This design comes from an exercise in tuning for small area on the open sky130 flow, not from production work. The RTL was checked by simulation tests, not by an equivalence proof against the original design. The series may have gaps, and a smaller design here may also do less where the tests do not look.

<file path="flow/config.mk">
export PLATFORM = sky130hd
export DESIGN_NAME = uart_vector_processor
export DESIGN_NICKNAME = uart_vector_processor
export VERILOG_FILES = /design/flow/design.v
export SDC_FILE = /design/flow/constraint.sdc
export NUM_CORES = 8
export LEC_CHECK = 0
export CAP_MARGIN = 20
export CORE_MARGIN = 2
export CORE_UTILIZATION = 40
export SLEW_MARGIN = 20
</file>
<file path="flow/constraint.sdc">
create_clock -name core_clock -period 100.0 [get_ports {clk}]
set_input_delay 20.0000 -clock core_clock [delete_from_list [all_inputs] [get_ports {clk}]]
set_output_delay 20.0000 -clock core_clock [all_outputs]
set_load 0.01 [all_outputs]
</file>
<file path="flow/design.v">
module uart_receiver #(
    parameter int BIT_RATE = 9600,          
    parameter int CLK_FREQ = 50_000_000,    
    parameter int PAYLOAD_BITS = 8,         
    parameter int EOF_BITS = 1              
)(
    input wire clk,                         
    input wire resetn,                      
    input wire receiver_pin,                
    input wire enabled,                     
    output wire got_break,                  
    output wire is_valid,                   
    output logic [PAYLOAD_BITS-1:0] data    
);
localparam int CLK_PER_BIT = CLK_FREQ / BIT_RATE;       
localparam int HALF_BIT = CLK_PER_BIT / 2;               
localparam int COUNT_REG_LEN = 1 + $clog2(CLK_PER_BIT);  
typedef enum logic [2:0] {
    IDLE       ,     
    START_BIT  ,     
    DATA_BITS  ,     
    STOP_BIT   ,     
    CLEANUP          
} state_t;
state_t curr_state, next_state;            
reg rx_sync1;                              
reg rx_sync2;                              
reg [PAYLOAD_BITS-1:0] rx_shift_reg;         
reg [COUNT_REG_LEN-1:0] cycle_counter;    
reg [$clog2(PAYLOAD_BITS):0] bit_counter;    
reg data_valid;                            
reg break_detected;                        
always_ff @(posedge clk or negedge resetn) begin 
    if(!resetn) begin
        curr_state <= IDLE;
        cycle_counter <= 0;
        bit_counter <= 0;
        rx_shift_reg <= 0;
        data <= 0;
        data_valid <= 0;
        break_detected <= 0;
        rx_sync1 <= 1;
        rx_sync2 <= 1;
    end else if (enabled) begin 
        rx_sync1 <= receiver_pin;
        rx_sync2 <= rx_sync1;
        curr_state <= next_state;
        data_valid <= 0;
        case (curr_state) 
            IDLE: begin
                cycle_counter <= 0;
                bit_counter <= 0;
                break_detected <= 0;
            end
            START_BIT: begin
                if(cycle_counter == HALF_BIT - 1) begin
                    cycle_counter <= 0;
                end else begin 
                    cycle_counter <= cycle_counter + 1;
                end 
            end
            DATA_BITS: begin
                if(cycle_counter == CLK_PER_BIT - 1) begin
                    cycle_counter <= 0;
                    if (bit_counter < PAYLOAD_BITS)
                        rx_shift_reg[bit_counter[$clog2(PAYLOAD_BITS)-1:0]] <= rx_sync2;
                    bit_counter <= bit_counter + 1;
                end else begin 
                    cycle_counter <= cycle_counter + 1;
                end
            end
            STOP_BIT: begin 
                if(cycle_counter == CLK_PER_BIT - 1) begin
                    cycle_counter <= 0;
                    if(rx_sync2 == 1) begin
                        data <= rx_shift_reg;
                        data_valid <= 1;
                    end else begin
                        break_detected <= 1;
                    end
                end else begin
                    cycle_counter <= cycle_counter + 1;
                end
            end
            CLEANUP: begin
                cycle_counter <= 0;
                bit_counter <= 0;
            end
        endcase
    end 
end 
always_comb begin
    next_state = curr_state;
    case (curr_state)
        IDLE: begin
            if(rx_sync2 == 0) begin
                next_state = START_BIT;
            end
        end
        START_BIT: begin
            if (cycle_counter == HALF_BIT - 1) begin
                if(rx_sync2 == 0) begin
                    next_state = DATA_BITS;
                end else begin
                    next_state = IDLE;
                end
            end 
        end 
        DATA_BITS: begin
            if (cycle_counter == CLK_PER_BIT - 1) begin
                if (bit_counter >= PAYLOAD_BITS) begin
                    next_state = STOP_BIT;
                end
            end 
        end
        STOP_BIT: begin
            if(cycle_counter == CLK_PER_BIT - 1) begin
                next_state = CLEANUP;
            end
        end
        CLEANUP: begin
            next_state = IDLE;
        end
        default: begin
            next_state = IDLE;
        end
    endcase
end 
assign is_valid = data_valid;
assign got_break = break_detected;
endmodule
module uart_transmitter #(
    parameter int BIT_RATE = 9600,          
    parameter int CLK_FREQ = 50_000_000,    
    parameter int PAYLOAD_BITS = 8,         
    parameter int STOP_BITS = 1             
)(
    input wire clk,                         
    input wire resetn,                      
    input wire [PAYLOAD_BITS-1:0] tx_data,  
    input wire tx_start,                    
    output logic tx,                        
    output logic tx_busy                    
);
localparam int CLK_PER_BIT = CLK_FREQ / BIT_RATE;       
localparam int COUNT_REG_LEN = 1 + $clog2(CLK_PER_BIT);  
typedef enum logic [2:0] {
    IDLE       ,     
    START_BIT  ,     
    DATA_BITS  ,     
    STOP_BIT   ,     
    CLEANUP          
} state_t;
state_t curr_state, next_state;            
reg [PAYLOAD_BITS-1:0] tx_shift_reg;       
reg [COUNT_REG_LEN-1:0] cycle_counter;     
reg [$clog2(PAYLOAD_BITS):0] bit_counter;  
reg tx_reg;                                
reg busy_reg;                              
always_ff @(posedge clk or negedge resetn) begin
    if (!resetn) begin
        curr_state <= IDLE;
        cycle_counter <= 0;
        bit_counter <= 0;
        tx_shift_reg <= 0;
        tx_reg <= 1;          
        busy_reg <= 0;
    end else begin
        curr_state <= next_state;
        case (curr_state)
            IDLE: begin
                tx_reg <= 1;
                busy_reg <= 0;
                cycle_counter <= 0;
                bit_counter <= 0;
                if (tx_start) begin
                    tx_shift_reg <= tx_data;
                    busy_reg <= 1;
                end
            end
            START_BIT: begin
                tx_reg <= 0;
                if (cycle_counter == CLK_PER_BIT - 1) begin
                    cycle_counter <= 0;
                end else begin
                    cycle_counter <= cycle_counter + 1;
                end
            end
            DATA_BITS: begin
                tx_reg <= tx_shift_reg[bit_counter];
                if (cycle_counter == CLK_PER_BIT - 1) begin
                    cycle_counter <= 0;
                    bit_counter <= bit_counter + 1;
                end else begin
                    cycle_counter <= cycle_counter + 1;
                end
            end
            STOP_BIT: begin
                tx_reg <= 1;
                if (cycle_counter == CLK_PER_BIT - 1) begin
                    cycle_counter <= 0;
                end else begin
                    cycle_counter <= cycle_counter + 1;
                end
            end
            CLEANUP: begin
                tx_reg <= 1;
                busy_reg <= 0;
                cycle_counter <= 0;
                bit_counter <= 0;
            end
        endcase
    end
end
always_comb begin
    next_state = curr_state;
    case (curr_state)
        IDLE: begin
            if (tx_start) begin
                next_state = START_BIT;
            end
        end
        START_BIT: begin
            if (cycle_counter == CLK_PER_BIT - 1) begin
                next_state = DATA_BITS;
            end
        end
        DATA_BITS: begin
            if (cycle_counter == CLK_PER_BIT - 1) begin
                if (bit_counter == PAYLOAD_BITS - 1) begin
                    next_state = STOP_BIT;
                end
            end
        end
        STOP_BIT: begin
            if (cycle_counter == CLK_PER_BIT - 1) begin
                next_state = CLEANUP;
            end
        end
        CLEANUP: begin
            next_state = IDLE;
        end
        default: begin
            next_state = IDLE;
        end
    endcase
end
assign tx = tx_reg;
assign tx_busy = busy_reg;
endmodule
module vect_add_operator #(
    parameter int MAX_N = 128
)(
    input wire [31:0] n,
    input wire [MAX_N-1:0][31:0] v1,
    input wire [MAX_N-1:0][31:0] v2,
    output reg [MAX_N-1:0][31:0] result
);
    always_comb begin
        for (int i = 0; i < MAX_N; i++) begin
            if (i < n) begin
                result[i] = v1[i] + v2[i];
            end else begin
                result[i] = 0;
            end
        end
    end
endmodule
module vect_mult_operator #(
    parameter int MAX_N = 128 
)(
    input wire [31:0] n,
    input wire [MAX_N-1:0][31:0] v1,
    input wire [MAX_N-1:0][31:0] v2,
    output reg [MAX_N-1:0][31:0] result
);
    always_comb begin 
        for (int i = 0; i < MAX_N; i++) begin
            if (i < n) begin
                result[i] = (v1[i] * v2[i]) >> 8;
            end else begin
                result[i] = 0;
            end
        end
    end
endmodule
module vect_dot_operator #(
    parameter int MAX_N = 128 
)(
    input wire [31:0] n,
    input wire [MAX_N-1:0][31:0] v1,
    input wire [MAX_N-1:0][31:0] v2,
    output reg [31:0] result
);
    always_comb begin 
        logic [31:0] temp_sum;
        temp_sum = 32'b0;
        for (int i = 0; i < MAX_N; i++) begin
            if (i < n) begin
                temp_sum += v1[i] * v2[i];
            end
        end
        result = temp_sum >> 16;
    end
endmodule
module mat_add_operator #(
    parameter int MAX_N = 4,
    parameter int MAX_M = 4
)(
    input  wire [31:0] n,
    input  wire [31:0] m,
    input  wire [MAX_N*MAX_M-1:0][31:0] m1,
    input  wire [MAX_N*MAX_M-1:0][31:0] m2,
    output reg [MAX_N*MAX_M-1:0][31:0] result
);
    integer i,j;
    always_comb begin
        for (i=0; i < MAX_N; i=i+1) begin
            for (j=0; j < MAX_M; j=j+1) begin
                result[i*MAX_M + j] = m1[i*MAX_M + j] + m2[i*MAX_M + j];
            end
        end
    end
endmodule
module uart_vector_processor #(
    parameter int BIT_RATE = 115200,       
    parameter int CLK_FREQ = 1_843_200,     
    parameter int MAX_VECT_SIZE = 8,       
    parameter int MAX_MAT_ROWS = 4,        
    parameter int MAX_MAT_COLS = 4         
)(
    input wire clk,
    input wire resetn,
    input wire uart_rx,
    output wire uart_tx,
    output wire led_busy,           
    output wire led_rx_active,      
    output wire led_tx_active,      
    output wire led_error           
);
    typedef enum logic [3:0] {
        IDLE,
        RX_SIZE_N,
        RX_SIZE_M,
        RX_VECTOR1,
        RX_VECTOR2,
        RX_MATRIX1,
        RX_MATRIX2,
        COMPUTE,
        TX_RESULT,
        ERROR
    } state_t;
    state_t state, next_state;
    wire [7:0] rx_data;
    wire rx_valid;
    reg [7:0] tx_data;
    reg tx_start;
    wire tx_busy;
    reg [7:0] command;
    reg [31:0] size_n;          
    reg [31:0] size_m;          
    reg [MAX_VECT_SIZE-1:0][31:0] vector1;
    reg [MAX_VECT_SIZE-1:0][31:0] vector2;
    reg [MAX_VECT_SIZE-1:0][31:0] vect_result;
    reg [MAX_MAT_ROWS*MAX_MAT_COLS-1:0][31:0] matrix1;
    reg [MAX_MAT_ROWS*MAX_MAT_COLS-1:0][31:0] matrix2;
    reg [MAX_MAT_ROWS*MAX_MAT_COLS-1:0][31:0] mat_result;
    reg [31:0] scalar_result;
    reg [1:0] byte_index;       
    reg [31:0] temp_value;      
    reg [31:0] element_count;   
    reg [31:0] total_elements;  
    reg tx_busy_prev;           
    wire tx_all_sent;           
    wire [31:0] mat_index = (element_count / size_m) * MAX_MAT_COLS + element_count % size_m;
    wire [MAX_VECT_SIZE-1:0][31:0] vect_add_out;
    wire [MAX_VECT_SIZE-1:0][31:0] vect_mult_out;
    wire [31:0] vect_dot_out;
    wire [MAX_MAT_ROWS*MAX_MAT_COLS-1:0][31:0] mat_add_out;
    uart_receiver #(
        .BIT_RATE(BIT_RATE),
        .CLK_FREQ(CLK_FREQ),
        .PAYLOAD_BITS(8),
        .EOF_BITS(1)
    ) uart_rx_inst (
        .clk(clk),
        .resetn(resetn),
        .receiver_pin(uart_rx),
        .enabled(1'b1),
        .data(rx_data),
        .is_valid(rx_valid),
        .got_break()
    );
    uart_transmitter #(
        .BIT_RATE(BIT_RATE),
        .CLK_FREQ(CLK_FREQ),
        .PAYLOAD_BITS(8),
        .STOP_BITS(1)
    ) uart_tx_inst (
        .clk(clk),
        .resetn(resetn),
        .tx_data(tx_data),
        .tx_start(tx_start),
        .tx(uart_tx),
        .tx_busy(tx_busy)
    );
    vect_add_operator #(
        .MAX_N(MAX_VECT_SIZE)
    ) vect_add (
        .n(size_n),
        .v1(vector1),
        .v2(vector2),
        .result(vect_add_out)
    );
    vect_mult_operator #(
        .MAX_N(MAX_VECT_SIZE)
    ) vect_mult (
        .n(size_n),
        .v1(vector1),
        .v2(vector2),
        .result(vect_mult_out)
    );
    vect_dot_operator #(
        .MAX_N(MAX_VECT_SIZE)
    ) vect_dot (
        .n(size_n),
        .v1(vector1),
        .v2(vector2),
        .result(vect_dot_out)
    );
    mat_add_operator #(
        .MAX_N(MAX_MAT_ROWS),
        .MAX_M(MAX_MAT_COLS)
    ) mat_add (
        .n(size_n),
        .m(size_m),
        .m1(matrix1),
        .m2(matrix2),
        .result(mat_add_out)
    );
    always_ff @(posedge clk or negedge resetn) begin
        if (!resetn) begin
            state <= IDLE;
            command <= 0;
            size_n <= 0;
            size_m <= 0;
            byte_index <= 0;
            temp_value <= 0;
            element_count <= 0;
            total_elements <= 0;
            tx_start <= 0;
            tx_data <= 0;
            tx_busy_prev <= 0;
            for (int i = 0; i < MAX_VECT_SIZE; i++) begin
                vector1[i] <= 0;
                vector2[i] <= 0;
                vect_result[i] <= 0;
            end
            for (int i = 0; i < MAX_MAT_ROWS; i++) begin
                for (int j = 0; j < MAX_MAT_COLS; j++) begin
                    matrix1[i*MAX_MAT_COLS + j] <= 0;
                    matrix2[i*MAX_MAT_COLS + j] <= 0;
                    mat_result[i*MAX_MAT_COLS + j] <= 0;
                end
            end
            scalar_result <= 0;
        end else begin
            state <= next_state;
            tx_start <= 0;   
            case (state)
                IDLE: begin
                    if (rx_valid) begin
                        command <= rx_data;
                        byte_index <= 0;
                        element_count <= 0;
                        temp_value <= 0;
                    end
                end
                RX_SIZE_N: begin
                    if (rx_valid) begin
                        if (byte_index == 3) begin
                            size_n <= {rx_data, temp_value[23:0]};
                            byte_index <= 0;
                            temp_value <= 0;
                        end else begin
                            temp_value[byte_index*8 +: 8] <= rx_data;
                            byte_index <= byte_index + 1;
                        end
                    end
                end
                RX_SIZE_M: begin
                    if (rx_valid) begin
                        if (byte_index == 3) begin
                            size_m <= {rx_data, temp_value[23:0]};
                            byte_index <= 0;
                            temp_value <= 0;
                            total_elements <= {rx_data, temp_value[23:0]} * size_n;
                        end else begin
                            temp_value[byte_index*8 +: 8] <= rx_data;
                            byte_index <= byte_index + 1;
                        end
                    end
                end
                RX_VECTOR1, RX_VECTOR2: begin
                    if (rx_valid) begin
                        if (byte_index == 3) begin
                            if (state == RX_VECTOR1)
                                vector1[element_count] <= {rx_data, temp_value[23:0]};
                            else
                                vector2[element_count] <= {rx_data, temp_value[23:0]};
                            byte_index <= 0;
                            temp_value <= 0;
                            if ((state == RX_VECTOR1 && element_count == size_n - 1) ||
                                (state == RX_VECTOR2 && element_count == size_n - 1)) begin
                                element_count <= 0;
                            end else begin
                                element_count <= element_count + 1;
                            end
                        end else begin
                            temp_value[byte_index*8 +: 8] <= rx_data;
                            byte_index <= byte_index + 1;
                        end
                    end
                end
                RX_MATRIX1, RX_MATRIX2: begin
                    if (rx_valid) begin
                        if (byte_index == 3) begin
                            if (state == RX_MATRIX1)
                                matrix1[mat_index] <= {rx_data, temp_value[23:0]};
                            else
                                matrix2[mat_index] <= {rx_data, temp_value[23:0]};
                            byte_index <= 0;
                            temp_value <= 0;
                            if ((state == RX_MATRIX1 && element_count == total_elements - 1) ||
                                (state == RX_MATRIX2 && element_count == total_elements - 1)) begin
                                element_count <= 0;
                            end else begin
                                element_count <= element_count + 1;
                            end
                        end else begin
                            temp_value[byte_index*8 +: 8] <= rx_data;
                            byte_index <= byte_index + 1;
                        end
                    end
                end
                COMPUTE: begin
                    case (command)
                        8'h01: begin  
                            for (int i = 0; i < MAX_VECT_SIZE; i++)
                                vect_result[i] <= vect_add_out[i];
                        end
                        8'h02: begin  
                            for (int i = 0; i < MAX_VECT_SIZE; i++)
                                vect_result[i] <= vect_mult_out[i];
                        end
                        8'h03: begin  
                            scalar_result <= vect_dot_out;
                        end
                        8'h04: begin  
                            for (int i = 0; i < MAX_MAT_ROWS; i++)
                                for (int j = 0; j < MAX_MAT_COLS; j++)
                                    mat_result[i*MAX_MAT_COLS + j] <= mat_add_out[i*MAX_MAT_COLS + j];
                        end
                    endcase
                    element_count <= 0;
                    byte_index <= 0;
                    tx_busy_prev <= 0;   
                end
                TX_RESULT: begin
                    tx_busy_prev <= tx_busy;
                    if (!tx_busy && !tx_busy_prev && !tx_start && !tx_all_sent) begin
                        if (command == 8'h03) begin
                            tx_data <= scalar_result[byte_index*8 +: 8];
                        end else if (command == 8'h04) begin
                            tx_data <= mat_result[mat_index][byte_index*8 +: 8];
                        end else begin
                            tx_data <= vect_result[element_count][byte_index*8 +: 8];
                        end
                        tx_start <= 1;
                    end
                    if (tx_busy_prev && !tx_busy) begin
                        if (byte_index == 3) begin
                            byte_index <= 0;
                            element_count <= element_count + 1;
                        end else begin
                            byte_index <= byte_index + 1;
                        end
                    end
                end
                ERROR: begin
                end
            endcase
        end
    end
    always_comb begin
        next_state = state;
        case (state)
            IDLE: begin
                if (rx_valid) begin
                    if (rx_data >= 8'h01 && rx_data <= 8'h04)
                        next_state = RX_SIZE_N;
                    else
                        next_state = ERROR;
                end
            end
            RX_SIZE_N: begin
                if (rx_valid && byte_index == 3) begin
                    if (command == 8'h04)  
                        next_state = RX_SIZE_M;
                    else
                        next_state = RX_VECTOR1;
                end
            end
            RX_SIZE_M: begin
                if (rx_valid && byte_index == 3)
                    next_state = RX_MATRIX1;
            end
            RX_VECTOR1: begin
                if (rx_valid && byte_index == 3 && element_count == size_n - 1)
                    next_state = RX_VECTOR2;
            end
            RX_VECTOR2: begin
                if (rx_valid && byte_index == 3 && element_count == size_n - 1)
                    next_state = COMPUTE;
            end
            RX_MATRIX1: begin
                if (rx_valid && byte_index == 3 && element_count == total_elements - 1)
                    next_state = RX_MATRIX2;
            end
            RX_MATRIX2: begin
                if (rx_valid && byte_index == 3 && element_count == total_elements - 1)
                    next_state = COMPUTE;
            end
            COMPUTE: begin
                next_state = TX_RESULT;
            end
            TX_RESULT: begin
                if (tx_all_sent && !tx_busy && !tx_start)
                    next_state = IDLE;
            end
            ERROR: begin
                next_state = ERROR;
            end
        endcase
    end
    assign tx_all_sent = byte_index == 0 &&
                         (command == 8'h03 ? element_count >= 1 :
                          command == 8'h04 ? element_count >= total_elements :
                                             element_count >= size_n);
    assign led_busy = (state != IDLE && state != ERROR);
    assign led_rx_active = (state >= RX_SIZE_N && state <= RX_MATRIX2);
    assign led_tx_active = (state == TX_RESULT);
    assign led_error = (state == ERROR);
endmodule
</file>
<file path="flow/run.sh">
#!/bin/bash
# synth_recipe.tcl (not shown) runs the flow's synth.tcl, then flattens the netlist and writes it again
# the make line also repeats each setting of config.mk as NAME=value (left out here)
make -C /OpenROAD-flow-scripts/flow DESIGN_CONFIG=/design/flow/config.mk WORK_HOME=/design/flow/orfs CLKGATE_MAP_FILE= SYNTH_SCRIPT=/design/flow/synth_recipe.tcl finish
</file>
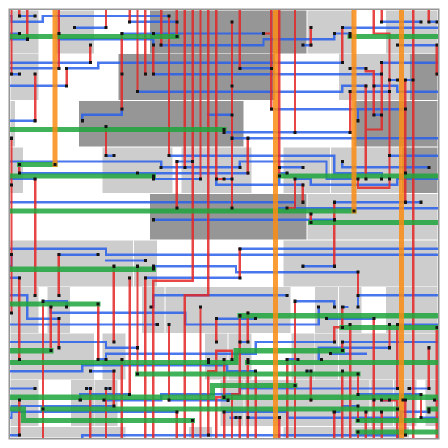
(run_1/zoom.png)
Window x 663 to 688, y 663 to 688 microns. Cells in gray, sequential cells in the stronger gray; small squares are vias.
red -> met2
green -> met3
orange -> met4
blue -> met1
most frequent = nand2_1 (9), inv_1 (8)
cells with their middle in the window = 37
netlist names of flops here include = vector1 (4), vector2 (1)
sequential cells in the window = 5

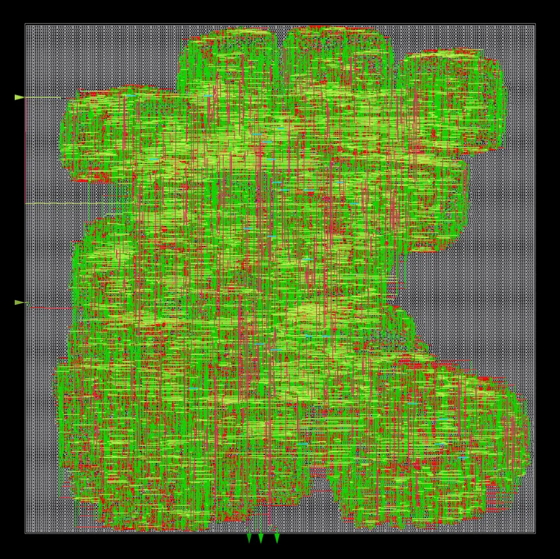
(run_1/final_routing.png)
wl on met1: 464 mm
DR top layer: met5

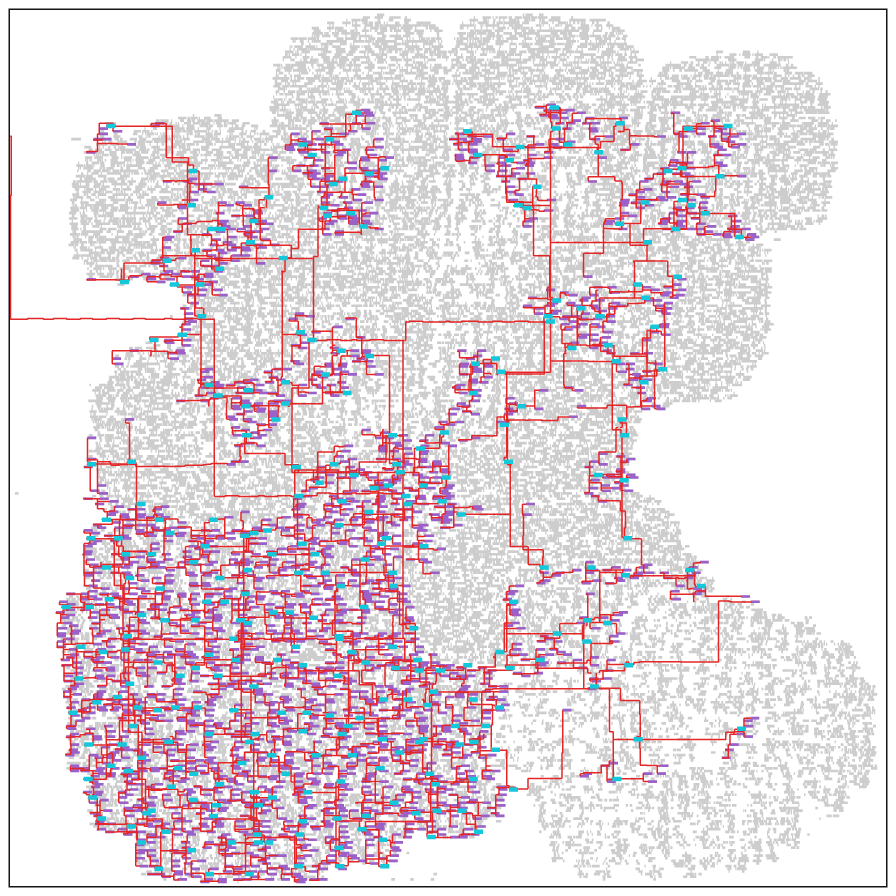
(run_1/clock_map.png)
red -> clock wires  # length 40.7 mm
cyan -> cells driving clock nets  # count 305
purple -> flip-flops  # count 2549
routed clock nets = 306
Worst Skew: 0.0962 ns
Clock Latency Late Sink: 1.04 ns

==> flow_metrics.py, run 1 <==
metrics = {
    "worst_setup_path": {
        "slowest_stage": "o31ai_1",
        "cpMostUsedCell": "o21a_1",
        "cp.arrival_ns": 94.62,
    },
    "route": {
        "via_per_inst": 5.64,
        "drtPass1Iterations": 8,
        "wl_met3_mm": 97.9,
        "vias": 253000,
    },
    "clock_network": {
        "clkSinkCount": 2549,
        "cts_tree": "yes",
        "cts_resized": 0,
    },
    "die": {
        "core_area_sq_um": 802000,
        "die_h_microns": 901,
    },
    "placed_design": {
        "portBuffers": 7,
        "dpl-instance-area_sq_um": 333000,
        "pre_cts_slack_ns": 1.24,
    },
    "synth": {
        "muxShareOfSynthArea_pct": 8.87,
        "synth.avg_cell_area_sq_um": 9.23,
        "synthXorXnorAreaFrac_pct": 5.26,
        "yosys.area_share.simple_pct": 14.2,
    },
    "timing": {
        "drv_slew": 0,
        "setup_violations": 0,
        "finalCritPeriodShare_pct": 93.7,
    },
    "grt": {
        "overflow": 0,
    },
    "min_path": {
        "hold_path.class": "reg2reg",
    },
    "finish": {
        "final_cell_mix": "nand2_1 (5094), inv_1 (5020), fa_1 (3704)",
        "final_common_cell": "nand2_1",
        "final_layout_size_suffix_gt1_share_pct": 9.25,
    },
    "status": {
        "status": "complete, no violations",
    },
}
[run 1: metrics by stage]
stage / util [%] / instances
6_report: 43.0 / 45000
5_1_grt: 42.9 / 44900
4_1_cts: 42.8 / 44800
3_5_place_dp: 41.5 / 44300
3_3_place_gp: 41.5 / 44300
2_1_floorplan: - / 34900
[run 1: layout make-up]
class                           count  area share [%]
Clock inverter                    137           0.565
Multi-Input combinational cell  25600            67.5
Inverter                         5038            5.50
Timing Repair inverter              1         0.00145
Timing Repair Buffer              592            1.40
Tap cell                        10600            3.85
Antenna cell                      100          0.0726
Sequential cell                  2549            18.6
Clock buffer                      417            2.54
[run 1: worst max-delay path: cells and delay by family, from the launching register on]
family	cells	cell delay, ns
flip-flops	1	0.44
multiplexers	6	2.11
AO/OA/AOI/OAI	216	55.08
adder cells (fa/ha/maj)	33	10.07
AND/OR/NAND/NOR	67	16.93
buffers and inverters	33	8.41
--- run 2 (changed files replaced; the others as in run 1) ---
==> flow/design.v <==
module uart_vector_processor #(
    parameter int BIT_RATE = 115200,
    parameter int CLK_FREQ = 1_843_200,
    parameter int MAX_VECT_SIZE = 8,
    parameter int MAX_MAT_ROWS = 4,
    parameter int MAX_MAT_COLS = 4
)(
    input wire clk,
    input wire resetn,
    input wire uart_rx,
    output wire uart_tx,
    output wire led_busy,
    output wire led_rx_active,
    output wire led_tx_active,
    output wire led_error
);
    localparam [2:0] S_IDLE = 3'd0,    
                     S_SZ   = 3'd1,    
                     S_OP1  = 3'd2,    
                     S_OP2  = 3'd3,    
                     S_TX   = 3'd4,    
                     S_ERR  = 3'd6;    
    reg [2:0] st;
    reg       frm;           
    reg [7:0] fc;            
    reg [3:0] ph;            
    reg [3:0] w;             
    reg [1:0] bi;            
    reg [3:0] L;             
    reg [1:0] op;            
    reg       c;             
    reg       dA;            
    reg       bcur;          
    reg       act;           
    reg       txo;           
    wire [3:0] m = fc[7:4];
    wire [3:0] e = fc[3:0];
    wire is_tx  = (st == S_TX);
    wire is_mat = (op == 2'b00);
    wire is_dot = (op == 2'b11);
    wire muldot = op[1];
    reg [15:0] rE [0:15];
    reg [15:0] rO [0:15];
    wire [2:0] yidx = is_dot ? 3'd0 : w[2:0];
    wire XE_lo = rE[{1'b0, w[2:0]}][0];
    wire XO_lo = rO[{1'b0, w[2:0]}][0];
    wire YE = rE[{1'b1, yidx}][0];
    wire YO = rO[{1'b1, yidx}][0];
    wire XE = w[3] ? YE : XE_lo;
    wire XO = w[3] ? YO : XO_lo;
    wire [2:0] bb = {1'b0, bi} + ((is_tx && muldot) ? {1'b0, is_dot, ~is_dot} : 3'd0);
    wire bitwin = frm && !m[3];                        
    wire hit    = bitwin && (ph == {bb[1:0], m[2:1]});  
    wire s15    = (ph == 4'd15);
    wire fend   = frm && (e == 4'd15) && (is_tx ? (m == 4'd9) : (m == 4'd8));
    wire rx   = uart_rx;
    wire XR   = m[0] ? XO : XE;                        
    wire first_bit = (bi == 2'd0) && (m[2:0] == 3'd0);
    wire cin_add = first_bit ? 1'b0 : c;
    wire nb   = (st == S_OP1) ? rx : (XR ^ rx ^ cin_add);
    wire pass  = act;                                   
    wire pfirst = (ph == 4'd0);
    wire cin_m = pfirst ? 1'b0 : c;
    wire t0 = bcur & XE;
    wire s0 = YE ^ t0 ^ cin_m;
    wire c1 = (YE & t0) | (YE & cin_m) | (t0 & cin_m);
    wire t1 = bcur & XO;
    wire s1 = YO ^ t1 ^ c1;
    wire c2 = (YO & t1) | (YO & c1) | (t1 & c1);
    wire rxop = frm && !is_tx;
    wire capv = bb[2] ? 1'b0 : (muldot ? (m[0] ? YO : YE) : (m[0] ? XO : XE));
    wire wrX  = pass || (hit && rxop && (st == S_OP1 || (st == S_OP2 && !muldot)));
    wire wrY  = pass || (st == S_OP1 && muldot);
    wire XdE = pass ? (pfirst ? 1'b0 : dA) : (m[0] ? XE : nb);
    wire XdO = pass ? XE : (m[0] ? nb : XO);
    wire YdE = pass ? s0 : 1'b0;
    wire YdO = pass ? s1 : 1'b0;
    wire UdE = is_mat ? XdE : YdE;
    wire UdO = is_mat ? XdO : YdO;
    genvar gi;
    generate
        for (gi = 0; gi < 16; gi = gi + 1) begin : g_slot
            wire we;
            wire dE, dO;
            if (gi < 8) begin : g_lo
                assign we = wrX && (w == gi);
                assign dE = XdE;
                assign dO = XdO;
            end else begin : g_hi
                assign we = (wrX && (w == gi)) || (wrY && (yidx == gi - 8));
                assign dE = UdE;
                assign dO = UdO;
            end
            always @(posedge clk) begin
                rE[gi] <= {we ? dE : rE[gi][0], rE[gi][15:1]};
                rO[gi] <= {we ? dO : rO[gi][0], rO[gi][15:1]};
            end
        end
    endgenerate
    wire [3:0] wnx = (is_mat && (w[1:0] == L[1:0])) ? {w[3:2] + 2'd1, 2'b00} : (w + 4'd1);
    wire last = (w == L);
    wire [2:0] k = m[2:0];
    wire brin = (k == 3'd0) ? 1'b1 : c;
    wire dbit = rx ^ brin;
    always @(posedge clk) begin
        ph <= ph + 4'd1;
        fc <= (!frm && !rx && st != S_ERR && !is_tx) ? 8'hF1 :
              (is_tx && !frm && s15)               ? 8'h00 : fc + 8'd1;
        if (pass) begin
            c  <= c2;
            dA <= XO;
        end else if (hit && rxop) begin
            if (st == S_SZ) c <= brin & ~rx;
            else            c <= (XR & rx) | (XR & cin_add) | (rx & cin_add);
        end
        if (hit && rxop) begin
            case (st)
                S_IDLE: begin
                    if (k == 3'd0) op[0] <= rx;
                    if (k == 3'd1) op[1] <= rx;
                end
                S_SZ: begin
                    if (bi == 2'd0 && (is_mat ? (k < 3'd2) : (k < 3'd4))) begin
                        if (is_mat && w[0]) L <= {L[3:2], dbit, L[1]};
                        else                L <= {dbit, L[3:1]};
                    end
                end
                default: ;
            endcase
        end
        if (is_tx) begin
            if (hit) bcur <= capv;
        end else if (s15)
            bcur <= rx;
        if (s15)
            act <= bitwin && rxop && st == S_OP2 && muldot;
        if (fend) begin
            case (st)
                S_IDLE: begin bi <= 2'd0; w <= 4'd0; end
                S_SZ: begin
                    bi <= bi + 2'd1;
                    if (bi == 2'd3) w <= (is_mat && !w[0]) ? 4'd1 : 4'd0;
                end
                S_OP1, S_OP2, S_TX: begin
                    bi <= bi + 2'd1;
                    if (bi == 2'd3) w <= last ? 4'd0 : wnx;
                end
                default: ;
            endcase
        end
    end
    always @(posedge clk or negedge resetn) begin
        if (!resetn) begin
            st  <= S_IDLE;
            frm <= 1'b0;
            txo <= 1'b1;
        end else begin
            if (!frm && !rx && st != S_ERR && !is_tx) frm <= 1'b1;
            else if (is_tx && !frm && s15)           frm <= 1'b1;
            else if (fend)                           frm <= 1'b0;
            if (s15)
                txo <= (is_tx && !frm) ? 1'b0 : (is_tx && frm && !m[3]) ? (hit ? capv : bcur) : 1'b1;
            if (hit && rxop && st == S_IDLE) begin
                if (k == 3'd2 && (rx ? (op != 2'b00) : (op == 2'b00))) st <= S_ERR;
                if (k >= 3'd3 && rx) st <= S_ERR;
            end
            if (fend) begin
                case (st)
                    S_IDLE: st <= S_SZ;
                    S_SZ:   if (bi == 2'd3 && !(is_mat && !w[0])) st <= S_OP1;
                    S_OP1:  if (bi == 2'd3 && last) st <= S_OP2;
                    S_OP2:  if (bi == 2'd3 && last) st <= S_TX;
                    S_TX:   if (bi == 2'd3 && (last || is_dot)) st <= S_IDLE;
                    default: ;
                endcase
            end
        end
    end
    assign uart_tx       = txo;
    assign led_tx_active = is_tx;
    assign led_rx_active = (st == S_SZ) || (st == S_OP1) || (st == S_OP2);
    assign led_busy      = led_rx_active || is_tx;
    assign led_error     = (st == S_ERR);
endmodule
==> flow/config.mk <==
export PLATFORM = sky130hd
export DESIGN_NAME = uart_vector_processor
export DESIGN_NICKNAME = uart_vector_processor
export VERILOG_FILES = /design/flow/design.v
export SDC_FILE = /design/flow/constraint.sdc
export NUM_CORES = 8
export LEC_CHECK = 0
export CAP_MARGIN = 20
export CORE_MARGIN = 2
export CORE_UTILIZATION = 40
export CTS_BUF_LIST = sky130_fd_sc_hd__clkbuf_8
export CTS_CLUSTER_SIZE = 30
export SLEW_MARGIN = 20
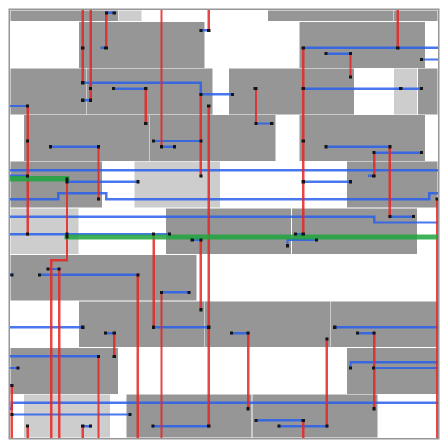
(run_2/zoom.png)
Window x 128 to 153, y 128 to 153 microns. Cells in gray, sequential cells in the stronger gray; small squares are vias.
blue -> met1
red -> met2
green -> met3
sequential cells in the window = 20
cells with their middle in the window = 24
netlist names of flops here include = rE (11), rO (8)
most frequent = dfxtp_1 (19), clkbuf_8 (3)

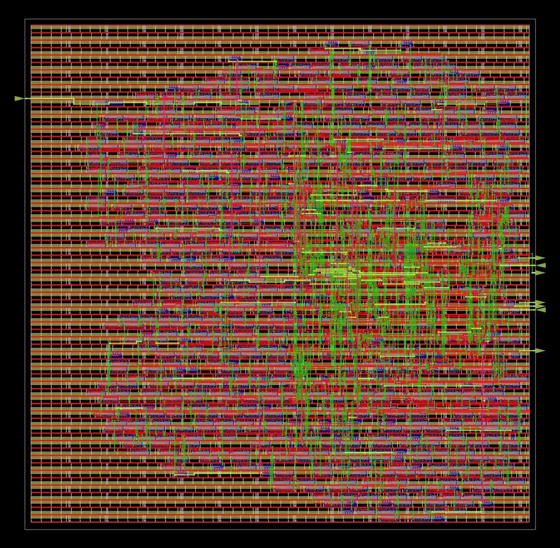
(run_2/final_routing.png)
met2 routed WL: 8.14 mm
GRT Total Usage: 11.4%

==> run 2 against run 1 <==
  * Sequential share of layout area increased by 53 points
  * Flip-flop and latch count down 2004
  * First-iteration DRC count fell by 99%
  * Synthesized area down 96%
  * Critical path type is now reg2out
  * Worst setup slack gained 71 ns
  * Largest cell class is now registers
  * Synthesized cell count down 97%
  * Clock skew down 0.064 ns
  * Routed wire length shrank 98%
  * Critical endpoint is now led_tx_active
  * Hold slack worse by 0.063 ns
  * Non-clock buffer count down 584
  * Die area down 96%
  * Register-to-register slack better by 89 ns
==> flow_metrics.py, run 2 <==
metrics = {
    "status": {
        "status": "complete, no violations",
    },
    "synth": {
        "synth_area_leaders": "dfxtp_1 (78%), edfxtp_1 (3.6%), mux2_2 (1.8%)",
        "synth.avg_cell_area_sq_um": 15.2,
        "yosys_register_bits": 545,
        "synth_fp_nets": 908,
    },
    "worst_setup_path": {
        "slowest_stage": "clkdlybuf4s50_1",
        "cp_num_buf_inv": 2,
        "cp.arrival_ns": 2.31,
        "worstPathCellList": "nor2b_1, nand2b_1, inv_2, clkdlybuf4s50_1",
        "path_delay_family": "buffers and inverters",
    },
    "finish": {
        "final_cell_mix": "dfxtp_1 (524), clkbuf_8 (98), nand2_1 (40)",
        "num_antenna_cells": 0,
        "final_common_cell": "dfxtp_1",
        "final_layout_size_suffix_gt1_share_pct": 15.3,
        "utilization_pct": 46.9,
        "fin_cells": 1463,
    },
    "clock_network": {
        "htree_num_levels": 3,
        "cts_resized": 0,
        "cts_tree": "yes",
        "clkSinkCount": 545,
    },
    "placed_design": {
        "dpl-instance-area_sq_um": 14000,
        "portBuffers": 7,
    },
    "grt": {
        "overflow": 0,
        "grt_pass1_vias": 6242,
    },
    "timing": {
        "drv_slew": 0,
        "setup_violations": 0,
        "finalClockSkew_ns": 0.0322,
        "finalCritPeriodShare_pct": 22.3,
    },
    "route": {
        "first_iter_violations": 349,
        "wl_per_cell_microns": 13.3,
        "drtPass1Iterations": 5,
        "via_per_inst": 4.29,
        "wirelength_mm": 19.5,
    },
    "min_path": {
        "hold_end": "rO[7][7]$_DFF_P_",
        "hold_path.class": "reg2reg",
    },
}
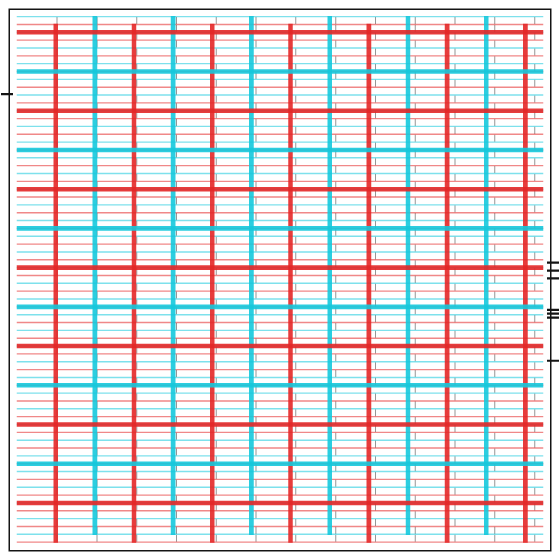
(run_2/pdn.png)
Pins as bars on the die edge. Tap cells in gray.
red -> VSS
cyan -> VDD
met1 rails = 68
met4 straps = 13
signal pins = 8
Die Y: 187 microns
Placeable Area: 33300 sq um
chip width: 187 microns

-- run 2: changes by cell type in the layout (fill, tap and decap cells not counted), moves of 553 or more --
cell,previous run,this run
o21ai_0,1432,15
dfrtp_1,2497,4
ha_1,2705,17
mux2_4,617,0
inv_1,5020,37
xor2_1,677,6
nor2_1,1397,39
nand2_1,5094,40
mux2_2,806,22
and2_1,1384,6
fa_1,3704,4
xnor2_1,1245,12
buf_4,554,1
a21oi_1,1248,9
-- run 2: cell families (layout without fill, tap and decap cells) --
logic type | after synthesis | in the layout | synth area share [%]
DFF | 545 | 545 | 82.6
xor gates and xnor gates | 18 | 18 | 1.17
buffers and inverters | 32 | 163 | 1.06
muxes | 35 | 35 | 2.89
AOI/OAI and AO/OA | 88 | 88 | 4.79
and+or+nand+nor | 145 | 145 | 5.30
adders and majority gates | 21 | 21 | 2.18
-- run 2: final cells by class --
type	instances	area share, %
clock buffers	98	8.64
clock inverters	43	1.81
inverters	14	0.337
multi-input cells	307	14.0
flip-flops and latches	545	71.1
well taps	448	3.59
repair buffers	8	0.497
-- run 2: metal layers --
layer,part of all wire [%],wire length (microns)
met2,42,8140
met1,50,9670
met4,3.3,639
met5,0,0
met3,5.3,1020
==> run 3, diff against run 2 <==
--- a/flow/config.mk
+++ b/flow/config.mk
@@ -7,7 +7,7 @@
 export LEC_CHECK = 0
 export CAP_MARGIN = 20
 export CORE_MARGIN = 2
-export CORE_UTILIZATION = 40
+export CORE_UTILIZATION = 70
 export CTS_BUF_LIST = sky130_fd_sc_hd__clkbuf_8
 export CTS_CLUSTER_SIZE = 30
 export SLEW_MARGIN = 20
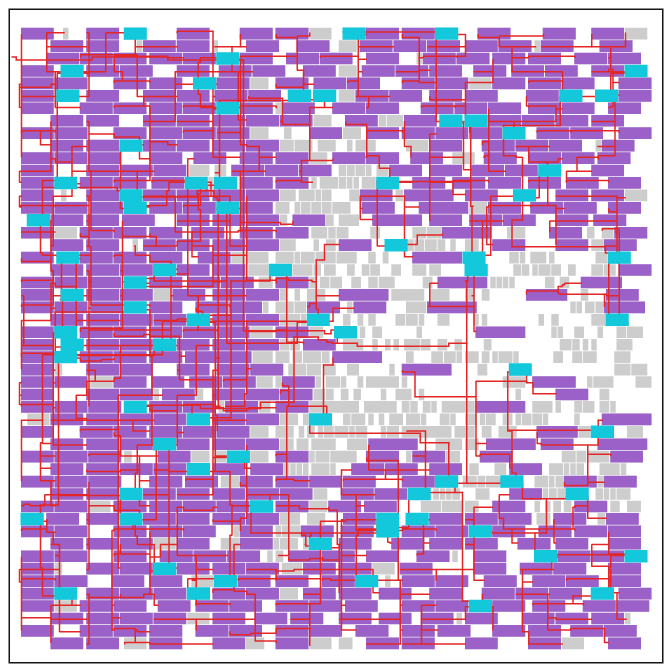
(run_3/clock_map.png)
red -> clock wires  # length 5820 microns
purple -> flip-flops  # count 545
cyan -> cells driving clock nets  # count 75
routed clock nets = 76
Clock Latency Late Sink: 0.60 ns

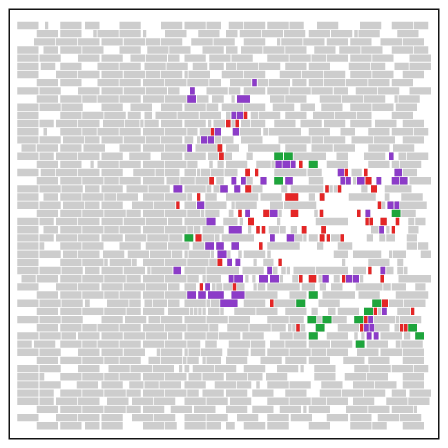
(run_3/gate_families.png)
green -> XOR/XNOR gates  # cells 18, most used xnor2_1
purple -> inverting AOI/OAI gates  # cells 69, most used o21ai_0
red -> NOR gates  # cells 60, most used nor2_1
Cell Count, Final, Fillers Out: 1238
commonest non-fill, non-tap cell in the layout: dfxtp_1
multi-input gate share of total cell area: 14.4%

==> run 3 against run 2 <==
  * Maximum frequency down 0.11%
  * Critical path type unchanged
  * First-iteration DRC count up 19%
  * Routed wire length up 27%
  * Clock skew down 0.0054 ns
  * Final area down 2.1%
  * Worst setup slack worse by 0.024 ns
  * Largest cell class unchanged
  * Non-clock buffer count down 1
  * Still clean on timing, DRC and antenna
  * Core utilization up 34 points
==> flow_metrics.py, run 3 <==
metrics = {
    "status": {
        "status": "complete, no violations",
    },
    "finish": {
        "num-multi-input-gates": 307,
        "final_cell_mix": "dfxtp_1 (524), clkbuf_8 (97), nand2_1 (40)",
        "seq_cells": 545,
        "n_all_inverters": 14,
        "seq_share_pct": 72.6,
        "clock_area_share_pct": 10.3,
        "num_antenna_cells": 0,
        "final-nonclk-buf-share_pct": 0.459,
        "num-clock-buffers": 97,
        "dominant-cell-class": "registers",
        "final_layout_size_suffix_gt1_share_pct": 15.1,
        "utilization_pct": 81.4,
    },
    "die": {
        "core_area_sq_um": 18800,
        "die_x_microns": 143,
        "n_tap_cell": 234,
    },
    "grt": {
        "grt_use_total_pct": 25.5,
        "overflow": 0,
    },
    "worst_setup_path": {
        "cp_num_buf_inv": 1,
        "worstPathCellList": "nor2_1, xnor2_1, clkdlybuf4s50_1",
        "cp.arrival_ns": 2.33,
        "slowest_stage": "dfrtp_1",
    },
    "clock_network": {
        "cts_resized": 0,
        "cts_tree": "yes",
        "clkSinkCount": 545,
        "htree_num_levels": 3,
    },
    "route": {
        "wirelength_mm": 24.7,
        "wl_met3_mm": 1.17,
        "first_iter_violations": 414,
        "met1Wirelength_mm": 10.6,
        "wl_met2_mm": 12.0,
        "routed.top_layer": "met4",
        "via_per_inst": 5.31,
        "drtPass1Iterations": 7,
    },
    "synth": {
        "synthXorXnorAreaFrac_pct": 1.17,
        "muxShareOfSynthArea_pct": 2.89,
        "synth_area_leaders": "dfxtp_1 (78%), edfxtp_1 (3.6%), mux2_2 (1.8%)",
        "async_flop_share_pct": 0.917,
        "synth_fp_nets": 908,
        "synth_compound_area_share_pct": 4.79,
        "synth.avg_cell_area_sq_um": 15.2,
        "yosysSeqAreaShare_pct": 82.6,
        "synth_top_family_by_area": "simple AND/OR/NAND/NOR gates",
    },
    "timing": {
        "drv_slew": 0,
        "finalCritPeriodShare_pct": 22.3,
        "finalClockSkew_ns": 0.0269,
        "setup_violations": 0,
    },
    "min_path": {
        "hold_path.class": "reg2reg",
    },
    "placed_design": {
        "dpl-instance-area_sq_um": 13700,
    },
}
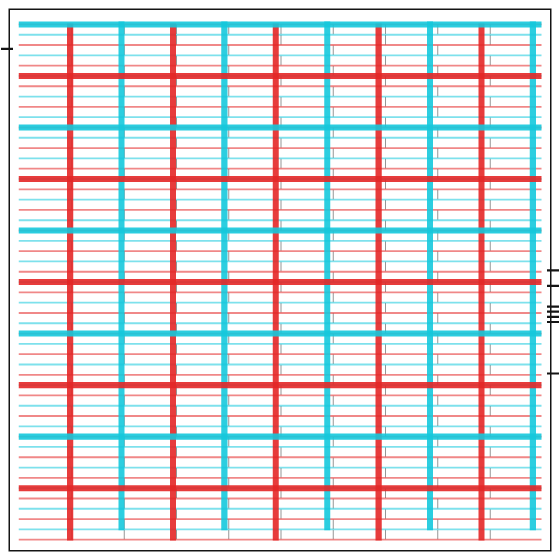
(run_3/pdn.png)
Pins as bars on the die edge. Tap cells in gray.
cyan -> VDD
red -> VSS
signal pins = 8
tap cells = 234
met5 straps = 10
met1 rails = 51

==> run 3: final timing paths <==
kind | slack [ns] | cells past startpoint | end | from
max in group asynchronous | 80.07 | 1 | txo$_DFFE_PN1N_ | resetn
hold / removal | 0.32 | 0 | rE[6][6]$_DFF_P_ | rE[6][7]$_DFF_P_
setup / recovery | 77.67 | 3 | led_busy | st[1]$_DFF_PN0_
setup reg to reg | 95.27 | 14 | rO[2][15]$_DFF_P_ | w[0]$_DFFE_PP_
min in group asynchronous | 19.66 | 1 | st[2]$_DFF_PN0_ | resetn
hold reg to reg | 0.32 | 0 | rE[6][6]$_DFF_P_ | rE[6][7]$_DFF_P_
==> run 3: metal layers <==
metal,track usage [%],vias up
met4,13.9,0
met1,32.3,3188
met5,0,-
met3,5.79,72
li1,-,3096
met2,41.2,215
==> run 3: stage by stage <==
| stage | std cells | hold slack [ns] |
|---|---|---|
| floorplan | 884 | 0.310 |
| global placement | 1107 | 0.309 |
| global route | 1238 | 0.325 |
| finish | 1238 | 0.316 |
| CTS | 1238 | 0.311 |
| detailed placement | 1107 | 0.312 |
==> run 4, diff against run 3 <==
--- a/flow/config.mk
+++ b/flow/config.mk
@@ -7,7 +7,5 @@
 export LEC_CHECK = 0
 export CAP_MARGIN = 20
 export CORE_MARGIN = 2
-export CORE_UTILIZATION = 70
-export CTS_BUF_LIST = sky130_fd_sc_hd__clkbuf_8
-export CTS_CLUSTER_SIZE = 30
+export CORE_UTILIZATION = 40
 export SLEW_MARGIN = 20
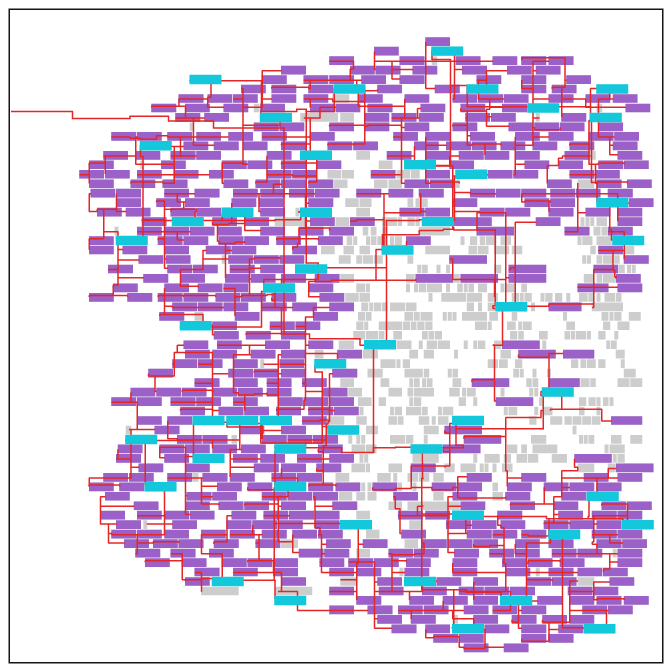
(run_4/clock_map.png)
red -> clock wires  # length 5120 microns
cyan -> cells driving clock nets  # count 49
purple -> flip-flops  # count 545
routed clock nets = 50
flops lie = spread over the die

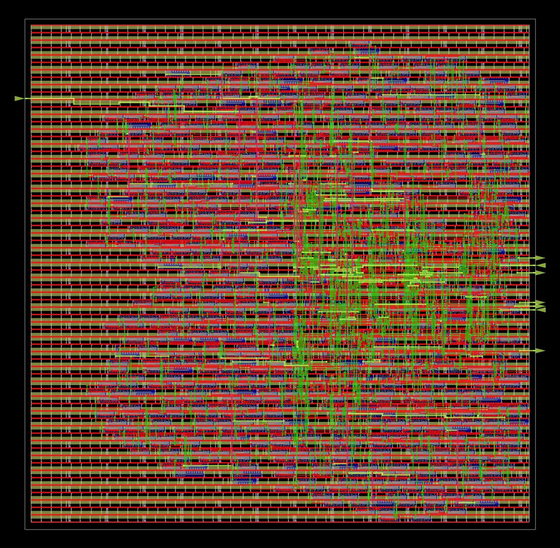
(run_4/final_routing.png)
DR top layer: met4
wl on met1: 9.49 mm
via count: 6183
Met3 Wirelength: 1.03 mm
final WL: 19.1 mm

==> run 4 against run 3 <==
  * Maximum frequency increased by 0.32%
  * Clock-buffer cell count decreased by 26
  * Flip-flop and latch count unchanged
  * Global-route usage decreased by 14 points
  * Core utilization decreased by 34 points
  * Hold slack improved by 0.0013 ns
==> flow_metrics.py, run 4 <==
metrics = {
    "finish": {
        "clock_area_share_pct": 10.6,
        "final_layout_size_suffix_gt1_share_pct": 12.1,
        "num-clock-buffers": 71,
        "final_common_cell": "dfxtp_1",
        "seq_cells": 545,
        "final_cell_mix": "dfxtp_1 (524), clkbuf_16 (52), nand2_1 (40)",
        "num-multi-input-gates": 307,
        "fin_cells": 1412,
        "dominant-cell-class": "registers",
        "num_antenna_cells": 0,
        "multi_input_area_share_pct": 14.0,
        "n_all_inverters": 14,
        "final-nonclk-buf-share_pct": 0.496,
    },
    "worst_setup_path": {
        "reg2reg_slack_ns": 95.41,
        "r2r_cells": 14,
        "worstPathCellList": "nor2_1, xnor2_1, clkdlybuf4s50_1",
        "cp.arrival_ns": 2.26,
        "reg2reg_from": "w[1]$_DFFE_PP_",
    },
    "min_path": {
        "min_path_cells": 0,
        "hp-start": "rE[1][9]$_DFF_P_",
        "hold_path.class": "reg2reg",
    },
    "timing": {
        "setup_violations": 0,
        "drv_slew": 0,
        "finalClockSkew_ns": 0.0181,
    },
    "grt": {
        "busiest_layer": "met2",
        "grt_use_met2_pct": 16.1,
        "overflow": 0,
        "grtUsageMet3_pct": 2.76,
        "grt_use_total_pct": 11.1,
    },
    "route": {
        "via_per_inst": 4.38,
        "drtPass1Iterations": 4,
        "first_iter_violations": 336,
    },
    "synth": {
        "yosysSeqAreaShare_pct": 82.6,
        "synth_area_leaders": "dfxtp_1 (78%), edfxtp_1 (3.6%), mux2_2 (1.8%)",
    },
    "die": {
        "die_x_microns": 187,
        "n_tap_cell": 448,
    },
    "clock_network": {
        "htree_num_levels": 2,
        "cts_resized": 0,
        "clock_latency_ns": 0.54,
        "clkSinkCount": 545,
    },
    "status": {
        "status": "complete, no violations",
    },
    "placed_design": {
        "dp.cells": 1322,
        "dpl-instance-area_sq_um": 14000,
    },
}
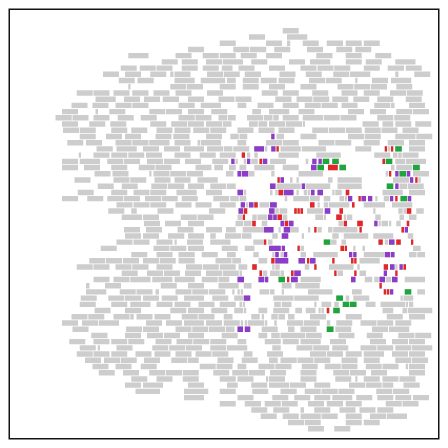
(run_4/gate_families.png)
purple -> inverting AOI/OAI gates  # cells 69, most used o21ai_0
red -> NOR gates  # cells 60, most used nor2_1, where middle right
green -> XOR/XNOR gates  # cells 18, most used xnor2_1

## run 4: metrics by stage
| stage | setup slack (ns) | utilization [%] |
|---|---|---|
| floorplan | 78.41 | - |
| global placement | 77.43 | 42.0 |
| detailed placement | 77.37 | 42.0 |
| CTS | 77.71 | 47.0 |
| global route | 77.62 | 47.0 |
| finish | 77.74 | 47.0 |
## run 4: critical path: cells and delay by family, from the launching register on
kind,cells,cell delay [ns]
flops,1,0.57
buf+inv,1,0.57
simple gates,1,0.38
xor+xnor,1,0.20
## run 4: routing by layer
| layer | part of all wire (%) | vias to the layer above |
|---|---|---|
| met3 | 5.4 | 56 |
| li1 | - | 3033 |
| met1 | 50 | 2933 |
| met5 | 0 | - |
| met2 | 41 | 161 |
| met4 | 3.4 | 0 |
## run 4: cell families (layout without fill, tap and decap cells)
family / count (synthesis) / in the layout / share of synthesized area [%]
AOI/OAI and AO/OA: 88 / 88 / 4.79
xor gates and xnor gates: 18 / 18 / 1.17
DFF: 545 / 545 / 82.6
adders and majority gates: 21 / 21 / 2.18
and+or+nand+nor: 145 / 145 / 5.30
muxes: 35 / 35 / 2.89
buffers and inverters: 32 / 112 / 1.06
==> run 5, diff against run 4 <==
--- a/flow/config.mk
+++ b/flow/config.mk
@@ -8,4 +8,6 @@
 export CAP_MARGIN = 20
 export CORE_MARGIN = 2
 export CORE_UTILIZATION = 40
+export CTS_BUF_LIST = sky130_fd_sc_hd__clkbuf_4
+export CTS_CLUSTER_SIZE = 20
 export SLEW_MARGIN = 20
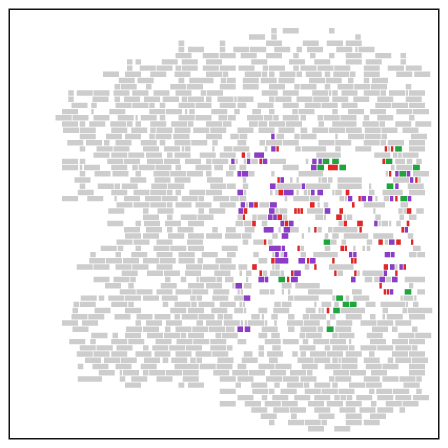
(run_5/gate_families.png)
red -> NOR gates  # cells 60, most used nor2_1, where middle right
green -> XOR/XNOR gates  # cells 18, most used xnor2_1
purple -> inverting AOI/OAI gates  # cells 69, most used o21ai_0

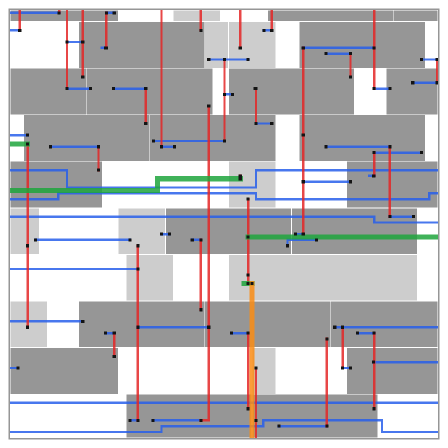
(run_5/zoom.png)
Window x 128 to 153, y 128 to 153 microns. Cells in gray, sequential cells in the stronger gray; small squares are vias.
green -> met3
orange -> met4
blue -> met1
red -> met2
most frequent = dfxtp_1 (19), clkbuf_4 (5), clkinv_1 (2)
netlist names of flops here include = rE (11), rO (8)
cells with their middle in the window = 28
sequential cells in the window = 19

==> run 5 against run 4 <==
  * Routed wire length increased by 2.3%
  * Final area decreased by 0.14%
  * Via count grew 6.3%
  * Global-route usage up 0.63 points
  * Synthesized area stayed put
  * Maximum frequency shrank 0.93%
  * Flip-flop and latch count stayed put
  * Worst setup slack got worse by 0.21 ns
  * Sequential share of layout area increased by 0.10 points
  * Critical endpoint is now led_tx_active
==> flow_metrics.py, run 5 <==
metrics = {
    "status": {
        "status": "complete, no violations",
    },
    "finish": {
        "final_layout_size_suffix_gt1_share_pct": 21.5,
        "final_common_cell": "dfxtp_1",
        "utilization_pct": 46.9,
        "fin_cells": 1538,
    },
    "route": {
        "drtPass1Iterations": 5,
        "vias": 6575,
        "wl_met2_mm": 8.32,
    },
    "clock_network": {
        "clkSinkCount": 545,
        "htree_num_levels": 4,
    },
    "worst_setup_path": {
        "worstPathCellList": "nor2b_1, nand2b_1, inv_2, clkdlybuf4s50_1",
    },
    "synth": {
        "yosysSeqAreaShare_pct": 82.6,
        "synth_area_leaders": "dfxtp_1 (78%), edfxtp_1 (3.6%), mux2_2 (1.8%)",
    },
    "timing": {
        "fin_ws_ns": 77.53,
        "finalClockSkew_ns": 0.0411,
    },
    "placed_design": {
        "pre_cts_slack_ns": 77.37,
        "dpl-instance-area_sq_um": 14000,
    },
    "grt": {
        "grtUsageMet3_pct": 4.90,
        "busiest_layer": "met2",
        "grt_use_met2_pct": 16.4,
    },
    "min_path": {
        "hp-start": "rO[1][10]$_DFF_P_",
        "min_path_cells": 0,
    },
    "die": {
        "die_x_microns": 187,
    },
}
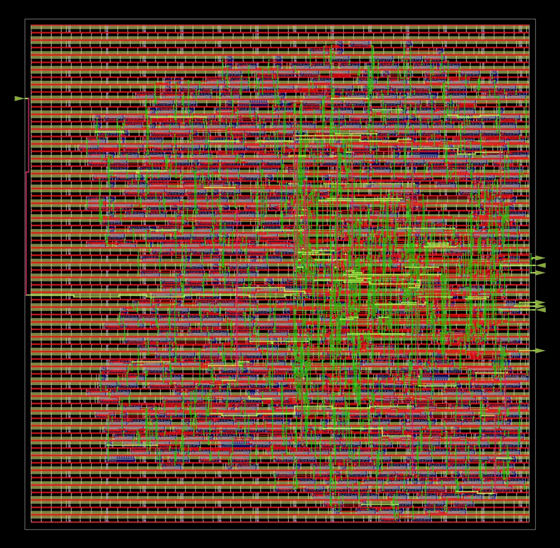
(run_5/final_routing.png)
GRT Total Usage: 11.7%
final WL: 19.5 mm

run 5: cell counts after synthesis:
Identical to the previous run, type by type.
run 5: layout make-up:
cell class	instances	area [sq um]	area share, %
flip-flops and latches	545	11100	71.1
multi-input cells	307	2190	14.0
clock buffers	177	1330	8.51
well taps	448	561	3.59
clock inverters	37	302	1.93
repair buffers	8	77.6	0.497
inverters	14	52.6	0.337
diodes	2	5.00	0.0320
run 5: logic make-up (layout without fill, tap and decap cells):
group                    after synthesis  in the layout  synth area share [%]
multiplexers                          35             35                  2.89
flip-flops                           545            545                  82.6
adder cells (fa/ha/maj)               21             21                  2.18
other                                  0              2                     0
XOR/XNOR                              18             18                  1.17
buffers and inverters                 32            236                  1.06
AND/OR/NAND/NOR                      145            145                  5.30
AO/OA/AOI/OAI                         88             88                  4.79
run 5: critical path, delay by kind of cell, from the launching register on:
kind | cells | cell delay (ns)
DFF | 1 | 0.55
buffers and inverters | 2 | 0.76
and+or+nand+nor | 2 | 0.41
==> run 6, diff against run 5 <==
--- a/flow/config.mk
+++ b/flow/config.mk
@@ -8,6 +8,6 @@
 export CAP_MARGIN = 20
 export CORE_MARGIN = 2
 export CORE_UTILIZATION = 40
-export CTS_BUF_LIST = sky130_fd_sc_hd__clkbuf_4
-export CTS_CLUSTER_SIZE = 20
+export CTS_CLUSTER_DIAMETER = 60
+export CTS_CLUSTER_SIZE = 40
 export SLEW_MARGIN = 20
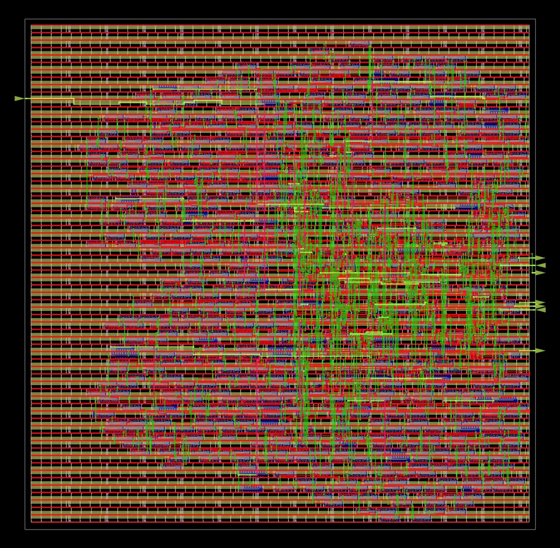
(run_6/final_routing.png)
met2 routed WL: 7.66 mm
via count: 5961

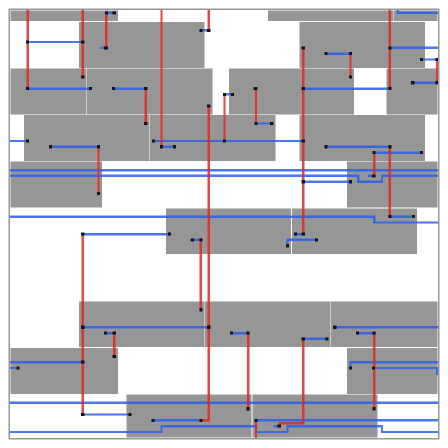
(run_6/zoom.png)
Window x 128 to 153, y 128 to 153 microns. Cells in gray, sequential cells in the stronger gray; small squares are vias.
red -> met2
blue -> met1
cells with their middle in the window = 19
sequential cells in the window = 19
most frequent = dfxtp_1 (19)
netlist names of flops here include = rE (11), rO (8)

==> run 6 against run 5 <==
  * Die area unchanged
  * Synthesized cell count unchanged
  * Global-route usage down 1.1 points
  * Routed wire length down 4.9%
  * Sequential share of layout area up 2.7 points
  * Via count down 9.3%
  * Maximum frequency up 0.74%
  * Register-to-register slack better by 0.03 ns
  * Core utilization down 1.7 points
  * Critical endpoint unchanged
==> flow_metrics.py, run 6 <==
metrics = {
    "status": {
        "status": "complete, no violations",
    },
    "worst_setup_path": {
        "cp_num_cells": 4,
        "cp_num_buf_inv": 2,
        "worstPathCellList": "nor2b_1, nand2b_1, inv_2, clkdlybuf4s50_1",
        "path_delay_family": "buffers and inverters",
    },
    "timing": {
        "fin_ws_ns": 77.70,
        "finalClockSkew_ns": 0.0424,
    },
    "clock_network": {
        "htree_num_levels": 1,
        "clkSinkCount": 545,
    },
    "finish": {
        "seq_area_sq_um": 11100,
        "fin_cells": 1371,
        "final_layout_size_suffix_gt1_share_pct": 9.22,
        "final_common_cell": "dfxtp_1",
        "utilization_pct": 45.2,
    },
    "synth": {
        "synth_area_leaders": "dfxtp_1 (78%), edfxtp_1 (3.6%), mux2_2 (1.8%)",
        "yosysSeqAreaShare_pct": 82.6,
        "yosysTopAreaCell": "dfxtp_1",
    },
    "route": {
        "drtPass1Iterations": 5,
        "wirelength_mm": 18.6,
    },
    "placed_design": {
        "dpl-instance-area_sq_um": 14000,
        "pre_cts_slack_ns": 77.37,
    },
    "min_path": {
        "min_path_cells": 0,
        "hp-start": "rO[1][7]$_DFF_P_",
    },
    "die": {
        "die_x_microns": 187,
    },
}
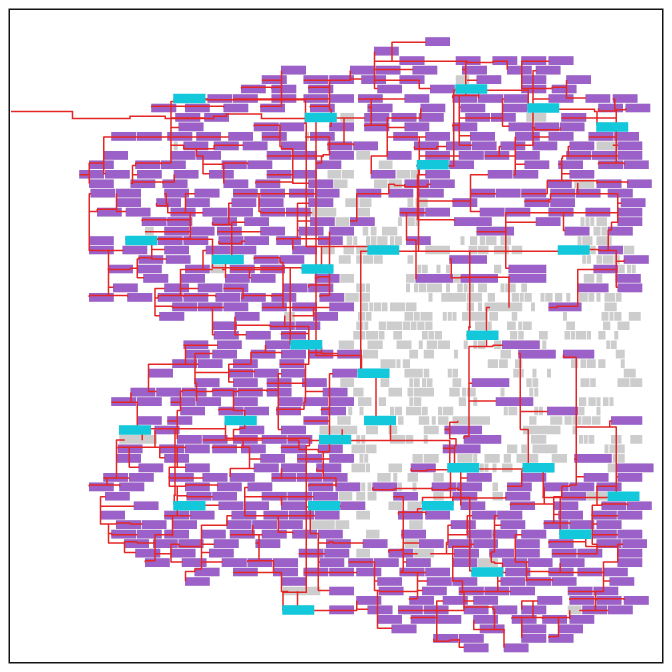
(run_6/clock_map.png)
red -> clock wires  # length 4650 microns
cyan -> cells driving clock nets  # count 27
purple -> flip-flops  # count 545
flops lie = spread over the die
routed clock nets = 28

-- run 6: cells by family (layout without fill, tap and decap cells) --
kind of cell    after synthesis  after routing  synth area share [%]
flops                       545            545                  82.6
simple gates                145            145                  5.30
compound gates               88             88                  4.79
mux                          35             35                  2.89
buf+inv                      32             70                  1.06
fa+ha+maj                    21             21                  2.18
xor+xnor                     18             18                  1.17
other cells                   0              1                     0
-- run 6: layout make-up --
class / count / share of cell area [%]
inverters: 14 / 0.350
well taps: 448 / 3.73
diodes: 1 / 0.0166
flip-flops and latches: 545 / 73.8
clock buffers: 27 / 4.49
repair buffers: 8 / 0.516
multi-input cells: 307 / 14.6
clock inverters: 21 / 2.50
-- run 6: layer usage --
layer,vias to the layer above,track usage (%)
li1,2972,-
met1,2859,15.3
met2,91,15.9
met3,39,1.97
met4,0,4.03
met5,-,0
==> run 7, diff against run 6 <==
--- a/flow/config.mk
+++ b/flow/config.mk
@@ -8,6 +8,6 @@
 export CAP_MARGIN = 20
 export CORE_MARGIN = 2
 export CORE_UTILIZATION = 40
-export CTS_CLUSTER_DIAMETER = 60
-export CTS_CLUSTER_SIZE = 40
+export CTS_CLUSTER_DIAMETER = 100
+export CTS_CLUSTER_SIZE = 30
 export SLEW_MARGIN = 20
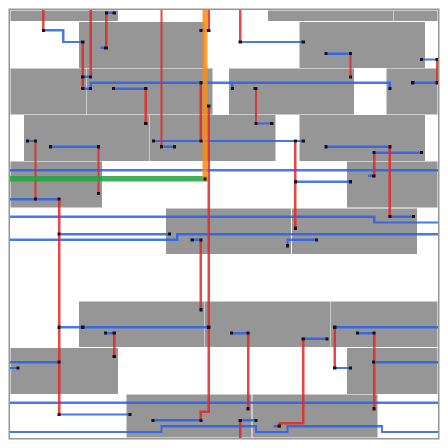
(run_7/zoom.png)
Window x 128 to 153, y 128 to 153 microns. Cells in gray, sequential cells in the stronger gray; small squares are vias.
blue -> met1
orange -> met4
red -> met2
green -> met3
most frequent = dfxtp_1 (19)
cells with their middle in the window = 19
sequential cells in the window = 19
netlist names of flops here include = rE (11), rO (8)

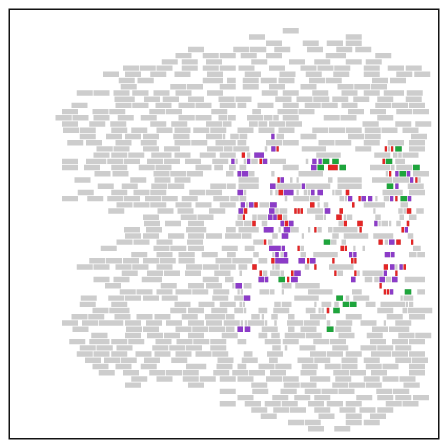
(run_7/gate_families.png)
purple -> inverting AOI/OAI gates  # cells 69, most used o21ai_0
red -> NOR gates  # cells 60, most used nor2_1, where middle right
green -> XOR/XNOR gates  # cells 18, most used xnor2_1

==> run 7 against run 6 <==
  * Global-route usage is essentially flat
  * Worst setup slack gained 0.023 ns
  * Via count shrank 1.5%
  * Routed wire length shrank 0.95%
  * Flip-flop and latch count is the same
  * Maximum frequency grew 0.10%
  * Non-clock buffer count is the same
  * Still clean
  * Register-to-register slack is essentially flat
  * Sequential share of layout area grew 2.1 points
==> flow_metrics.py, run 7 <==
metrics = {
    "status": {
        "status": "complete, no violations",
    },
    "die": {
        "die_x_microns": 187,
    },
    "synth": {
        "muxShareOfSynthArea_pct": 2.89,
        "yosysSeqAreaShare_pct": 82.6,
        "yosys_register_bits": 545,
        "synth_area_leaders": "dfxtp_1 (78%), edfxtp_1 (3.6%), mux2_2 (1.8%)",
        "synth_compound_area_share_pct": 4.79,
        "synth_top_family_by_area": "simple AND/OR/NAND/NOR gates",
        "yosysTopAreaCell": "dfxtp_1",
        "synthXorXnorAreaFrac_pct": 1.17,
        "synthAdderAreaFrac_pct": 2.18,
    },
    "route": {
        "vias": 5872,
    },
    "min_path": {
        "min_path_cells": 0,
        "hp-start": "rO[6][11]$_DFF_P_",
    },
    "grt": {
        "grtUsageMet3_pct": 1.84,
        "busiest_layer": "met2",
        "gr-usage-met1_pct": 15.4,
        "grt_use_met2_pct": 16.0,
    },
    "clock_network": {
        "clkSinkCount": 545,
        "htree_num_levels": 1,
    },
    "finish": {
        "final_layout_size_suffix_gt1_share_pct": 7.10,
        "utilization_pct": 43.9,
        "design_area_sq_um": 14600,
    },
    "placed_design": {
        "pre_cts_slack_ns": 77.37,
        "dpl-instance-area_sq_um": 14000,
    },
    "timing": {
        "finalClockSkew_ns": 0.0200,
        "fin_ws_ns": 77.72,
    },
}
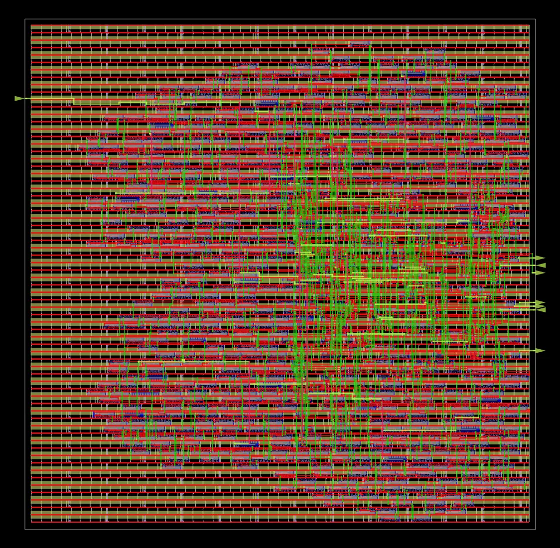
(run_7/final_routing.png)
wl on met1: 9.44 mm
Met3 Wirelength: 816 microns
final WL: 18.4 mm
met2 routed WL: 7.72 mm

[run 7: cell types whose count changed in the layout (fill, tap and decap cells not counted)]
cell | before | now
clkinv_16 | 6 | 1
inv_12 | 4 | 0
clkbuf_1 | 0 | 3
clkbuf_16 | 27 | 24
inv_8 | 3 | 0
clkinv_1 | 2 | 0
clkinv_8 | 2 | 0
inv_16 | 2 | 0
clkinvlp_4 | 1 | 0
inv_6 | 1 | 0
[run 7: layout make-up]
class / count / area [sq um] / share of cell area (%)
flip-flops and latches: 545 / 11100 / 75.9
clock buffers: 27 / 612 / 4.18
diodes: 1 / 2.50 / 0.0171
clock inverters: 1 / 30.0 / 0.205
well taps: 448 / 561 / 3.83
inverters: 14 / 52.6 / 0.359
repair buffers: 8 / 77.6 / 0.530
multi-input cells: 307 / 2190 / 15.0
[run 7: worst max-delay path, stage by stage, from the launching register on]
cell and delay (ns):
dfrtp_1 0.57, nor2b_1 0.24, nand2b_1 0.18, inv_2 0.20
clkdlybuf4s50_1 0.57
==> run 8, diff against run 7 <==
--- a/flow/config.mk
+++ b/flow/config.mk
@@ -9,5 +9,5 @@
 export CORE_MARGIN = 2
 export CORE_UTILIZATION = 40
 export CTS_CLUSTER_DIAMETER = 100
-export CTS_CLUSTER_SIZE = 30
+export CTS_CLUSTER_SIZE = 35
 export SLEW_MARGIN = 20
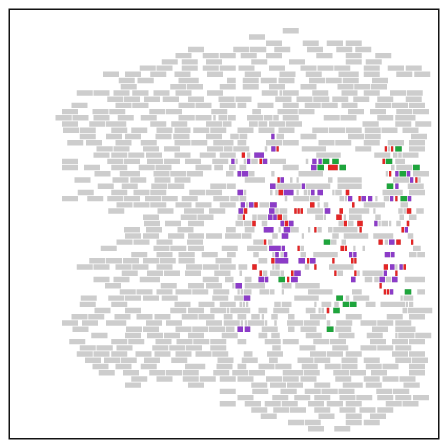
(run_8/gate_families.png)
green -> XOR/XNOR gates  # cells 18, most used xnor2_1
red -> NOR gates  # cells 60, most used nor2_1, where middle right
purple -> inverting AOI/OAI gates  # cells 69, most used o21ai_0
Cell Count, Final, Fillers Out: 1347
multi-input gate share of total cell area: 15.1%

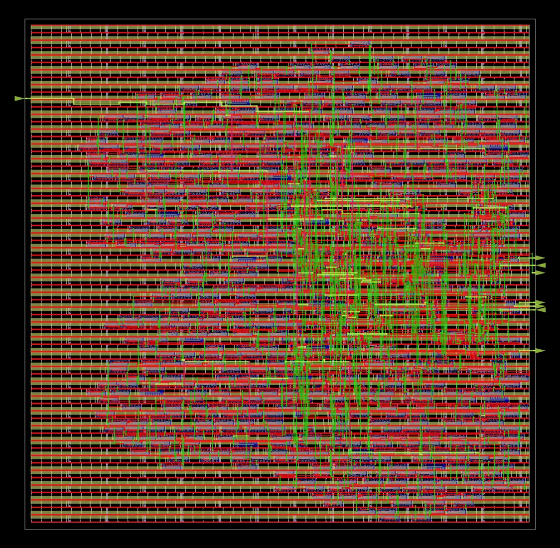
(run_8/final_routing.png)
final WL: 18.3 mm
GRT Total Usage: 10.5%
wl on met1: 9.53 mm
met2 routed WL: 7.52 mm

==> run 8 against run 7 <==
  * Die area unchanged
  * Clock-buffer cell count decreased by 4
  * Global-route usage decreased by 0.097 points
  * Worst setup slack improved by 0.011 ns
  * Synthesized area unchanged
  * Highest routed layer unchanged
  * Hold slack improved by 0.0078 ns
  * Critical path type unchanged
==> flow_metrics.py, run 8 <==
metrics = {
    "clock_network": {
        "htree_num_levels": 1,
        "clkSinkCount": 545,
        "cts_hold_buf": 0,
    },
    "synth": {
        "synth-main-ff-cell": "dfxtp_1",
        "synthXorXnorAreaFrac_pct": 1.17,
        "yosysTopAreaCell": "dfxtp_1",
        "synthAdderAreaFrac_pct": 2.18,
        "muxShareOfSynthArea_pct": 2.89,
        "yosysSeqAreaShare_pct": 82.6,
        "synth_area_leaders": "dfxtp_1 (78%), edfxtp_1 (3.6%), mux2_2 (1.8%)",
        "async_flop_share_pct": 0.917,
        "synth_top_family_by_area": "simple AND/OR/NAND/NOR gates",
        "yosys_register_bits": 545,
        "synth_compound_area_share_pct": 4.79,
        "syn-cell-area_sq_um": 13400,
    },
    "route": {
        "wl_met3_microns": 779,
        "vias": 5831,
        "via_per_inst": 4.33,
    },
    "grt": {
        "gr-usage-met1_pct": 15.4,
        "grt_max_degree": 37,
        "grtUsageMet3_pct": 1.80,
        "grt_use_met2_pct": 15.7,
        "busiest_layer": "met2",
    },
    "finish": {
        "final_layout_size_suffix_gt1_share_pct": 6.67,
        "num_antenna_cells": 0,
        "nets": 919,
    },
    "placed_design": {
        "portBuffers": 7,
    },
    "min_path": {
        "hp-start": "rO[4][5]$_DFF_P_",
        "min_path_cells": 0,
    },
    "timing": {
        "finalCritPeriodShare_pct": 22.3,
        "worst_pin_slew_ns": 0.868,
    },
    "die": {
        "die_x_microns": 187,
    },
    "status": {
        "status": "complete, no violations",
    },
}
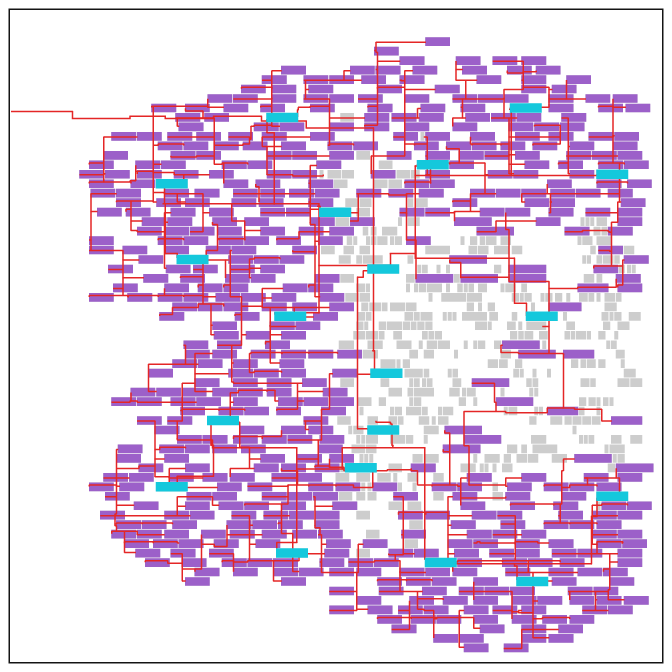
(run_8/clock_map.png)
red -> clock wires  # length 4520 microns
purple -> flip-flops  # count 545
cyan -> cells driving clock nets  # count 19
routed clock nets = 20
Worst Skew: 0.0175 ns
Clock Latency Late Sink: 0.54 ns

## run 8: cell counts after synthesis
No cell type changed its count.
## run 8: area by class of cell
| cell class | instances | area (sq um) |
|---|---|---|
| repair buffers | 8 | 77.6 |
| multi-input cells | 307 | 2190 |
| clock buffers | 23 | 490 |
| clock inverters | 2 | 25.0 |
| inverters | 14 | 52.6 |
| flip-flops and latches | 545 | 11100 |
| well taps | 448 | 561 |
| fillers | 2981 | 18800 |
## run 8: critical path, stage by stage (launching register included)
cell,delay [ns]
dfrtp_1,0.59
nor2_1,0.37
xnor2_1,0.20
clkdlybuf4s50_1,0.57
## run 8: through the flow
stage | hold WS (ns) | area, sq um | utilization [%] | setup slack, ns
3_5_place_dp | 0.312 | 14000 | 42.0 | 77.37
4_1_cts | 0.332 | 14500 | 43.6 | 77.69
2_1_floorplan | 0.310 | 13400 | - | 78.41
3_3_place_gp | 0.310 | 14000 | 42.0 | 77.43
5_1_grt | 0.334 | 14500 | 43.6 | 77.59
6_report | 0.327 | 14500 | 43.6 | 77.73
==> run 9, diff against run 8 <==
--- a/flow/config.mk
+++ b/flow/config.mk
@@ -7,7 +7,7 @@
 export LEC_CHECK = 0
 export CAP_MARGIN = 20
 export CORE_MARGIN = 2
-export CORE_UTILIZATION = 40
+export CORE_UTILIZATION = 70
 export CTS_CLUSTER_DIAMETER = 100
 export CTS_CLUSTER_SIZE = 35
 export SLEW_MARGIN = 20
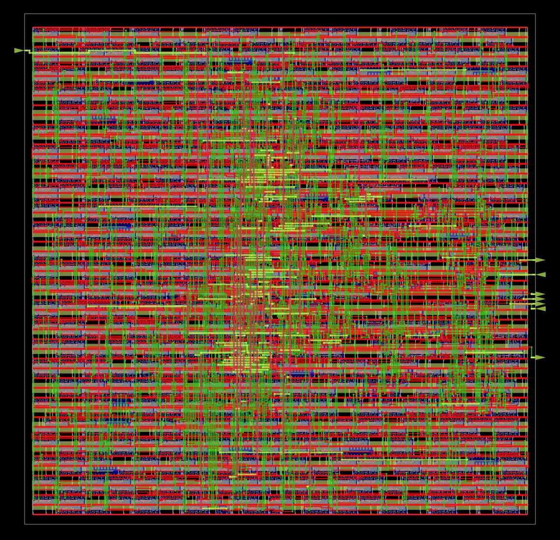
(run_9/final_routing.png)
wl on met1: 10.5 mm
met2 routed WL: 10.8 mm
via count: 6185

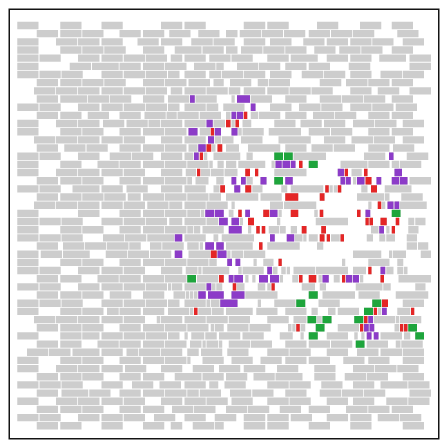
(run_9/gate_families.png)
purple -> inverting AOI/OAI gates  # cells 69, most used o21ai_0
red -> NOR gates  # cells 60, most used nor2_1
green -> XOR/XNOR gates  # cells 18, most used xnor2_1

==> run 9 against run 8 <==
  * Clock skew rose by 0.0028 ns
  * Flip-flop and latch count unchanged
  * Worst setup slack got worse by 0.042 ns
  * Via count rose by 6.1%
  * Final area shrank 2.0%
  * Register-to-register slack worse by 0.25 ns
  * Critical path depth increased by 1
  * Routed wire length grew 27%
  * Final cell count fell by 16%
  * Sequential share of layout area up 1.6 points
  * Critical path type unchanged
  * Critical endpoint is now led_tx_active
  * Highest routed layer unchanged
==> flow_metrics.py, run 9 <==
metrics = {
    "finish": {
        "n_all_inverters": 14,
        "seq_area_sq_um": 11100,
        "final_layout_size_suffix_gt1_share_pct": 6.47,
        "num-clock-buffers": 22,
        "seq_share_pct": 78.1,
    },
    "placed_design": {
        "pre_cts_slack_ns": 77.38,
    },
    "clock_network": {
        "htree_num_levels": 1,
        "clock_latency_ns": 0.54,
        "cts_hold_buf": 0,
        "clkSinkCount": 545,
    },
    "worst_setup_path": {
        "path_delay_family": "buffers and inverters",
        "slowest_stage": "clkdlybuf4s50_1",
        "cp_num_buf_inv": 2,
    },
    "timing": {
        "fin_ws_ns": 77.69,
        "worst_pin_slew_ns": 0.892,
        "finalClockSkew_ns": 0.0203,
    },
    "synth": {
        "yosysSeqAreaShare_pct": 82.6,
        "yosysTopAreaCell": "dfxtp_1",
    },
    "status": {
        "status": "complete, no violations",
    },
    "die": {
        "die_x_microns": 143,
        "n_tap_cell": 234,
    },
    "grt": {
        "grt_use_total_pct": 23.4,
    },
}
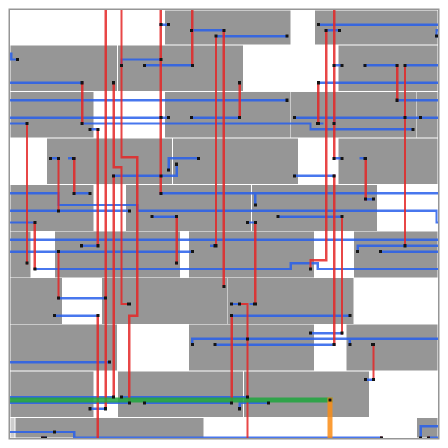
(run_9/zoom.png)
Window x 94 to 119, y 94 to 119 microns. Cells in gray, sequential cells in the stronger gray; small squares are vias.
blue -> met1
green -> met3
orange -> met4
red -> met2
netlist names of flops here include = rE (20), rO (4)
most frequent = dfxtp_1 (24), edfxtp_1 (1)
cells with their middle in the window = 25
sequential cells in the window = 25

[run 9: cell counts after synthesis]
Identical to the previous run, type by type.
[run 9: worst min path at each step]
| stage | from | endpoint | depth (start not counted) |
|---|---|---|---|
| after floorplan | rE[0][1]$_DFF_P_ | rE[0][0]$_DFF_P_ | 0 |
| after global placement | rO[8][6]$_DFF_P_ | rO[8][5]$_DFF_P_ | 0 |
| after detailed placement | rO[1][2]$_DFF_P_ | rO[1][1]$_DFF_P_ | 0 |
| after CTS | rO[5][4]$_DFF_P_ | rO[5][3]$_DFF_P_ | 0 |
| after global routing | rO[5][4]$_DFF_P_ | rO[5][3]$_DFF_P_ | 0 |
| final | rE[6][9]$_DFF_P_ | rE[6][8]$_DFF_P_ | 0 |
[run 9: cells by family after synthesis]
kind of cell	share of synthesized area, %
xor gates and xnor gates	1.17
muxes	2.89
DFF	82.6
AOI/OAI and AO/OA	4.79
adders and majority gates	2.18
buffers and inverters	1.06
and+or+nand+nor	5.30
[run 9: layer usage]
layer	share of wire [%]	vias up	GRT usage, %
li1	-	2943	-
met1	45	2974	32.0
met2	47	191	38.4
met3	4.2	77	3.16
met4	4.1	0	9.43
met5	0	-	0
==> run 10, diff against run 9 <==
--- a/flow/config.mk
+++ b/flow/config.mk
@@ -7,7 +7,7 @@
 export LEC_CHECK = 0
 export CAP_MARGIN = 20
 export CORE_MARGIN = 2
-export CORE_UTILIZATION = 70
+export CORE_UTILIZATION = 55
 export CTS_CLUSTER_DIAMETER = 100
-export CTS_CLUSTER_SIZE = 35
+export CTS_CLUSTER_SIZE = 36
 export SLEW_MARGIN = 20
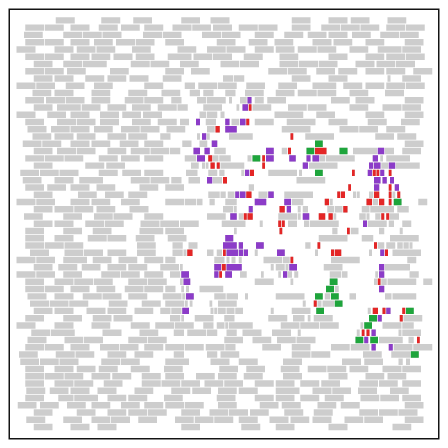
(run_10/gate_families.png)
red -> NOR gates  # cells 60, most used nor2_1
purple -> inverting AOI/OAI gates  # cells 69, most used o21ai_0
green -> XOR/XNOR gates  # cells 18, most used xnor2_1
multi-input gate share of total cell area: 15.3%
Cell Count, Final, Fillers Out: 1221

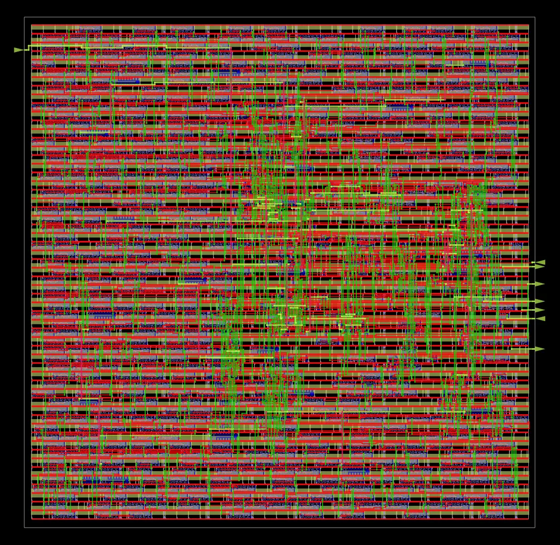
(run_10/final_routing.png)
drt wl/cell: 15.9 microns
met2 routed WL: 8.47 mm
Met3 Wirelength: 767 microns
wl on met1: 9.69 mm
GRT Total Usage: 15.4%

==> run 10 against run 9 <==
  * Maximum frequency hardly changed
  * Synthesized area stayed put
  * Core utilization is 16 points lower
  * Sequential share of layout area is 0.72 points lower
  * Largest cell class unchanged
==> flow_metrics.py, run 10 <==
metrics = {
    "status": {
        "status": "complete, no violations",
    },
    "worst_setup_path": {
        "cp-endpoint": "led_busy",
        "cp_num_buf_inv": 1,
        "reg2reg_slack_ns": 95.39,
        "slowest_stage": "dfrtp_1",
        "crit_path_end_kind": "output port",
        "reg2reg_from": "w[0]$_DFFE_PP_",
        "path_delay_family": "flip-flops",
    },
    "synth": {
        "yosysSeqAreaShare_pct": 82.6,
        "yosysTopAreaCell": "dfxtp_1",
        "synth.avg_cell_area_sq_um": 15.2,
        "yosys_register_bits": 545,
    },
    "clock_network": {
        "clock_latency_ns": 0.54,
        "htree_num_levels": 1,
        "clkSinkCount": 545,
        "cts_hold_buf": 0,
    },
    "die": {
        "die_x_microns": 160,
        "core_area_sq_um": 24200,
        "die-area_sq_um": 25700,
    },
    "min_path": {
        "min_path_cells": 0,
        "hold_end": "rO[13][0]$_DFF_P_",
        "hp-start": "rO[13][1]$_DFF_P_",
    },
    "timing": {
        "fin_ws_ns": 77.70,
        "setup_violations": 0,
        "finalClockSkew_ns": 0.0260,
        "worst_pin_slew_ns": 0.819,
    },
    "placed_design": {
        "gp_congestion": 0.806,
        "pre_cts_slack_ns": 77.39,
        "dp_hpwl_mm": 12.7,
    },
    "route": {
        "vias": 5922,
    },
}
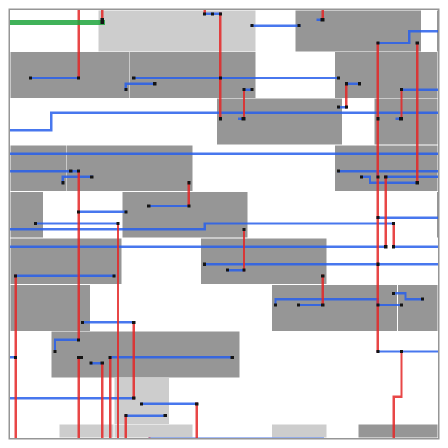
(run_10/zoom.png)
Window x 108 to 133, y 108 to 133 microns. Cells in gray, sequential cells in the stronger gray; small squares are vias.
red -> met2
green -> met3
blue -> met1
sequential cells in the window = 13
most frequent = dfxtp_1 (11), edfxtp_1 (2)
cells with their middle in the window = 15
netlist names of flops here include = rE (9), rO (2)

==> run 10: cell counts after synthesis <==
Identical to the previous run, type by type.
==> run 10: cell families after synthesis <==
| group | after synthesis | share of synthesized area (%) |
|---|---|---|
| buffers and inverters | 32 | 1.06 |
| AOI/OAI and AO/OA | 88 | 4.79 |
| adders and majority gates | 21 | 2.18 |
| DFF | 545 | 82.6 |
| xor gates and xnor gates | 18 | 1.17 |
| muxes | 35 | 2.89 |
| and+or+nand+nor | 145 | 5.30 |
==> run 10: routing by layer <==
layer | track usage [%] | wire, microns
met5 | 0 | 0
met4 | 4.59 | 436
met3 | 2.60 | 767
met2 | 24.1 | 8470
met1 | 22.3 | 9690
==> run 10: layout make-up <==
type / count / area (sq um)
clock buffer: 22 / 487
clock inverter: 2 / 36.3
fill: 1874 / 9840
inverter: 14 / 52.6
multi-input combinational: 307 / 2190
sequential: 545 / 11100
tap: 324 / 405
timing repair buffer: 7 / 70.1
==> run 11: a larger rewrite; changed files in full <==
==> flow/design.v <==
module uart_vector_processor #(
    parameter int BIT_RATE = 115200,
    parameter int CLK_FREQ = 1_843_200,
    parameter int MAX_VECT_SIZE = 8,
    parameter int MAX_MAT_ROWS = 4,
    parameter int MAX_MAT_COLS = 4
)(
    input wire clk,
    input wire resetn,
    input wire uart_rx,
    output wire uart_tx,
    output wire led_busy,
    output wire led_rx_active,
    output wire led_tx_active,
    output wire led_error
);
    localparam [2:0] S_IDLE = 3'b000,    
                     S_SZ   = 3'b001,    
                     S_OP1  = 3'b010,    
                     S_OP2  = 3'b011,    
                     S_TX   = 3'b100,    
                     S_ERR  = 3'b101;    
    reg [2:0] st;
    reg       frm;           
    reg [7:0] fc;            
    reg [3:0] ph;            
    reg [3:0] w;             
    reg [1:0] bi;            
    reg [3:0] L;             
    reg [1:0] op;            
    reg       c;             
    reg       dA;            
    reg       bcur;          
    reg       act;           
    reg       txo;           
    wire [3:0] m = fc[7:4];
    wire s_idle = (st == S_IDLE);
    wire s_sz   = (st == S_SZ);
    wire s_op1  = (st == S_OP1);
    wire s_op2  = (st == S_OP2);
    wire is_tx  = (st == S_TX);
    wire is_err = (st == S_ERR);
    wire is_mat = ~op[1] & ~op[0];
    wire is_dot = op[1] & op[0];
    wire muldot = op[1];
    reg [15:0] rE [0:15];
    reg [15:0] rO [0:15];
    wire [2:0] yidx = w[2:0] & {3{~is_dot}};
    wire XE_lo = rE[{1'b0, w[2:0]}][0];
    wire XO_lo = rO[{1'b0, w[2:0]}][0];
    wire YE = rE[{1'b1, yidx}][0];
    wire YO = rO[{1'b1, yidx}][0];
    wire XE = w[3] ? YE : XE_lo;
    wire XO = w[3] ? YO : XO_lo;
    wire [2:0] bb = {1'b0, bi} + {1'b0, is_tx & is_dot, is_tx & op[1] & ~op[0]};
    wire bitwin = frm & ~m[3];                           
    wire hit    = bitwin & (ph == {bb[1:0], m[2:1]});    
    wire s15    = &ph;
    wire fend   = frm & s15 & m[3] & (m[0] == is_tx);
    wire rxstart = ~frm & ~uart_rx & ~is_err & ~is_tx;
    wire txstart = ~frm & is_tx & s15;
    wire rx   = uart_rx;
    wire rxop = frm & ~is_tx;
    wire rhit = hit & rxop;
    wire [2:0] k = m[2:0];
    wire XR   = m[0] ? XO : XE;                          
    wire cin_add = c & ~((bi == 2'd0) & (k == 3'd0));
    wire nb   = s_op1 ? rx : (XR ^ rx ^ cin_add);
    wire cadd = (XR & rx) | (cin_add & (XR ^ rx));
    wire pass   = act;
    wire pfirst = (ph == 4'd0);
    wire cin_m  = c & ~pfirst;
    wire t0 = bcur & XE;
    wire s0 = YE ^ t0 ^ cin_m;
    wire c1 = (YE & t0) | (cin_m & (YE ^ t0));
    wire t1 = bcur & XO;
    wire s1 = YO ^ t1 ^ c1;
    wire c2 = (YO & t1) | (c1 & (YO ^ t1));
    wire capv = ~bb[2] & (muldot ? (m[0] ? YO : YE) : XR);
    wire wrX  = pass | (rhit & (s_op1 | (s_op2 & ~muldot)));
    wire wrY  = pass | (s_op1 & muldot);
    wire XdE = pass ? (dA & ~pfirst) : (m[0] ? XE : nb);
    wire XdO = pass ? XE : (m[0] ? nb : XO);
    wire YdE = pass & s0;
    wire YdO = pass & s1;
    wire UdE = is_mat ? XdE : YdE;
    wire UdO = is_mat ? XdO : YdO;
    genvar gi;
    generate
        for (gi = 0; gi < 16; gi = gi + 1) begin : g_slot
            wire we;
            wire dE, dO;
            if (gi < 8) begin : g_lo
                assign we = wrX & (w == gi);
                assign dE = XdE;
                assign dO = XdO;
            end else begin : g_hi
                assign we = (wrX & (w == gi)) | (wrY & (yidx == gi - 8));
                assign dE = UdE;
                assign dO = UdO;
            end
            always @(posedge clk) begin
                rE[gi] <= {we ? dE : rE[gi][0], rE[gi][15:1]};
                rO[gi] <= {we ? dO : rO[gi][0], rO[gi][15:1]};
            end
        end
    endgenerate
    wire skip = is_mat & (w[1:0] == L[1:0]);
    wire [3:0] wnx = (w | {2'b00, skip, skip}) + 4'd1;
    wire last = (w == L);
    wire brin = (k == 3'd0) | c;
    wire dbit = rx ^ brin;
    always @(posedge clk) begin
        ph <= ph + 4'd1;
        fc <= rxstart ? 8'hF1 : txstart ? 8'h00 : fc + 8'd1;
        if (pass) begin
            c  <= c2;
            dA <= XO;
        end else if (rhit) begin
            c <= s_sz ? (brin & ~rx) : cadd;
        end
        if (rhit & s_idle) begin
            if (k == 3'd0) op[0] <= rx;
            if (k == 3'd1) op[1] <= rx;
        end
        if (rhit & s_sz & (bi == 2'd0) & ~k[2] & (~k[1] | ~is_mat)) begin
            if (is_mat & w[0]) L <= {L[3:2], dbit, L[1]};
            else               L <= {dbit, L[3:1]};
        end
        if (is_tx) begin
            if (hit) bcur <= capv;
        end else if (s15)
            bcur <= rx;
        if (s15)
            act <= bitwin & rxop & s_op2 & muldot;
        if (fend) begin
            if (s_idle) begin
                bi <= 2'd0;
                w  <= 4'd0;
            end else begin
                bi <= bi + 2'd1;
                if (bi == 2'd3)
                    w <= s_sz ? {3'b000, is_mat & ~w[0]} : (last ? 4'd0 : wnx);
            end
        end
    end
    always @(posedge clk or negedge resetn) begin
        if (!resetn) begin
            st  <= S_IDLE;
            frm <= 1'b0;
            txo <= 1'b1;
        end else begin
            if (rxstart | txstart) frm <= 1'b1;
            else if (fend)         frm <= 1'b0;
            if (s15)
                txo <= ~txstart & ~(is_tx & bitwin & ~(hit ? capv : bcur));
            if (rhit & s_idle & (k[2] | k[1]) & (rx ^ (~k[2] & ~k[0] & is_mat)))
                st <= S_ERR;
            else if (fend & (bi == 2'd3 | s_idle)) begin
                case (st)
                    S_IDLE: st <= S_SZ;
                    S_SZ:   if (~(is_mat & ~w[0])) st <= S_OP1;
                    S_OP1:  if (last) st <= S_OP2;
                    S_OP2:  if (last) st <= S_TX;
                    S_TX:   if (last | is_dot) st <= S_IDLE;
                    default: ;
                endcase
            end
        end
    end
    assign uart_tx       = txo;
    assign led_tx_active = is_tx;
    assign led_rx_active = ~st[2] & (st[1] | st[0]);
    assign led_busy      = led_rx_active | is_tx;
    assign led_error     = is_err;
endmodule
==> flow/config.mk <==
export PLATFORM = sky130hd
export DESIGN_NAME = uart_vector_processor
export DESIGN_NICKNAME = uart_vector_processor
export VERILOG_FILES = /design/flow/design.v
export SDC_FILE = /design/flow/constraint.sdc
export NUM_CORES = 8
export LEC_CHECK = 0
export CAP_MARGIN = 20
export CORE_MARGIN = 2
export CORE_UTILIZATION = 40
export CTS_CLUSTER_DIAMETER = 100
export CTS_CLUSTER_SIZE = 35
export SLEW_MARGIN = 20
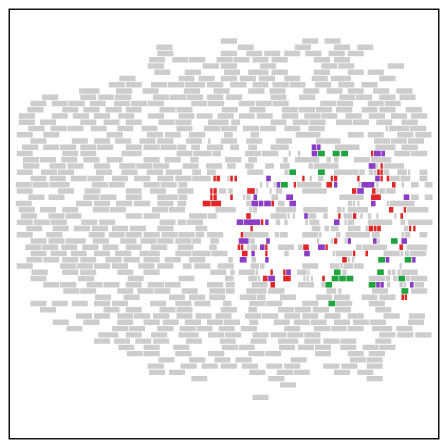
(run_11/gate_families.png)
purple -> inverting AOI/OAI gates  # cells 43, most used o21ai_0
green -> XOR/XNOR gates  # cells 19, most used xnor2_1
red -> NOR gates  # cells 63, most used nor2_1
Cell Count, Final, Fillers Out: 1305
multi-input gate share of total cell area: 14.1%

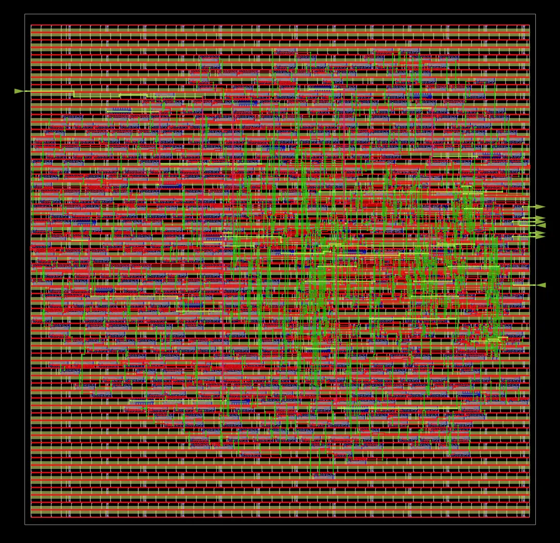
(run_11/final_routing.png)
met2 routed WL: 7.10 mm
Met3 Wirelength: 733 microns
wl on met1: 9.34 mm
via count: 5438
GRT Total Usage: 10.3%

==> run 11 against run 10 <==
  * Via count shrank 8.2%
  * Global-route usage shrank 5.1 points
  * Worst setup slack worse by 0.16 ns
  * Synthesized area is 1.1% lower
  * Sequential share of layout area is essentially flat
  * Critical path type unchanged
  * First-iteration DRC count up 2.0%
  * Critical path depth unchanged
  * Clock skew decreased by 0.0079 ns
==> flow_metrics.py, run 11 <==
metrics = {
    "status": {
        "status": "complete, no violations",
    },
    "die": {
        "die-area_sq_um": 34700,
        "core_area_sq_um": 32600,
    },
    "grt": {
        "grtUsageMet3_pct": 1.85,
        "gr-usage-met1_pct": 15.9,
    },
    "clock_network": {
        "clock_latency_ns": 0.54,
        "htree_num_levels": 1,
        "clkSinkCount": 545,
        "cts_hold_buf": 0,
    },
    "synth": {
        "synth.avg_cell_area_sq_um": 15.6,
        "yosys_register_bits": 545,
        "synthXorXnorAreaFrac_pct": 1.25,
        "synthAdderAreaFrac_pct": 1.73,
        "muxShareOfSynthArea_pct": 4.22,
        "synth_top_family_by_area": "simple AND/OR/NAND/NOR gates",
    },
    "worst_setup_path": {
        "slowest_stage": "clkdlybuf4s50_1",
        "cp_num_buf_inv": 1,
    },
    "finish": {
        "fillers": 2931,
        "multi_input_area_sq_um": 2020,
    },
    "route": {
        "routed.top_layer": "met4",
        "wl_per_cell_microns": 13.4,
    },
    "placed_design": {
        "gp_congestion": 0.790,
        "pre_cts_slack_ns": 77.49,
    },
    "timing": {
        "setup_violations": 0,
        "worst_pin_slew_ns": 0.879,
    },
}
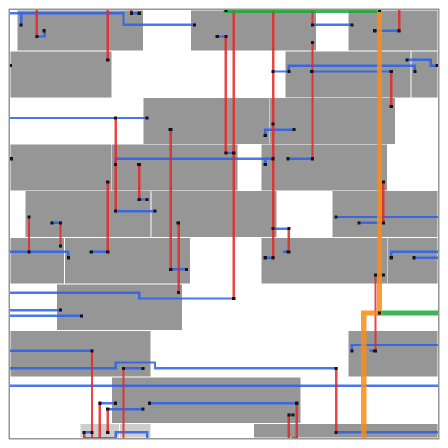
(run_11/zoom.png)
Window x 127 to 152, y 127 to 152 microns. Cells in gray, sequential cells in the stronger gray; small squares are vias.
orange -> met4
red -> met2
blue -> met1
green -> met3
netlist names of flops here include = rO (10), rE (7), L (2)
cells with their middle in the window = 19
most frequent = dfxtp_1 (17), edfxtp_1 (2)
sequential cells in the window = 19

[run 11: changes by cell type after synthesis, moves of 5 or more]
| cell | before | now |
|---|---|---|
| mux4_2 | 0 | 5 |
| mux2_1 | 8 | 0 |
| a22oi_1 | 5 | 0 |
| a31oi_1 | 12 | 6 |
| inv_1 | 12 | 21 |
| nand2_1 | 40 | 29 |
| ha_1 | 17 | 12 |
| mux2_2 | 22 | 34 |
[run 11: layout make-up]
class | instances | area share, %
Sequential cell | 545 | 77.4
Inverter | 21 | 0.550
Multi-Input combinational cell | 265 | 14.1
Clock buffer | 21 | 3.37
Clock inverter | 2 | 0.175
Tap cell | 442 | 3.86
Timing Repair Buffer | 9 | 0.593
[run 11: final timing paths]
check,to,cells after the start,slack (ns),from
max,led_tx_active,3,77.55,st[1]$_DFFE_PN0P_
min,rO[1][4]$_DFF_P_,0,0.32,rO[1][5]$_DFF_P_
max reg2reg,rO[12][15]$_DFF_P_,11,95.95,st[1]$_DFFE_PN0P_
min reg2reg,rO[1][4]$_DFF_P_,0,0.32,rO[1][5]$_DFF_P_
max in group asynchronous,txo$_DFFE_PN1P_,1,80.06,resetn
min in group asynchronous,st[2]$_DFFE_PN0P_,1,19.68,resetn
==> run 12, diff against run 11 <==
--- a/flow/design.v
+++ b/flow/design.v
@@ -113,9 +113,9 @@
     always @(posedge clk) begin
         ph <= ph + 4'd1;
         fc <= rxstart ? 8'hF1 : txstart ? 8'h00 : fc + 8'd1;
+        dA <= XO;
         if (pass) begin
             c  <= c2;
-            dA <= XO;
         end else if (rhit) begin
             c <= s_sz ? (brin & ~rx) : cadd;
         end
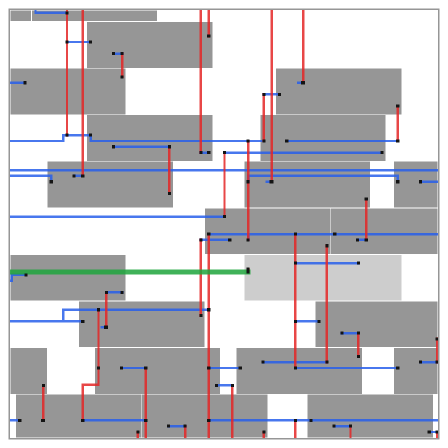
(run_12/zoom.png)
Window x 128 to 153, y 128 to 153 microns. Cells in gray, sequential cells in the stronger gray; small squares are vias.
red -> met2
blue -> met1
green -> met3
netlist names of flops here include = rE (9), rO (8)
sequential cells in the window = 17
most frequent = dfxtp_1 (17), clkbuf_16 (1)
cells with their middle in the window = 18

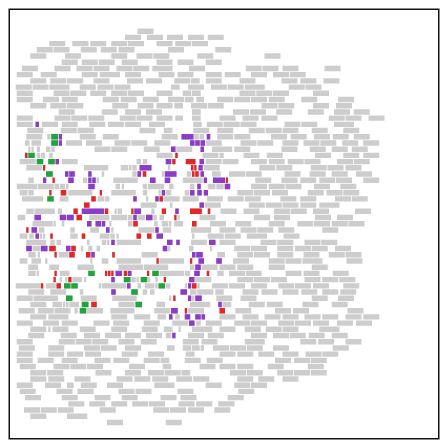
(run_12/gate_families.png)
red -> NOR gates  # cells 58, most used nor2_1
purple -> inverting AOI/OAI gates  # cells 88, most used o21ai_0
green -> XOR/XNOR gates  # cells 19, most used xor2_1
multi-input gate share of total cell area: 15.1%
Cell Count, Final, Fillers Out: 1350

==> run 12 against run 11 <==
  * Still clean on timing, DRC and antenna
  * Global-route usage grew 0.20 points
  * Flip-flop and latch count is the same
  * Maximum frequency is essentially flat
  * Clock-buffer cell count is the same
  * Register-to-register slack lost 0.27 ns
  * Largest cell class unchanged
==> flow_metrics.py, run 12 <==
metrics = {
    "status": {
        "status": "complete, no violations",
    },
    "worst_setup_path": {
        "slowest_stage": "clkdlybuf4s50_1",
        "r2r_cells": 11,
        "cp_num_cells": 3,
        "reg2reg_to": "rE[11][15]$_DFF_P_",
        "cp-endpoint": "led_tx_active",
        "reg2reg_slack_ns": 95.68,
        "critical_path.startpoint": "st[0]$_DFFE_PN0P_",
        "reg2reg_from": "w[0]$_SDFFCE_PN0P_",
    },
    "placed_design": {
        "portBuffers": 7,
        "dp.cells": 1326,
        "gp_congestion": 0.869,
        "dpl-instance-area_sq_um": 14000,
        "pre_cts_slack_ns": 77.46,
    },
    "clock_network": {
        "cts_resized": 0,
        "clkSinkCount": 545,
        "postCtsSetupRepairBufs": 0,
        "cts_tree": "yes",
        "clock_latency_ns": 0.55,
        "cts_hold_buf": 0,
        "htree_num_levels": 1,
    },
    "synth": {
        "synth_area_leaders": "dfxtp_1 (78%), edfxtp_1 (3.3%), mux2_2 (1.4%)",
        "synth.avg_cell_area_sq_um": 15.1,
        "yosys_register_bits": 545,
        "yosysTopAreaCell": "dfxtp_1",
        "ys_types": 72,
    },
    "timing": {
        "worst_pin_slew_ns": 0.930,
        "setup_violations": 0,
        "finalCritPeriodShare_pct": 22.5,
        "finalSetupTns_ns": 0,
    },
    "grt": {
        "grt_max_degree": 38,
        "grt_pass1_wl_mm": 29.8,
        "grt_antenna_before_repair": 0,
        "grt_use_total_pct": 10.5,
    },
    "route": {
        "wl_per_cell_microns": 13.6,
        "vias": 5858,
    },
    "finish": {
        "final_cell_mix": "dfxtp_1 (525), nor2_1 (30), nand2_1 (26)",
        "fillers": 3071,
        "areaGrowthSynthToFinish_pct": 7.74,
        "reg.largest.list": "rE: 256 flops, rO: 256 flops, fc: 8 flops",
    },
    "min_path": {
        "hold_end": "rE[5][6]$_DFF_P_",
        "hp-start": "rE[5][7]$_DFF_P_",
        "min_path_cells": 0,
    },
    "die": {
        "die-area_sq_um": 35100,
        "die_h_microns": 187,
        "core_area_sq_um": 33400,
        "die_x_microns": 187,
    },
}
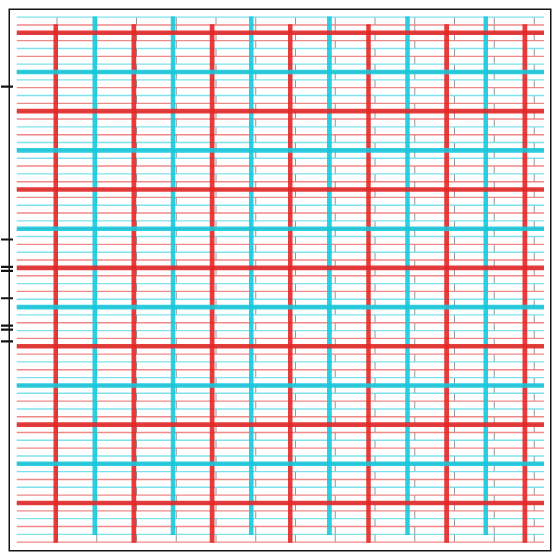
(run_12/pdn.png)
Pins as bars on the die edge. Tap cells in gray.
red -> VSS
cyan -> VDD
signal pins = 8
met5 straps = 13

run 12: area by class of cell:
class                   instances  area (sq um)  area share (%)
repair buffers                  8          77.6           0.535
clock inverters                 3          28.8           0.198
clock buffers                  21           483            3.33
inverters                      20          75.1           0.518
flip-flops and latches        545         11100            76.4
multi-input cells             305          2190            15.1
well taps                     448           561            3.87
run 12: logic make-up (layout without fill, tap and decap cells):
group	after synthesis	after routing	synth area share, %
buf+inv	40	52	1.36
simple gates	147	147	6.00
mux	27	27	2.19
fa+ha+maj	16	16	1.71
flops	545	545	82.4
xor+xnor	19	19	1.24
compound gates	96	96	5.13
run 12: layer usage:
metal / vias up / track usage [%] / routed length, microns
li1: 2961 / - / -
met1: 2799 / 15.3 / 9640
met2: 70 / 16.2 / 7750
met3: 28 / 2.03 / 669
met4: 0 / 2.82 / 350
met5: - / 0 / 0
==> run 13, diff against run 12 <==
--- a/flow/config.mk
+++ b/flow/config.mk
@@ -5,6 +5,7 @@
 export SDC_FILE = /design/flow/constraint.sdc
 export NUM_CORES = 8
 export LEC_CHECK = 0
+export ABC_AREA = 1
 export CAP_MARGIN = 20
 export CORE_MARGIN = 2
 export CORE_UTILIZATION = 40
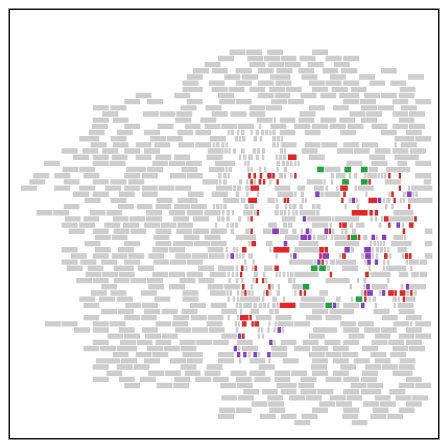
(run_13/gate_families.png)
red -> NOR gates  # cells 81, most used nor2_1
purple -> inverting AOI/OAI gates  # cells 37, most used o21ai_0
green -> XOR/XNOR gates  # cells 11, most used xor2_1, where middle right
multi-input gate share of total cell area: 15.0%
Cell Count, Final, Fillers Out: 1482

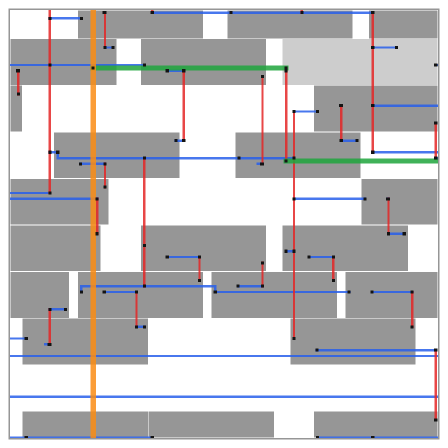
(run_13/zoom.png)
Window x 129 to 154, y 129 to 154 microns. Cells in gray, sequential cells in the stronger gray; small squares are vias.
blue -> met1
orange -> met4
green -> met3
red -> met2
netlist names of flops here include = rE (11), rO (10)
cells with their middle in the window = 22
sequential cells in the window = 21
most frequent = dfxtp_1 (21), clkbuf_16 (1)

==> run 13 against run 12 <==
  * Still clean on timing, DRC and antenna
  * Worst setup slack gained 0.17 ns
  * First-iteration DRC count is 1.7% higher
  * Hold slack better by 0.0024 ns
  * Flip-flop and latch count unchanged
  * Final cell count is 9.8% higher
  * Via count increased by 6.1%
  * Routed wire length shrank 0.68%
  * Sequential share of layout area decreased by 0.89 points
  * Clock-buffer cell count stayed put
  * Critical path depth is the same
  * Synthesized cell count is 14% higher
  * Largest cell class unchanged
==> flow_metrics.py, run 13 <==
metrics = {
    "clock_network": {
        "clock_latency_ns": 0.53,
        "cts_tree": "yes",
        "clkSinkCount": 545,
        "postCtsSetupRepairBufs": 0,
    },
    "die": {
        "core_area_sq_um": 33500,
        "n_tap_cell": 448,
        "die-area_sq_um": 35600,
    },
    "min_path": {
        "hold_end": "rE[2][1]$_DFF_P_",
        "hp-start": "rE[2][2]$_DFF_P_",
        "min_path_cells": 0,
    },
    "grt": {
        "grt_max_degree": 37,
        "grt_use_met2_pct": 15.8,
        "busiest_layer": "met2",
        "gr-usage-met1_pct": 15.4,
        "grtUsageMet3_pct": 1.90,
    },
    "route": {
        "routed.top_layer": "met4",
        "met1Wirelength_mm": 9.69,
    },
    "synth": {
        "yosys_register_bits": 545,
        "synthXorXnorAreaFrac_pct": 0.706,
        "ys_types": 47,
        "synth.avg_cell_area_sq_um": 13.4,
        "yosysTopAreaCell": "dfxtp_1",
        "synth_compound_area_share_pct": 1.55,
        "muxShareOfSynthArea_pct": 0,
        "synth_area_leaders": "dfxtp_1 (77%), nand2_1 (4.0%), edfxtp_1 (3.3%)",
    },
    "finish": {
        "n_all_inverters": 55,
        "seq_cells": 545,
        "num-clock-buffers": 21,
        "buffers": 7,
        "num-multi-input-gates": 404,
        "fillers": 3088,
        "reg.largest.list": "rE: 256 flops, rO: 256 flops, fc: 8 flops",
    },
    "timing": {
        "finalCritPeriodShare_pct": 22.3,
        "finalSetupTns_ns": 0,
    },
    "worst_setup_path": {
        "reg2reg_from": "st[1]$_DFFE_PN0P_",
        "reg2reg_to": "rO[2][15]$_DFF_P_",
        "reg2reg_slack_ns": 96.23,
    },
    "status": {
        "status": "complete, no violations",
    },
}
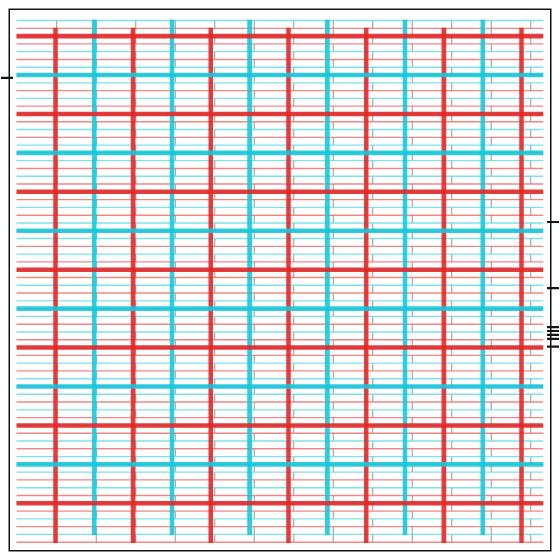
(run_13/pdn.png)
Pins as bars on the die edge. Tap cells in gray.
cyan -> VDD
red -> VSS
met4 straps = 13
met5 straps = 13
signal pins = 8

-- run 13: changes by cell type in the layout (fill, tap and decap cells not counted), sizes merged, moves of 7 or more --
cell / delta
a21oi: -7
a31oi: -10
inv: +33
mux2: -20
mux2i: -7
nand2: +138
nand2b: -10
nand3: +65
nand4: +7
nor2: +36
nor2b: -8
o31ai: -10
-- run 13: logic make-up after synthesis --
group,count (synthesis)
compound gates,37
flops,545
xor+xnor,11
fa+ha+maj,16
buf+inv,68
simple gates,340
-- run 13: through the flow --
step                hold WS (ns)  setup WS (ns)  utilization [%]  area [sq um]
global placement           0.310          77.80             42.2         14100
CTS                        0.322          77.70             43.8         14700
floorplan                  0.310          78.64                -         13600
global route               0.332          77.62             43.8         14700
finish                     0.327          77.71             43.8         14700
detailed placement         0.312          77.74             42.2         14100
-- run 13: worst max path at each step --
stage | end | cells after the start
after floorplan | rE[8][15]$_DFF_P_ | 8
after global placement | rE[10][15]$_DFF_P_ | 9
after detailed placement | rE[10][15]$_DFF_P_ | 9
after CTS | led_tx_active | 3
after global routing | led_tx_active | 3
final | led_tx_active | 3
==> run 14, diff against run 13 <==
--- a/flow/design.v
+++ b/flow/design.v
@@ -113,9 +113,9 @@
     always @(posedge clk) begin
         ph <= ph + 4'd1;
         fc <= rxstart ? 8'hF1 : txstart ? 8'h00 : fc + 8'd1;
-        dA <= XO;
         if (pass) begin
             c  <= c2;
+            dA <= XO;
         end else if (rhit) begin
             c <= s_sz ? (brin & ~rx) : cadd;
         end
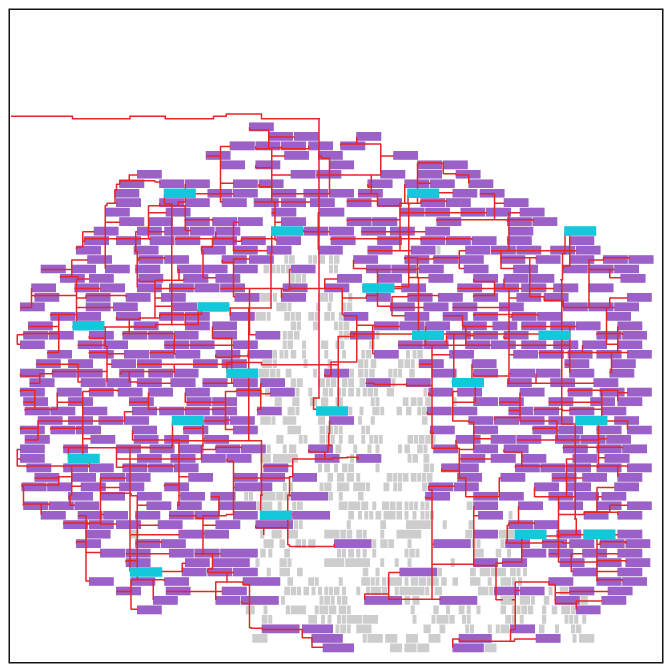
(run_14/clock_map.png)
cyan -> cells driving clock nets  # count 19
red -> clock wires  # length 4520 microns
purple -> flip-flops  # count 545
routed clock nets = 20

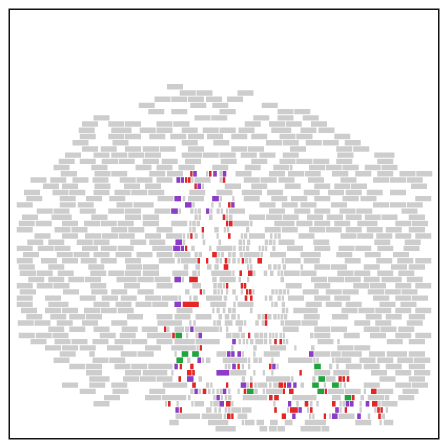
(run_14/gate_families.png)
purple -> inverting AOI/OAI gates  # cells 47, most used a21oi_1
red -> NOR gates  # cells 83, most used nor2_1, where bottom center
green -> XOR/XNOR gates  # cells 11, most used xor2_1

==> run 14 against run 13 <==
  * Still clean
  * Routed wire length increased by 2.6%
  * Maximum frequency rose by 0.24%
  * First-iteration DRC count rose by 27%
  * Sequential share of layout area increased by 0.97 points
  * Global-route usage is 0.26 points higher
  * Synthesized area decreased by 1.5%
  * Die area down 1.5%
  * Largest cell class unchanged
  * Final cell count fell by 1.0%
  * Non-clock buffer count did not move
  * Critical path type unchanged
==> flow_metrics.py, run 14 <==
metrics = {
    "grt": {
        "grtUsageMet3_pct": 1.67,
        "busiest_layer": "met1",
        "grt_use_met2_pct": 15.3,
        "gr-usage-met1_pct": 16.7,
    },
    "synth": {
        "yosys_register_bits": 545,
        "yosysTopAreaCell": "dfxtp_1",
        "synth_area_leaders": "dfxtp_1 (78%), edfxtp_1 (3.6%), nand2_1 (3.5%)",
    },
    "route": {
        "met1Wirelength_mm": 10.3,
    },
    "clock_network": {
        "postCtsSetupRepairBufs": 0,
        "cts_tree": "yes",
        "clock_latency_ns": 0.53,
    },
    "timing": {
        "finalSetupTns_ns": 0,
    },
    "min_path": {
        "hold_end": "rE[12][11]$_DFF_P_",
        "hp-start": "rE[12][12]$_DFF_P_",
        "min_path_cells": 0,
    },
    "finish": {
        "design_area_sq_um": 14500,
        "multi_input_area_share_pct": 14.2,
        "num-clock-buffers": 21,
        "seq_cells": 545,
        "fillers": 3070,
        "buffers": 7,
    },
    "die": {
        "die-area_sq_um": 35100,
        "core_area_sq_um": 33300,
        "n_tap_cell": 448,
    },
    "status": {
        "status": "complete, no violations",
    },
    "worst_setup_path": {
        "reg2reg_to": "rO[7][15]$_DFF_P_",
        "reg2reg_slack_ns": 96.32,
    },
    "placed_design": {
        "dpl-instance-area_sq_um": 14000,
    },
}
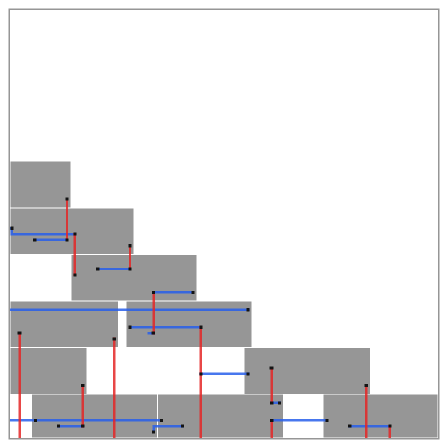
(run_14/zoom.png)
Window x 128 to 153, y 128 to 153 microns. Cells in gray, sequential cells in the stronger gray; small squares are vias.
blue -> met1
red -> met2
sequential cells in the window = 9
cells with their middle in the window = 9
most frequent = dfxtp_1 (9)
netlist names of flops here include = rE (6), rO (3)

==> run 14: worst max-delay path: cells and delay by family (launching register included) <==
kind	cells	cell delay (ns)
fa+ha+maj	1	0.42
flops	1	0.43
simple gates	1	0.24
buf+inv	1	0.61
==> run 14: through the flow <==
step	utilization [%]	hold slack, ns	setup WS [ns]	instances
3_3_place_gp	42.1	0.309	77.70	1444
5_1_grt	43.6	0.329	77.70	1467
3_5_place_dp	42.1	0.312	77.64	1444
4_1_cts	43.6	0.323	77.76	1467
2_1_floorplan	-	0.310	78.63	1000
6_report	43.6	0.318	77.77	1467
==> run 14: cells by family (layout without fill, tap and decap cells) <==
logic type	after synthesis	in the layout	share of synthesized area [%]
flops	545	545	82.6
simple gates	312	312	10.6
buf+inv	66	85	2.04
compound gates	50	50	2.32
fa+ha+maj	16	16	1.71
xor+xnor	11	11	0.717
==> run 15, diff against run 14 <==
--- a/flow/config.mk
+++ b/flow/config.mk
@@ -5,7 +5,7 @@
 export SDC_FILE = /design/flow/constraint.sdc
 export NUM_CORES = 8
 export LEC_CHECK = 0
-export ABC_AREA = 1
+export ABC_CLOCK_PERIOD_IN_PS = 1000000
 export CAP_MARGIN = 20
 export CORE_MARGIN = 2
 export CORE_UTILIZATION = 40
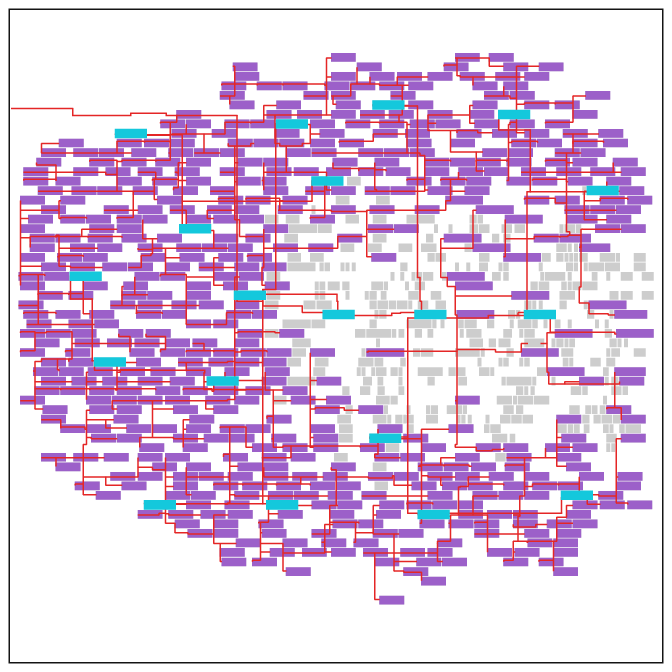
(run_15/clock_map.png)
red -> clock wires  # length 4580 microns
purple -> flip-flops  # count 545
cyan -> cells driving clock nets  # count 19
routed clock nets = 20
Worst Skew: 0.0180 ns

==> run 15 against run 14 <==
  * Routed wire length down 6.6%
  * Clock-buffer cell count did not move
  * Highest routed layer unchanged
==> flow_metrics.py, run 15 <==
metrics = {
    "status": {
        "status": "complete, no violations",
    },
    "placed_design": {
        "dp.cells": 1282,
        "portBuffers": 7,
        "dpl-instance-area_sq_um": 13800,
        "pre_cts_slack_ns": 77.49,
    },
    "synth": {
        "syn-cell-area_sq_um": 13300,
        "yosysTopAreaCell": "dfxtp_1",
        "synth_commonest_cells": "dfxtp_1 (524), nor2_1 (38), mux2_2 (34)",
        "ys_types": 64,
        "yosys_register_bits": 545,
        "synth_area_leaders": "dfxtp_1 (79%), edfxtp_1 (3.6%), mux2_2 (2.9%)",
        "synth.avg_cell_area_sq_um": 15.6,
        "yosysWarnings": 3,
        "synthCells": 850,
        "yosysMostFrequentCell": "dfxtp_1",
    },
    "route": {
        "wl_per_cell_microns": 13.4,
        "vias": 5438,
        "met1Wirelength_mm": 9.34,
    },
    "finish": {
        "reg.largest.list": "rE: 256 flops, rO: 256 flops, fc: 8 flops",
        "final_cell_mix": "dfxtp_1 (524), nor2_1 (38), mux2_2 (34)",
        "fin_cells": 1305,
        "fillers": 2931,
        "utilization_pct": 44.0,
        "design_area_sq_um": 14300,
    },
    "timing": {
        "fin_ws_ns": 77.55,
        "fmax_mhz": 44.5,
        "finalSetupTns_ns": 0,
        "hold_slack_ns": 0.322,
    },
    "min_path": {
        "min_path_cells": 0,
        "hp-start": "rO[1][5]$_DFF_P_",
        "hold_end": "rO[1][4]$_DFF_P_",
    },
    "worst_setup_path": {
        "reg2reg_to": "rO[12][15]$_DFF_P_",
        "reg2reg_slack_ns": 95.95,
        "required_ns": 80.00,
        "crit_path_end_kind": "output port",
        "cp.arrival_ns": 2.45,
    },
    "die": {
        "core.rowCount": 66,
        "core_area_sq_um": 32600,
        "initial_core_util_pct": 40.7,
        "die_x_microns": 186,
        "die-area_sq_um": 34700,
    },
    "clock_network": {
        "postCtsSetupRepairBufs": 0,
        "clock_latency_ns": 0.54,
        "ctsLongestPathBuffers": 3,
        "cts_tree": "yes",
        "cts_hold_buf": 0,
    },
}
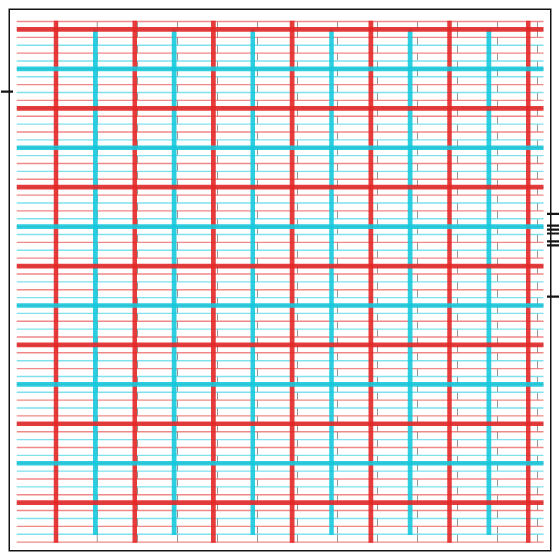
(run_15/pdn.png)
Pins as bars on the die edge. Tap cells in gray.
cyan -> VDD
red -> VSS
met4 straps = 13
met5 straps = 13
rows = 66
tap cells = 442

==> run 15: per-layer routing <==
metal,up-vias,GRT usage (%)
li1,2772,-
met1,2572,15.9
met2,73,15.1
met3,21,1.85
met4,0,2.39
met5,-,0
==> run 15: logic make-up after synthesis <==
family	Yosys count	synth area share, %
xor+xnor	19	1.25
mux	45	4.22
buf+inv	40	1.26
flops	545	83.5
fa+ha+maj	16	1.73
compound gates	50	2.80
simple gates	135	5.19
==> run 15: area by class of cell <==
class / count / area, sq um / share of cell area (%)
clock buffer: 21 / 483 / 3.37
clock inverter: 2 / 25.0 / 0.175
inverter: 21 / 78.8 / 0.550
multi-input combinational: 265 / 2020 / 14.1
sequential: 545 / 11100 / 77.4
tap: 442 / 553 / 3.86
timing repair buffer: 9 / 85.1 / 0.593
==> run 15: worst max-delay path, delay by kind of cell (launching register included) <==
family	cells	cell delay [ns]
flip-flops	1	0.48
buffers and inverters	1	0.62
AND/OR/NAND/NOR	1	0.30
adder cells (fa/ha/maj)	1	0.51

[separate check: timing with driven ports]
In the flow no input, the clock included, has a driving cell. The finished layouts below were timed again as built, in two steps. Step 1 sets driving cells, clkbuf_16 on the clock port and buf_2 on the other inputs (assumed; they add their load-dependent delay and slew). Step 2 adds t to the input delays and takes it off the output delays; t is the mean of the earliest and latest rising clock arrival at the registers after step 1. Input paths then give back, and output paths get back, about the clock's delay inside the block. Three values: ideal ports, drivers, drivers and shift; two values: the first two.
run	shift t [ns]	setup slack, ns	worst data-port slew with drivers (ns)
run 1	1.115	6.259 / 6.259 / 6.259	0.11
run 2	0.613	77.694 / 77.650 / 77.324	0.03
run 3	0.633	77.670 / 77.628 / 77.317	0.03
run 4	0.581	77.742 / 77.695 / 77.344	0.03
run 5	0.766	77.532 / 77.490 / 77.320	0.03
run 6	0.595	77.697 / 77.649 / 77.347	0.03
run 7	0.576	77.719 / 77.673 / 77.350	0.03
run 8	0.581	77.731 / 77.680 / 77.322	0.03
run 9	0.570	77.689 / 77.641 / 77.329	0.03
run 10	0.574	77.702 / 77.655 / 77.362	0.03
run 11	0.575	77.546 / 77.502 / 77.461	0.03
run 12	0.583	77.548 / 77.500 / 77.407	0.03
run 13	0.570	77.714 / 77.669 / 77.743	0.03
run 14	0.572	77.767 / 77.718 / 77.638	0.03
run 15	0.575	77.546 / 77.502 / 77.461	0.03
After both steps setup and hold are still met in every run listed. For run 8, which loses most, drivers alone change the setup slack by -0.051 ns; drivers and shift together by -0.409 ns.
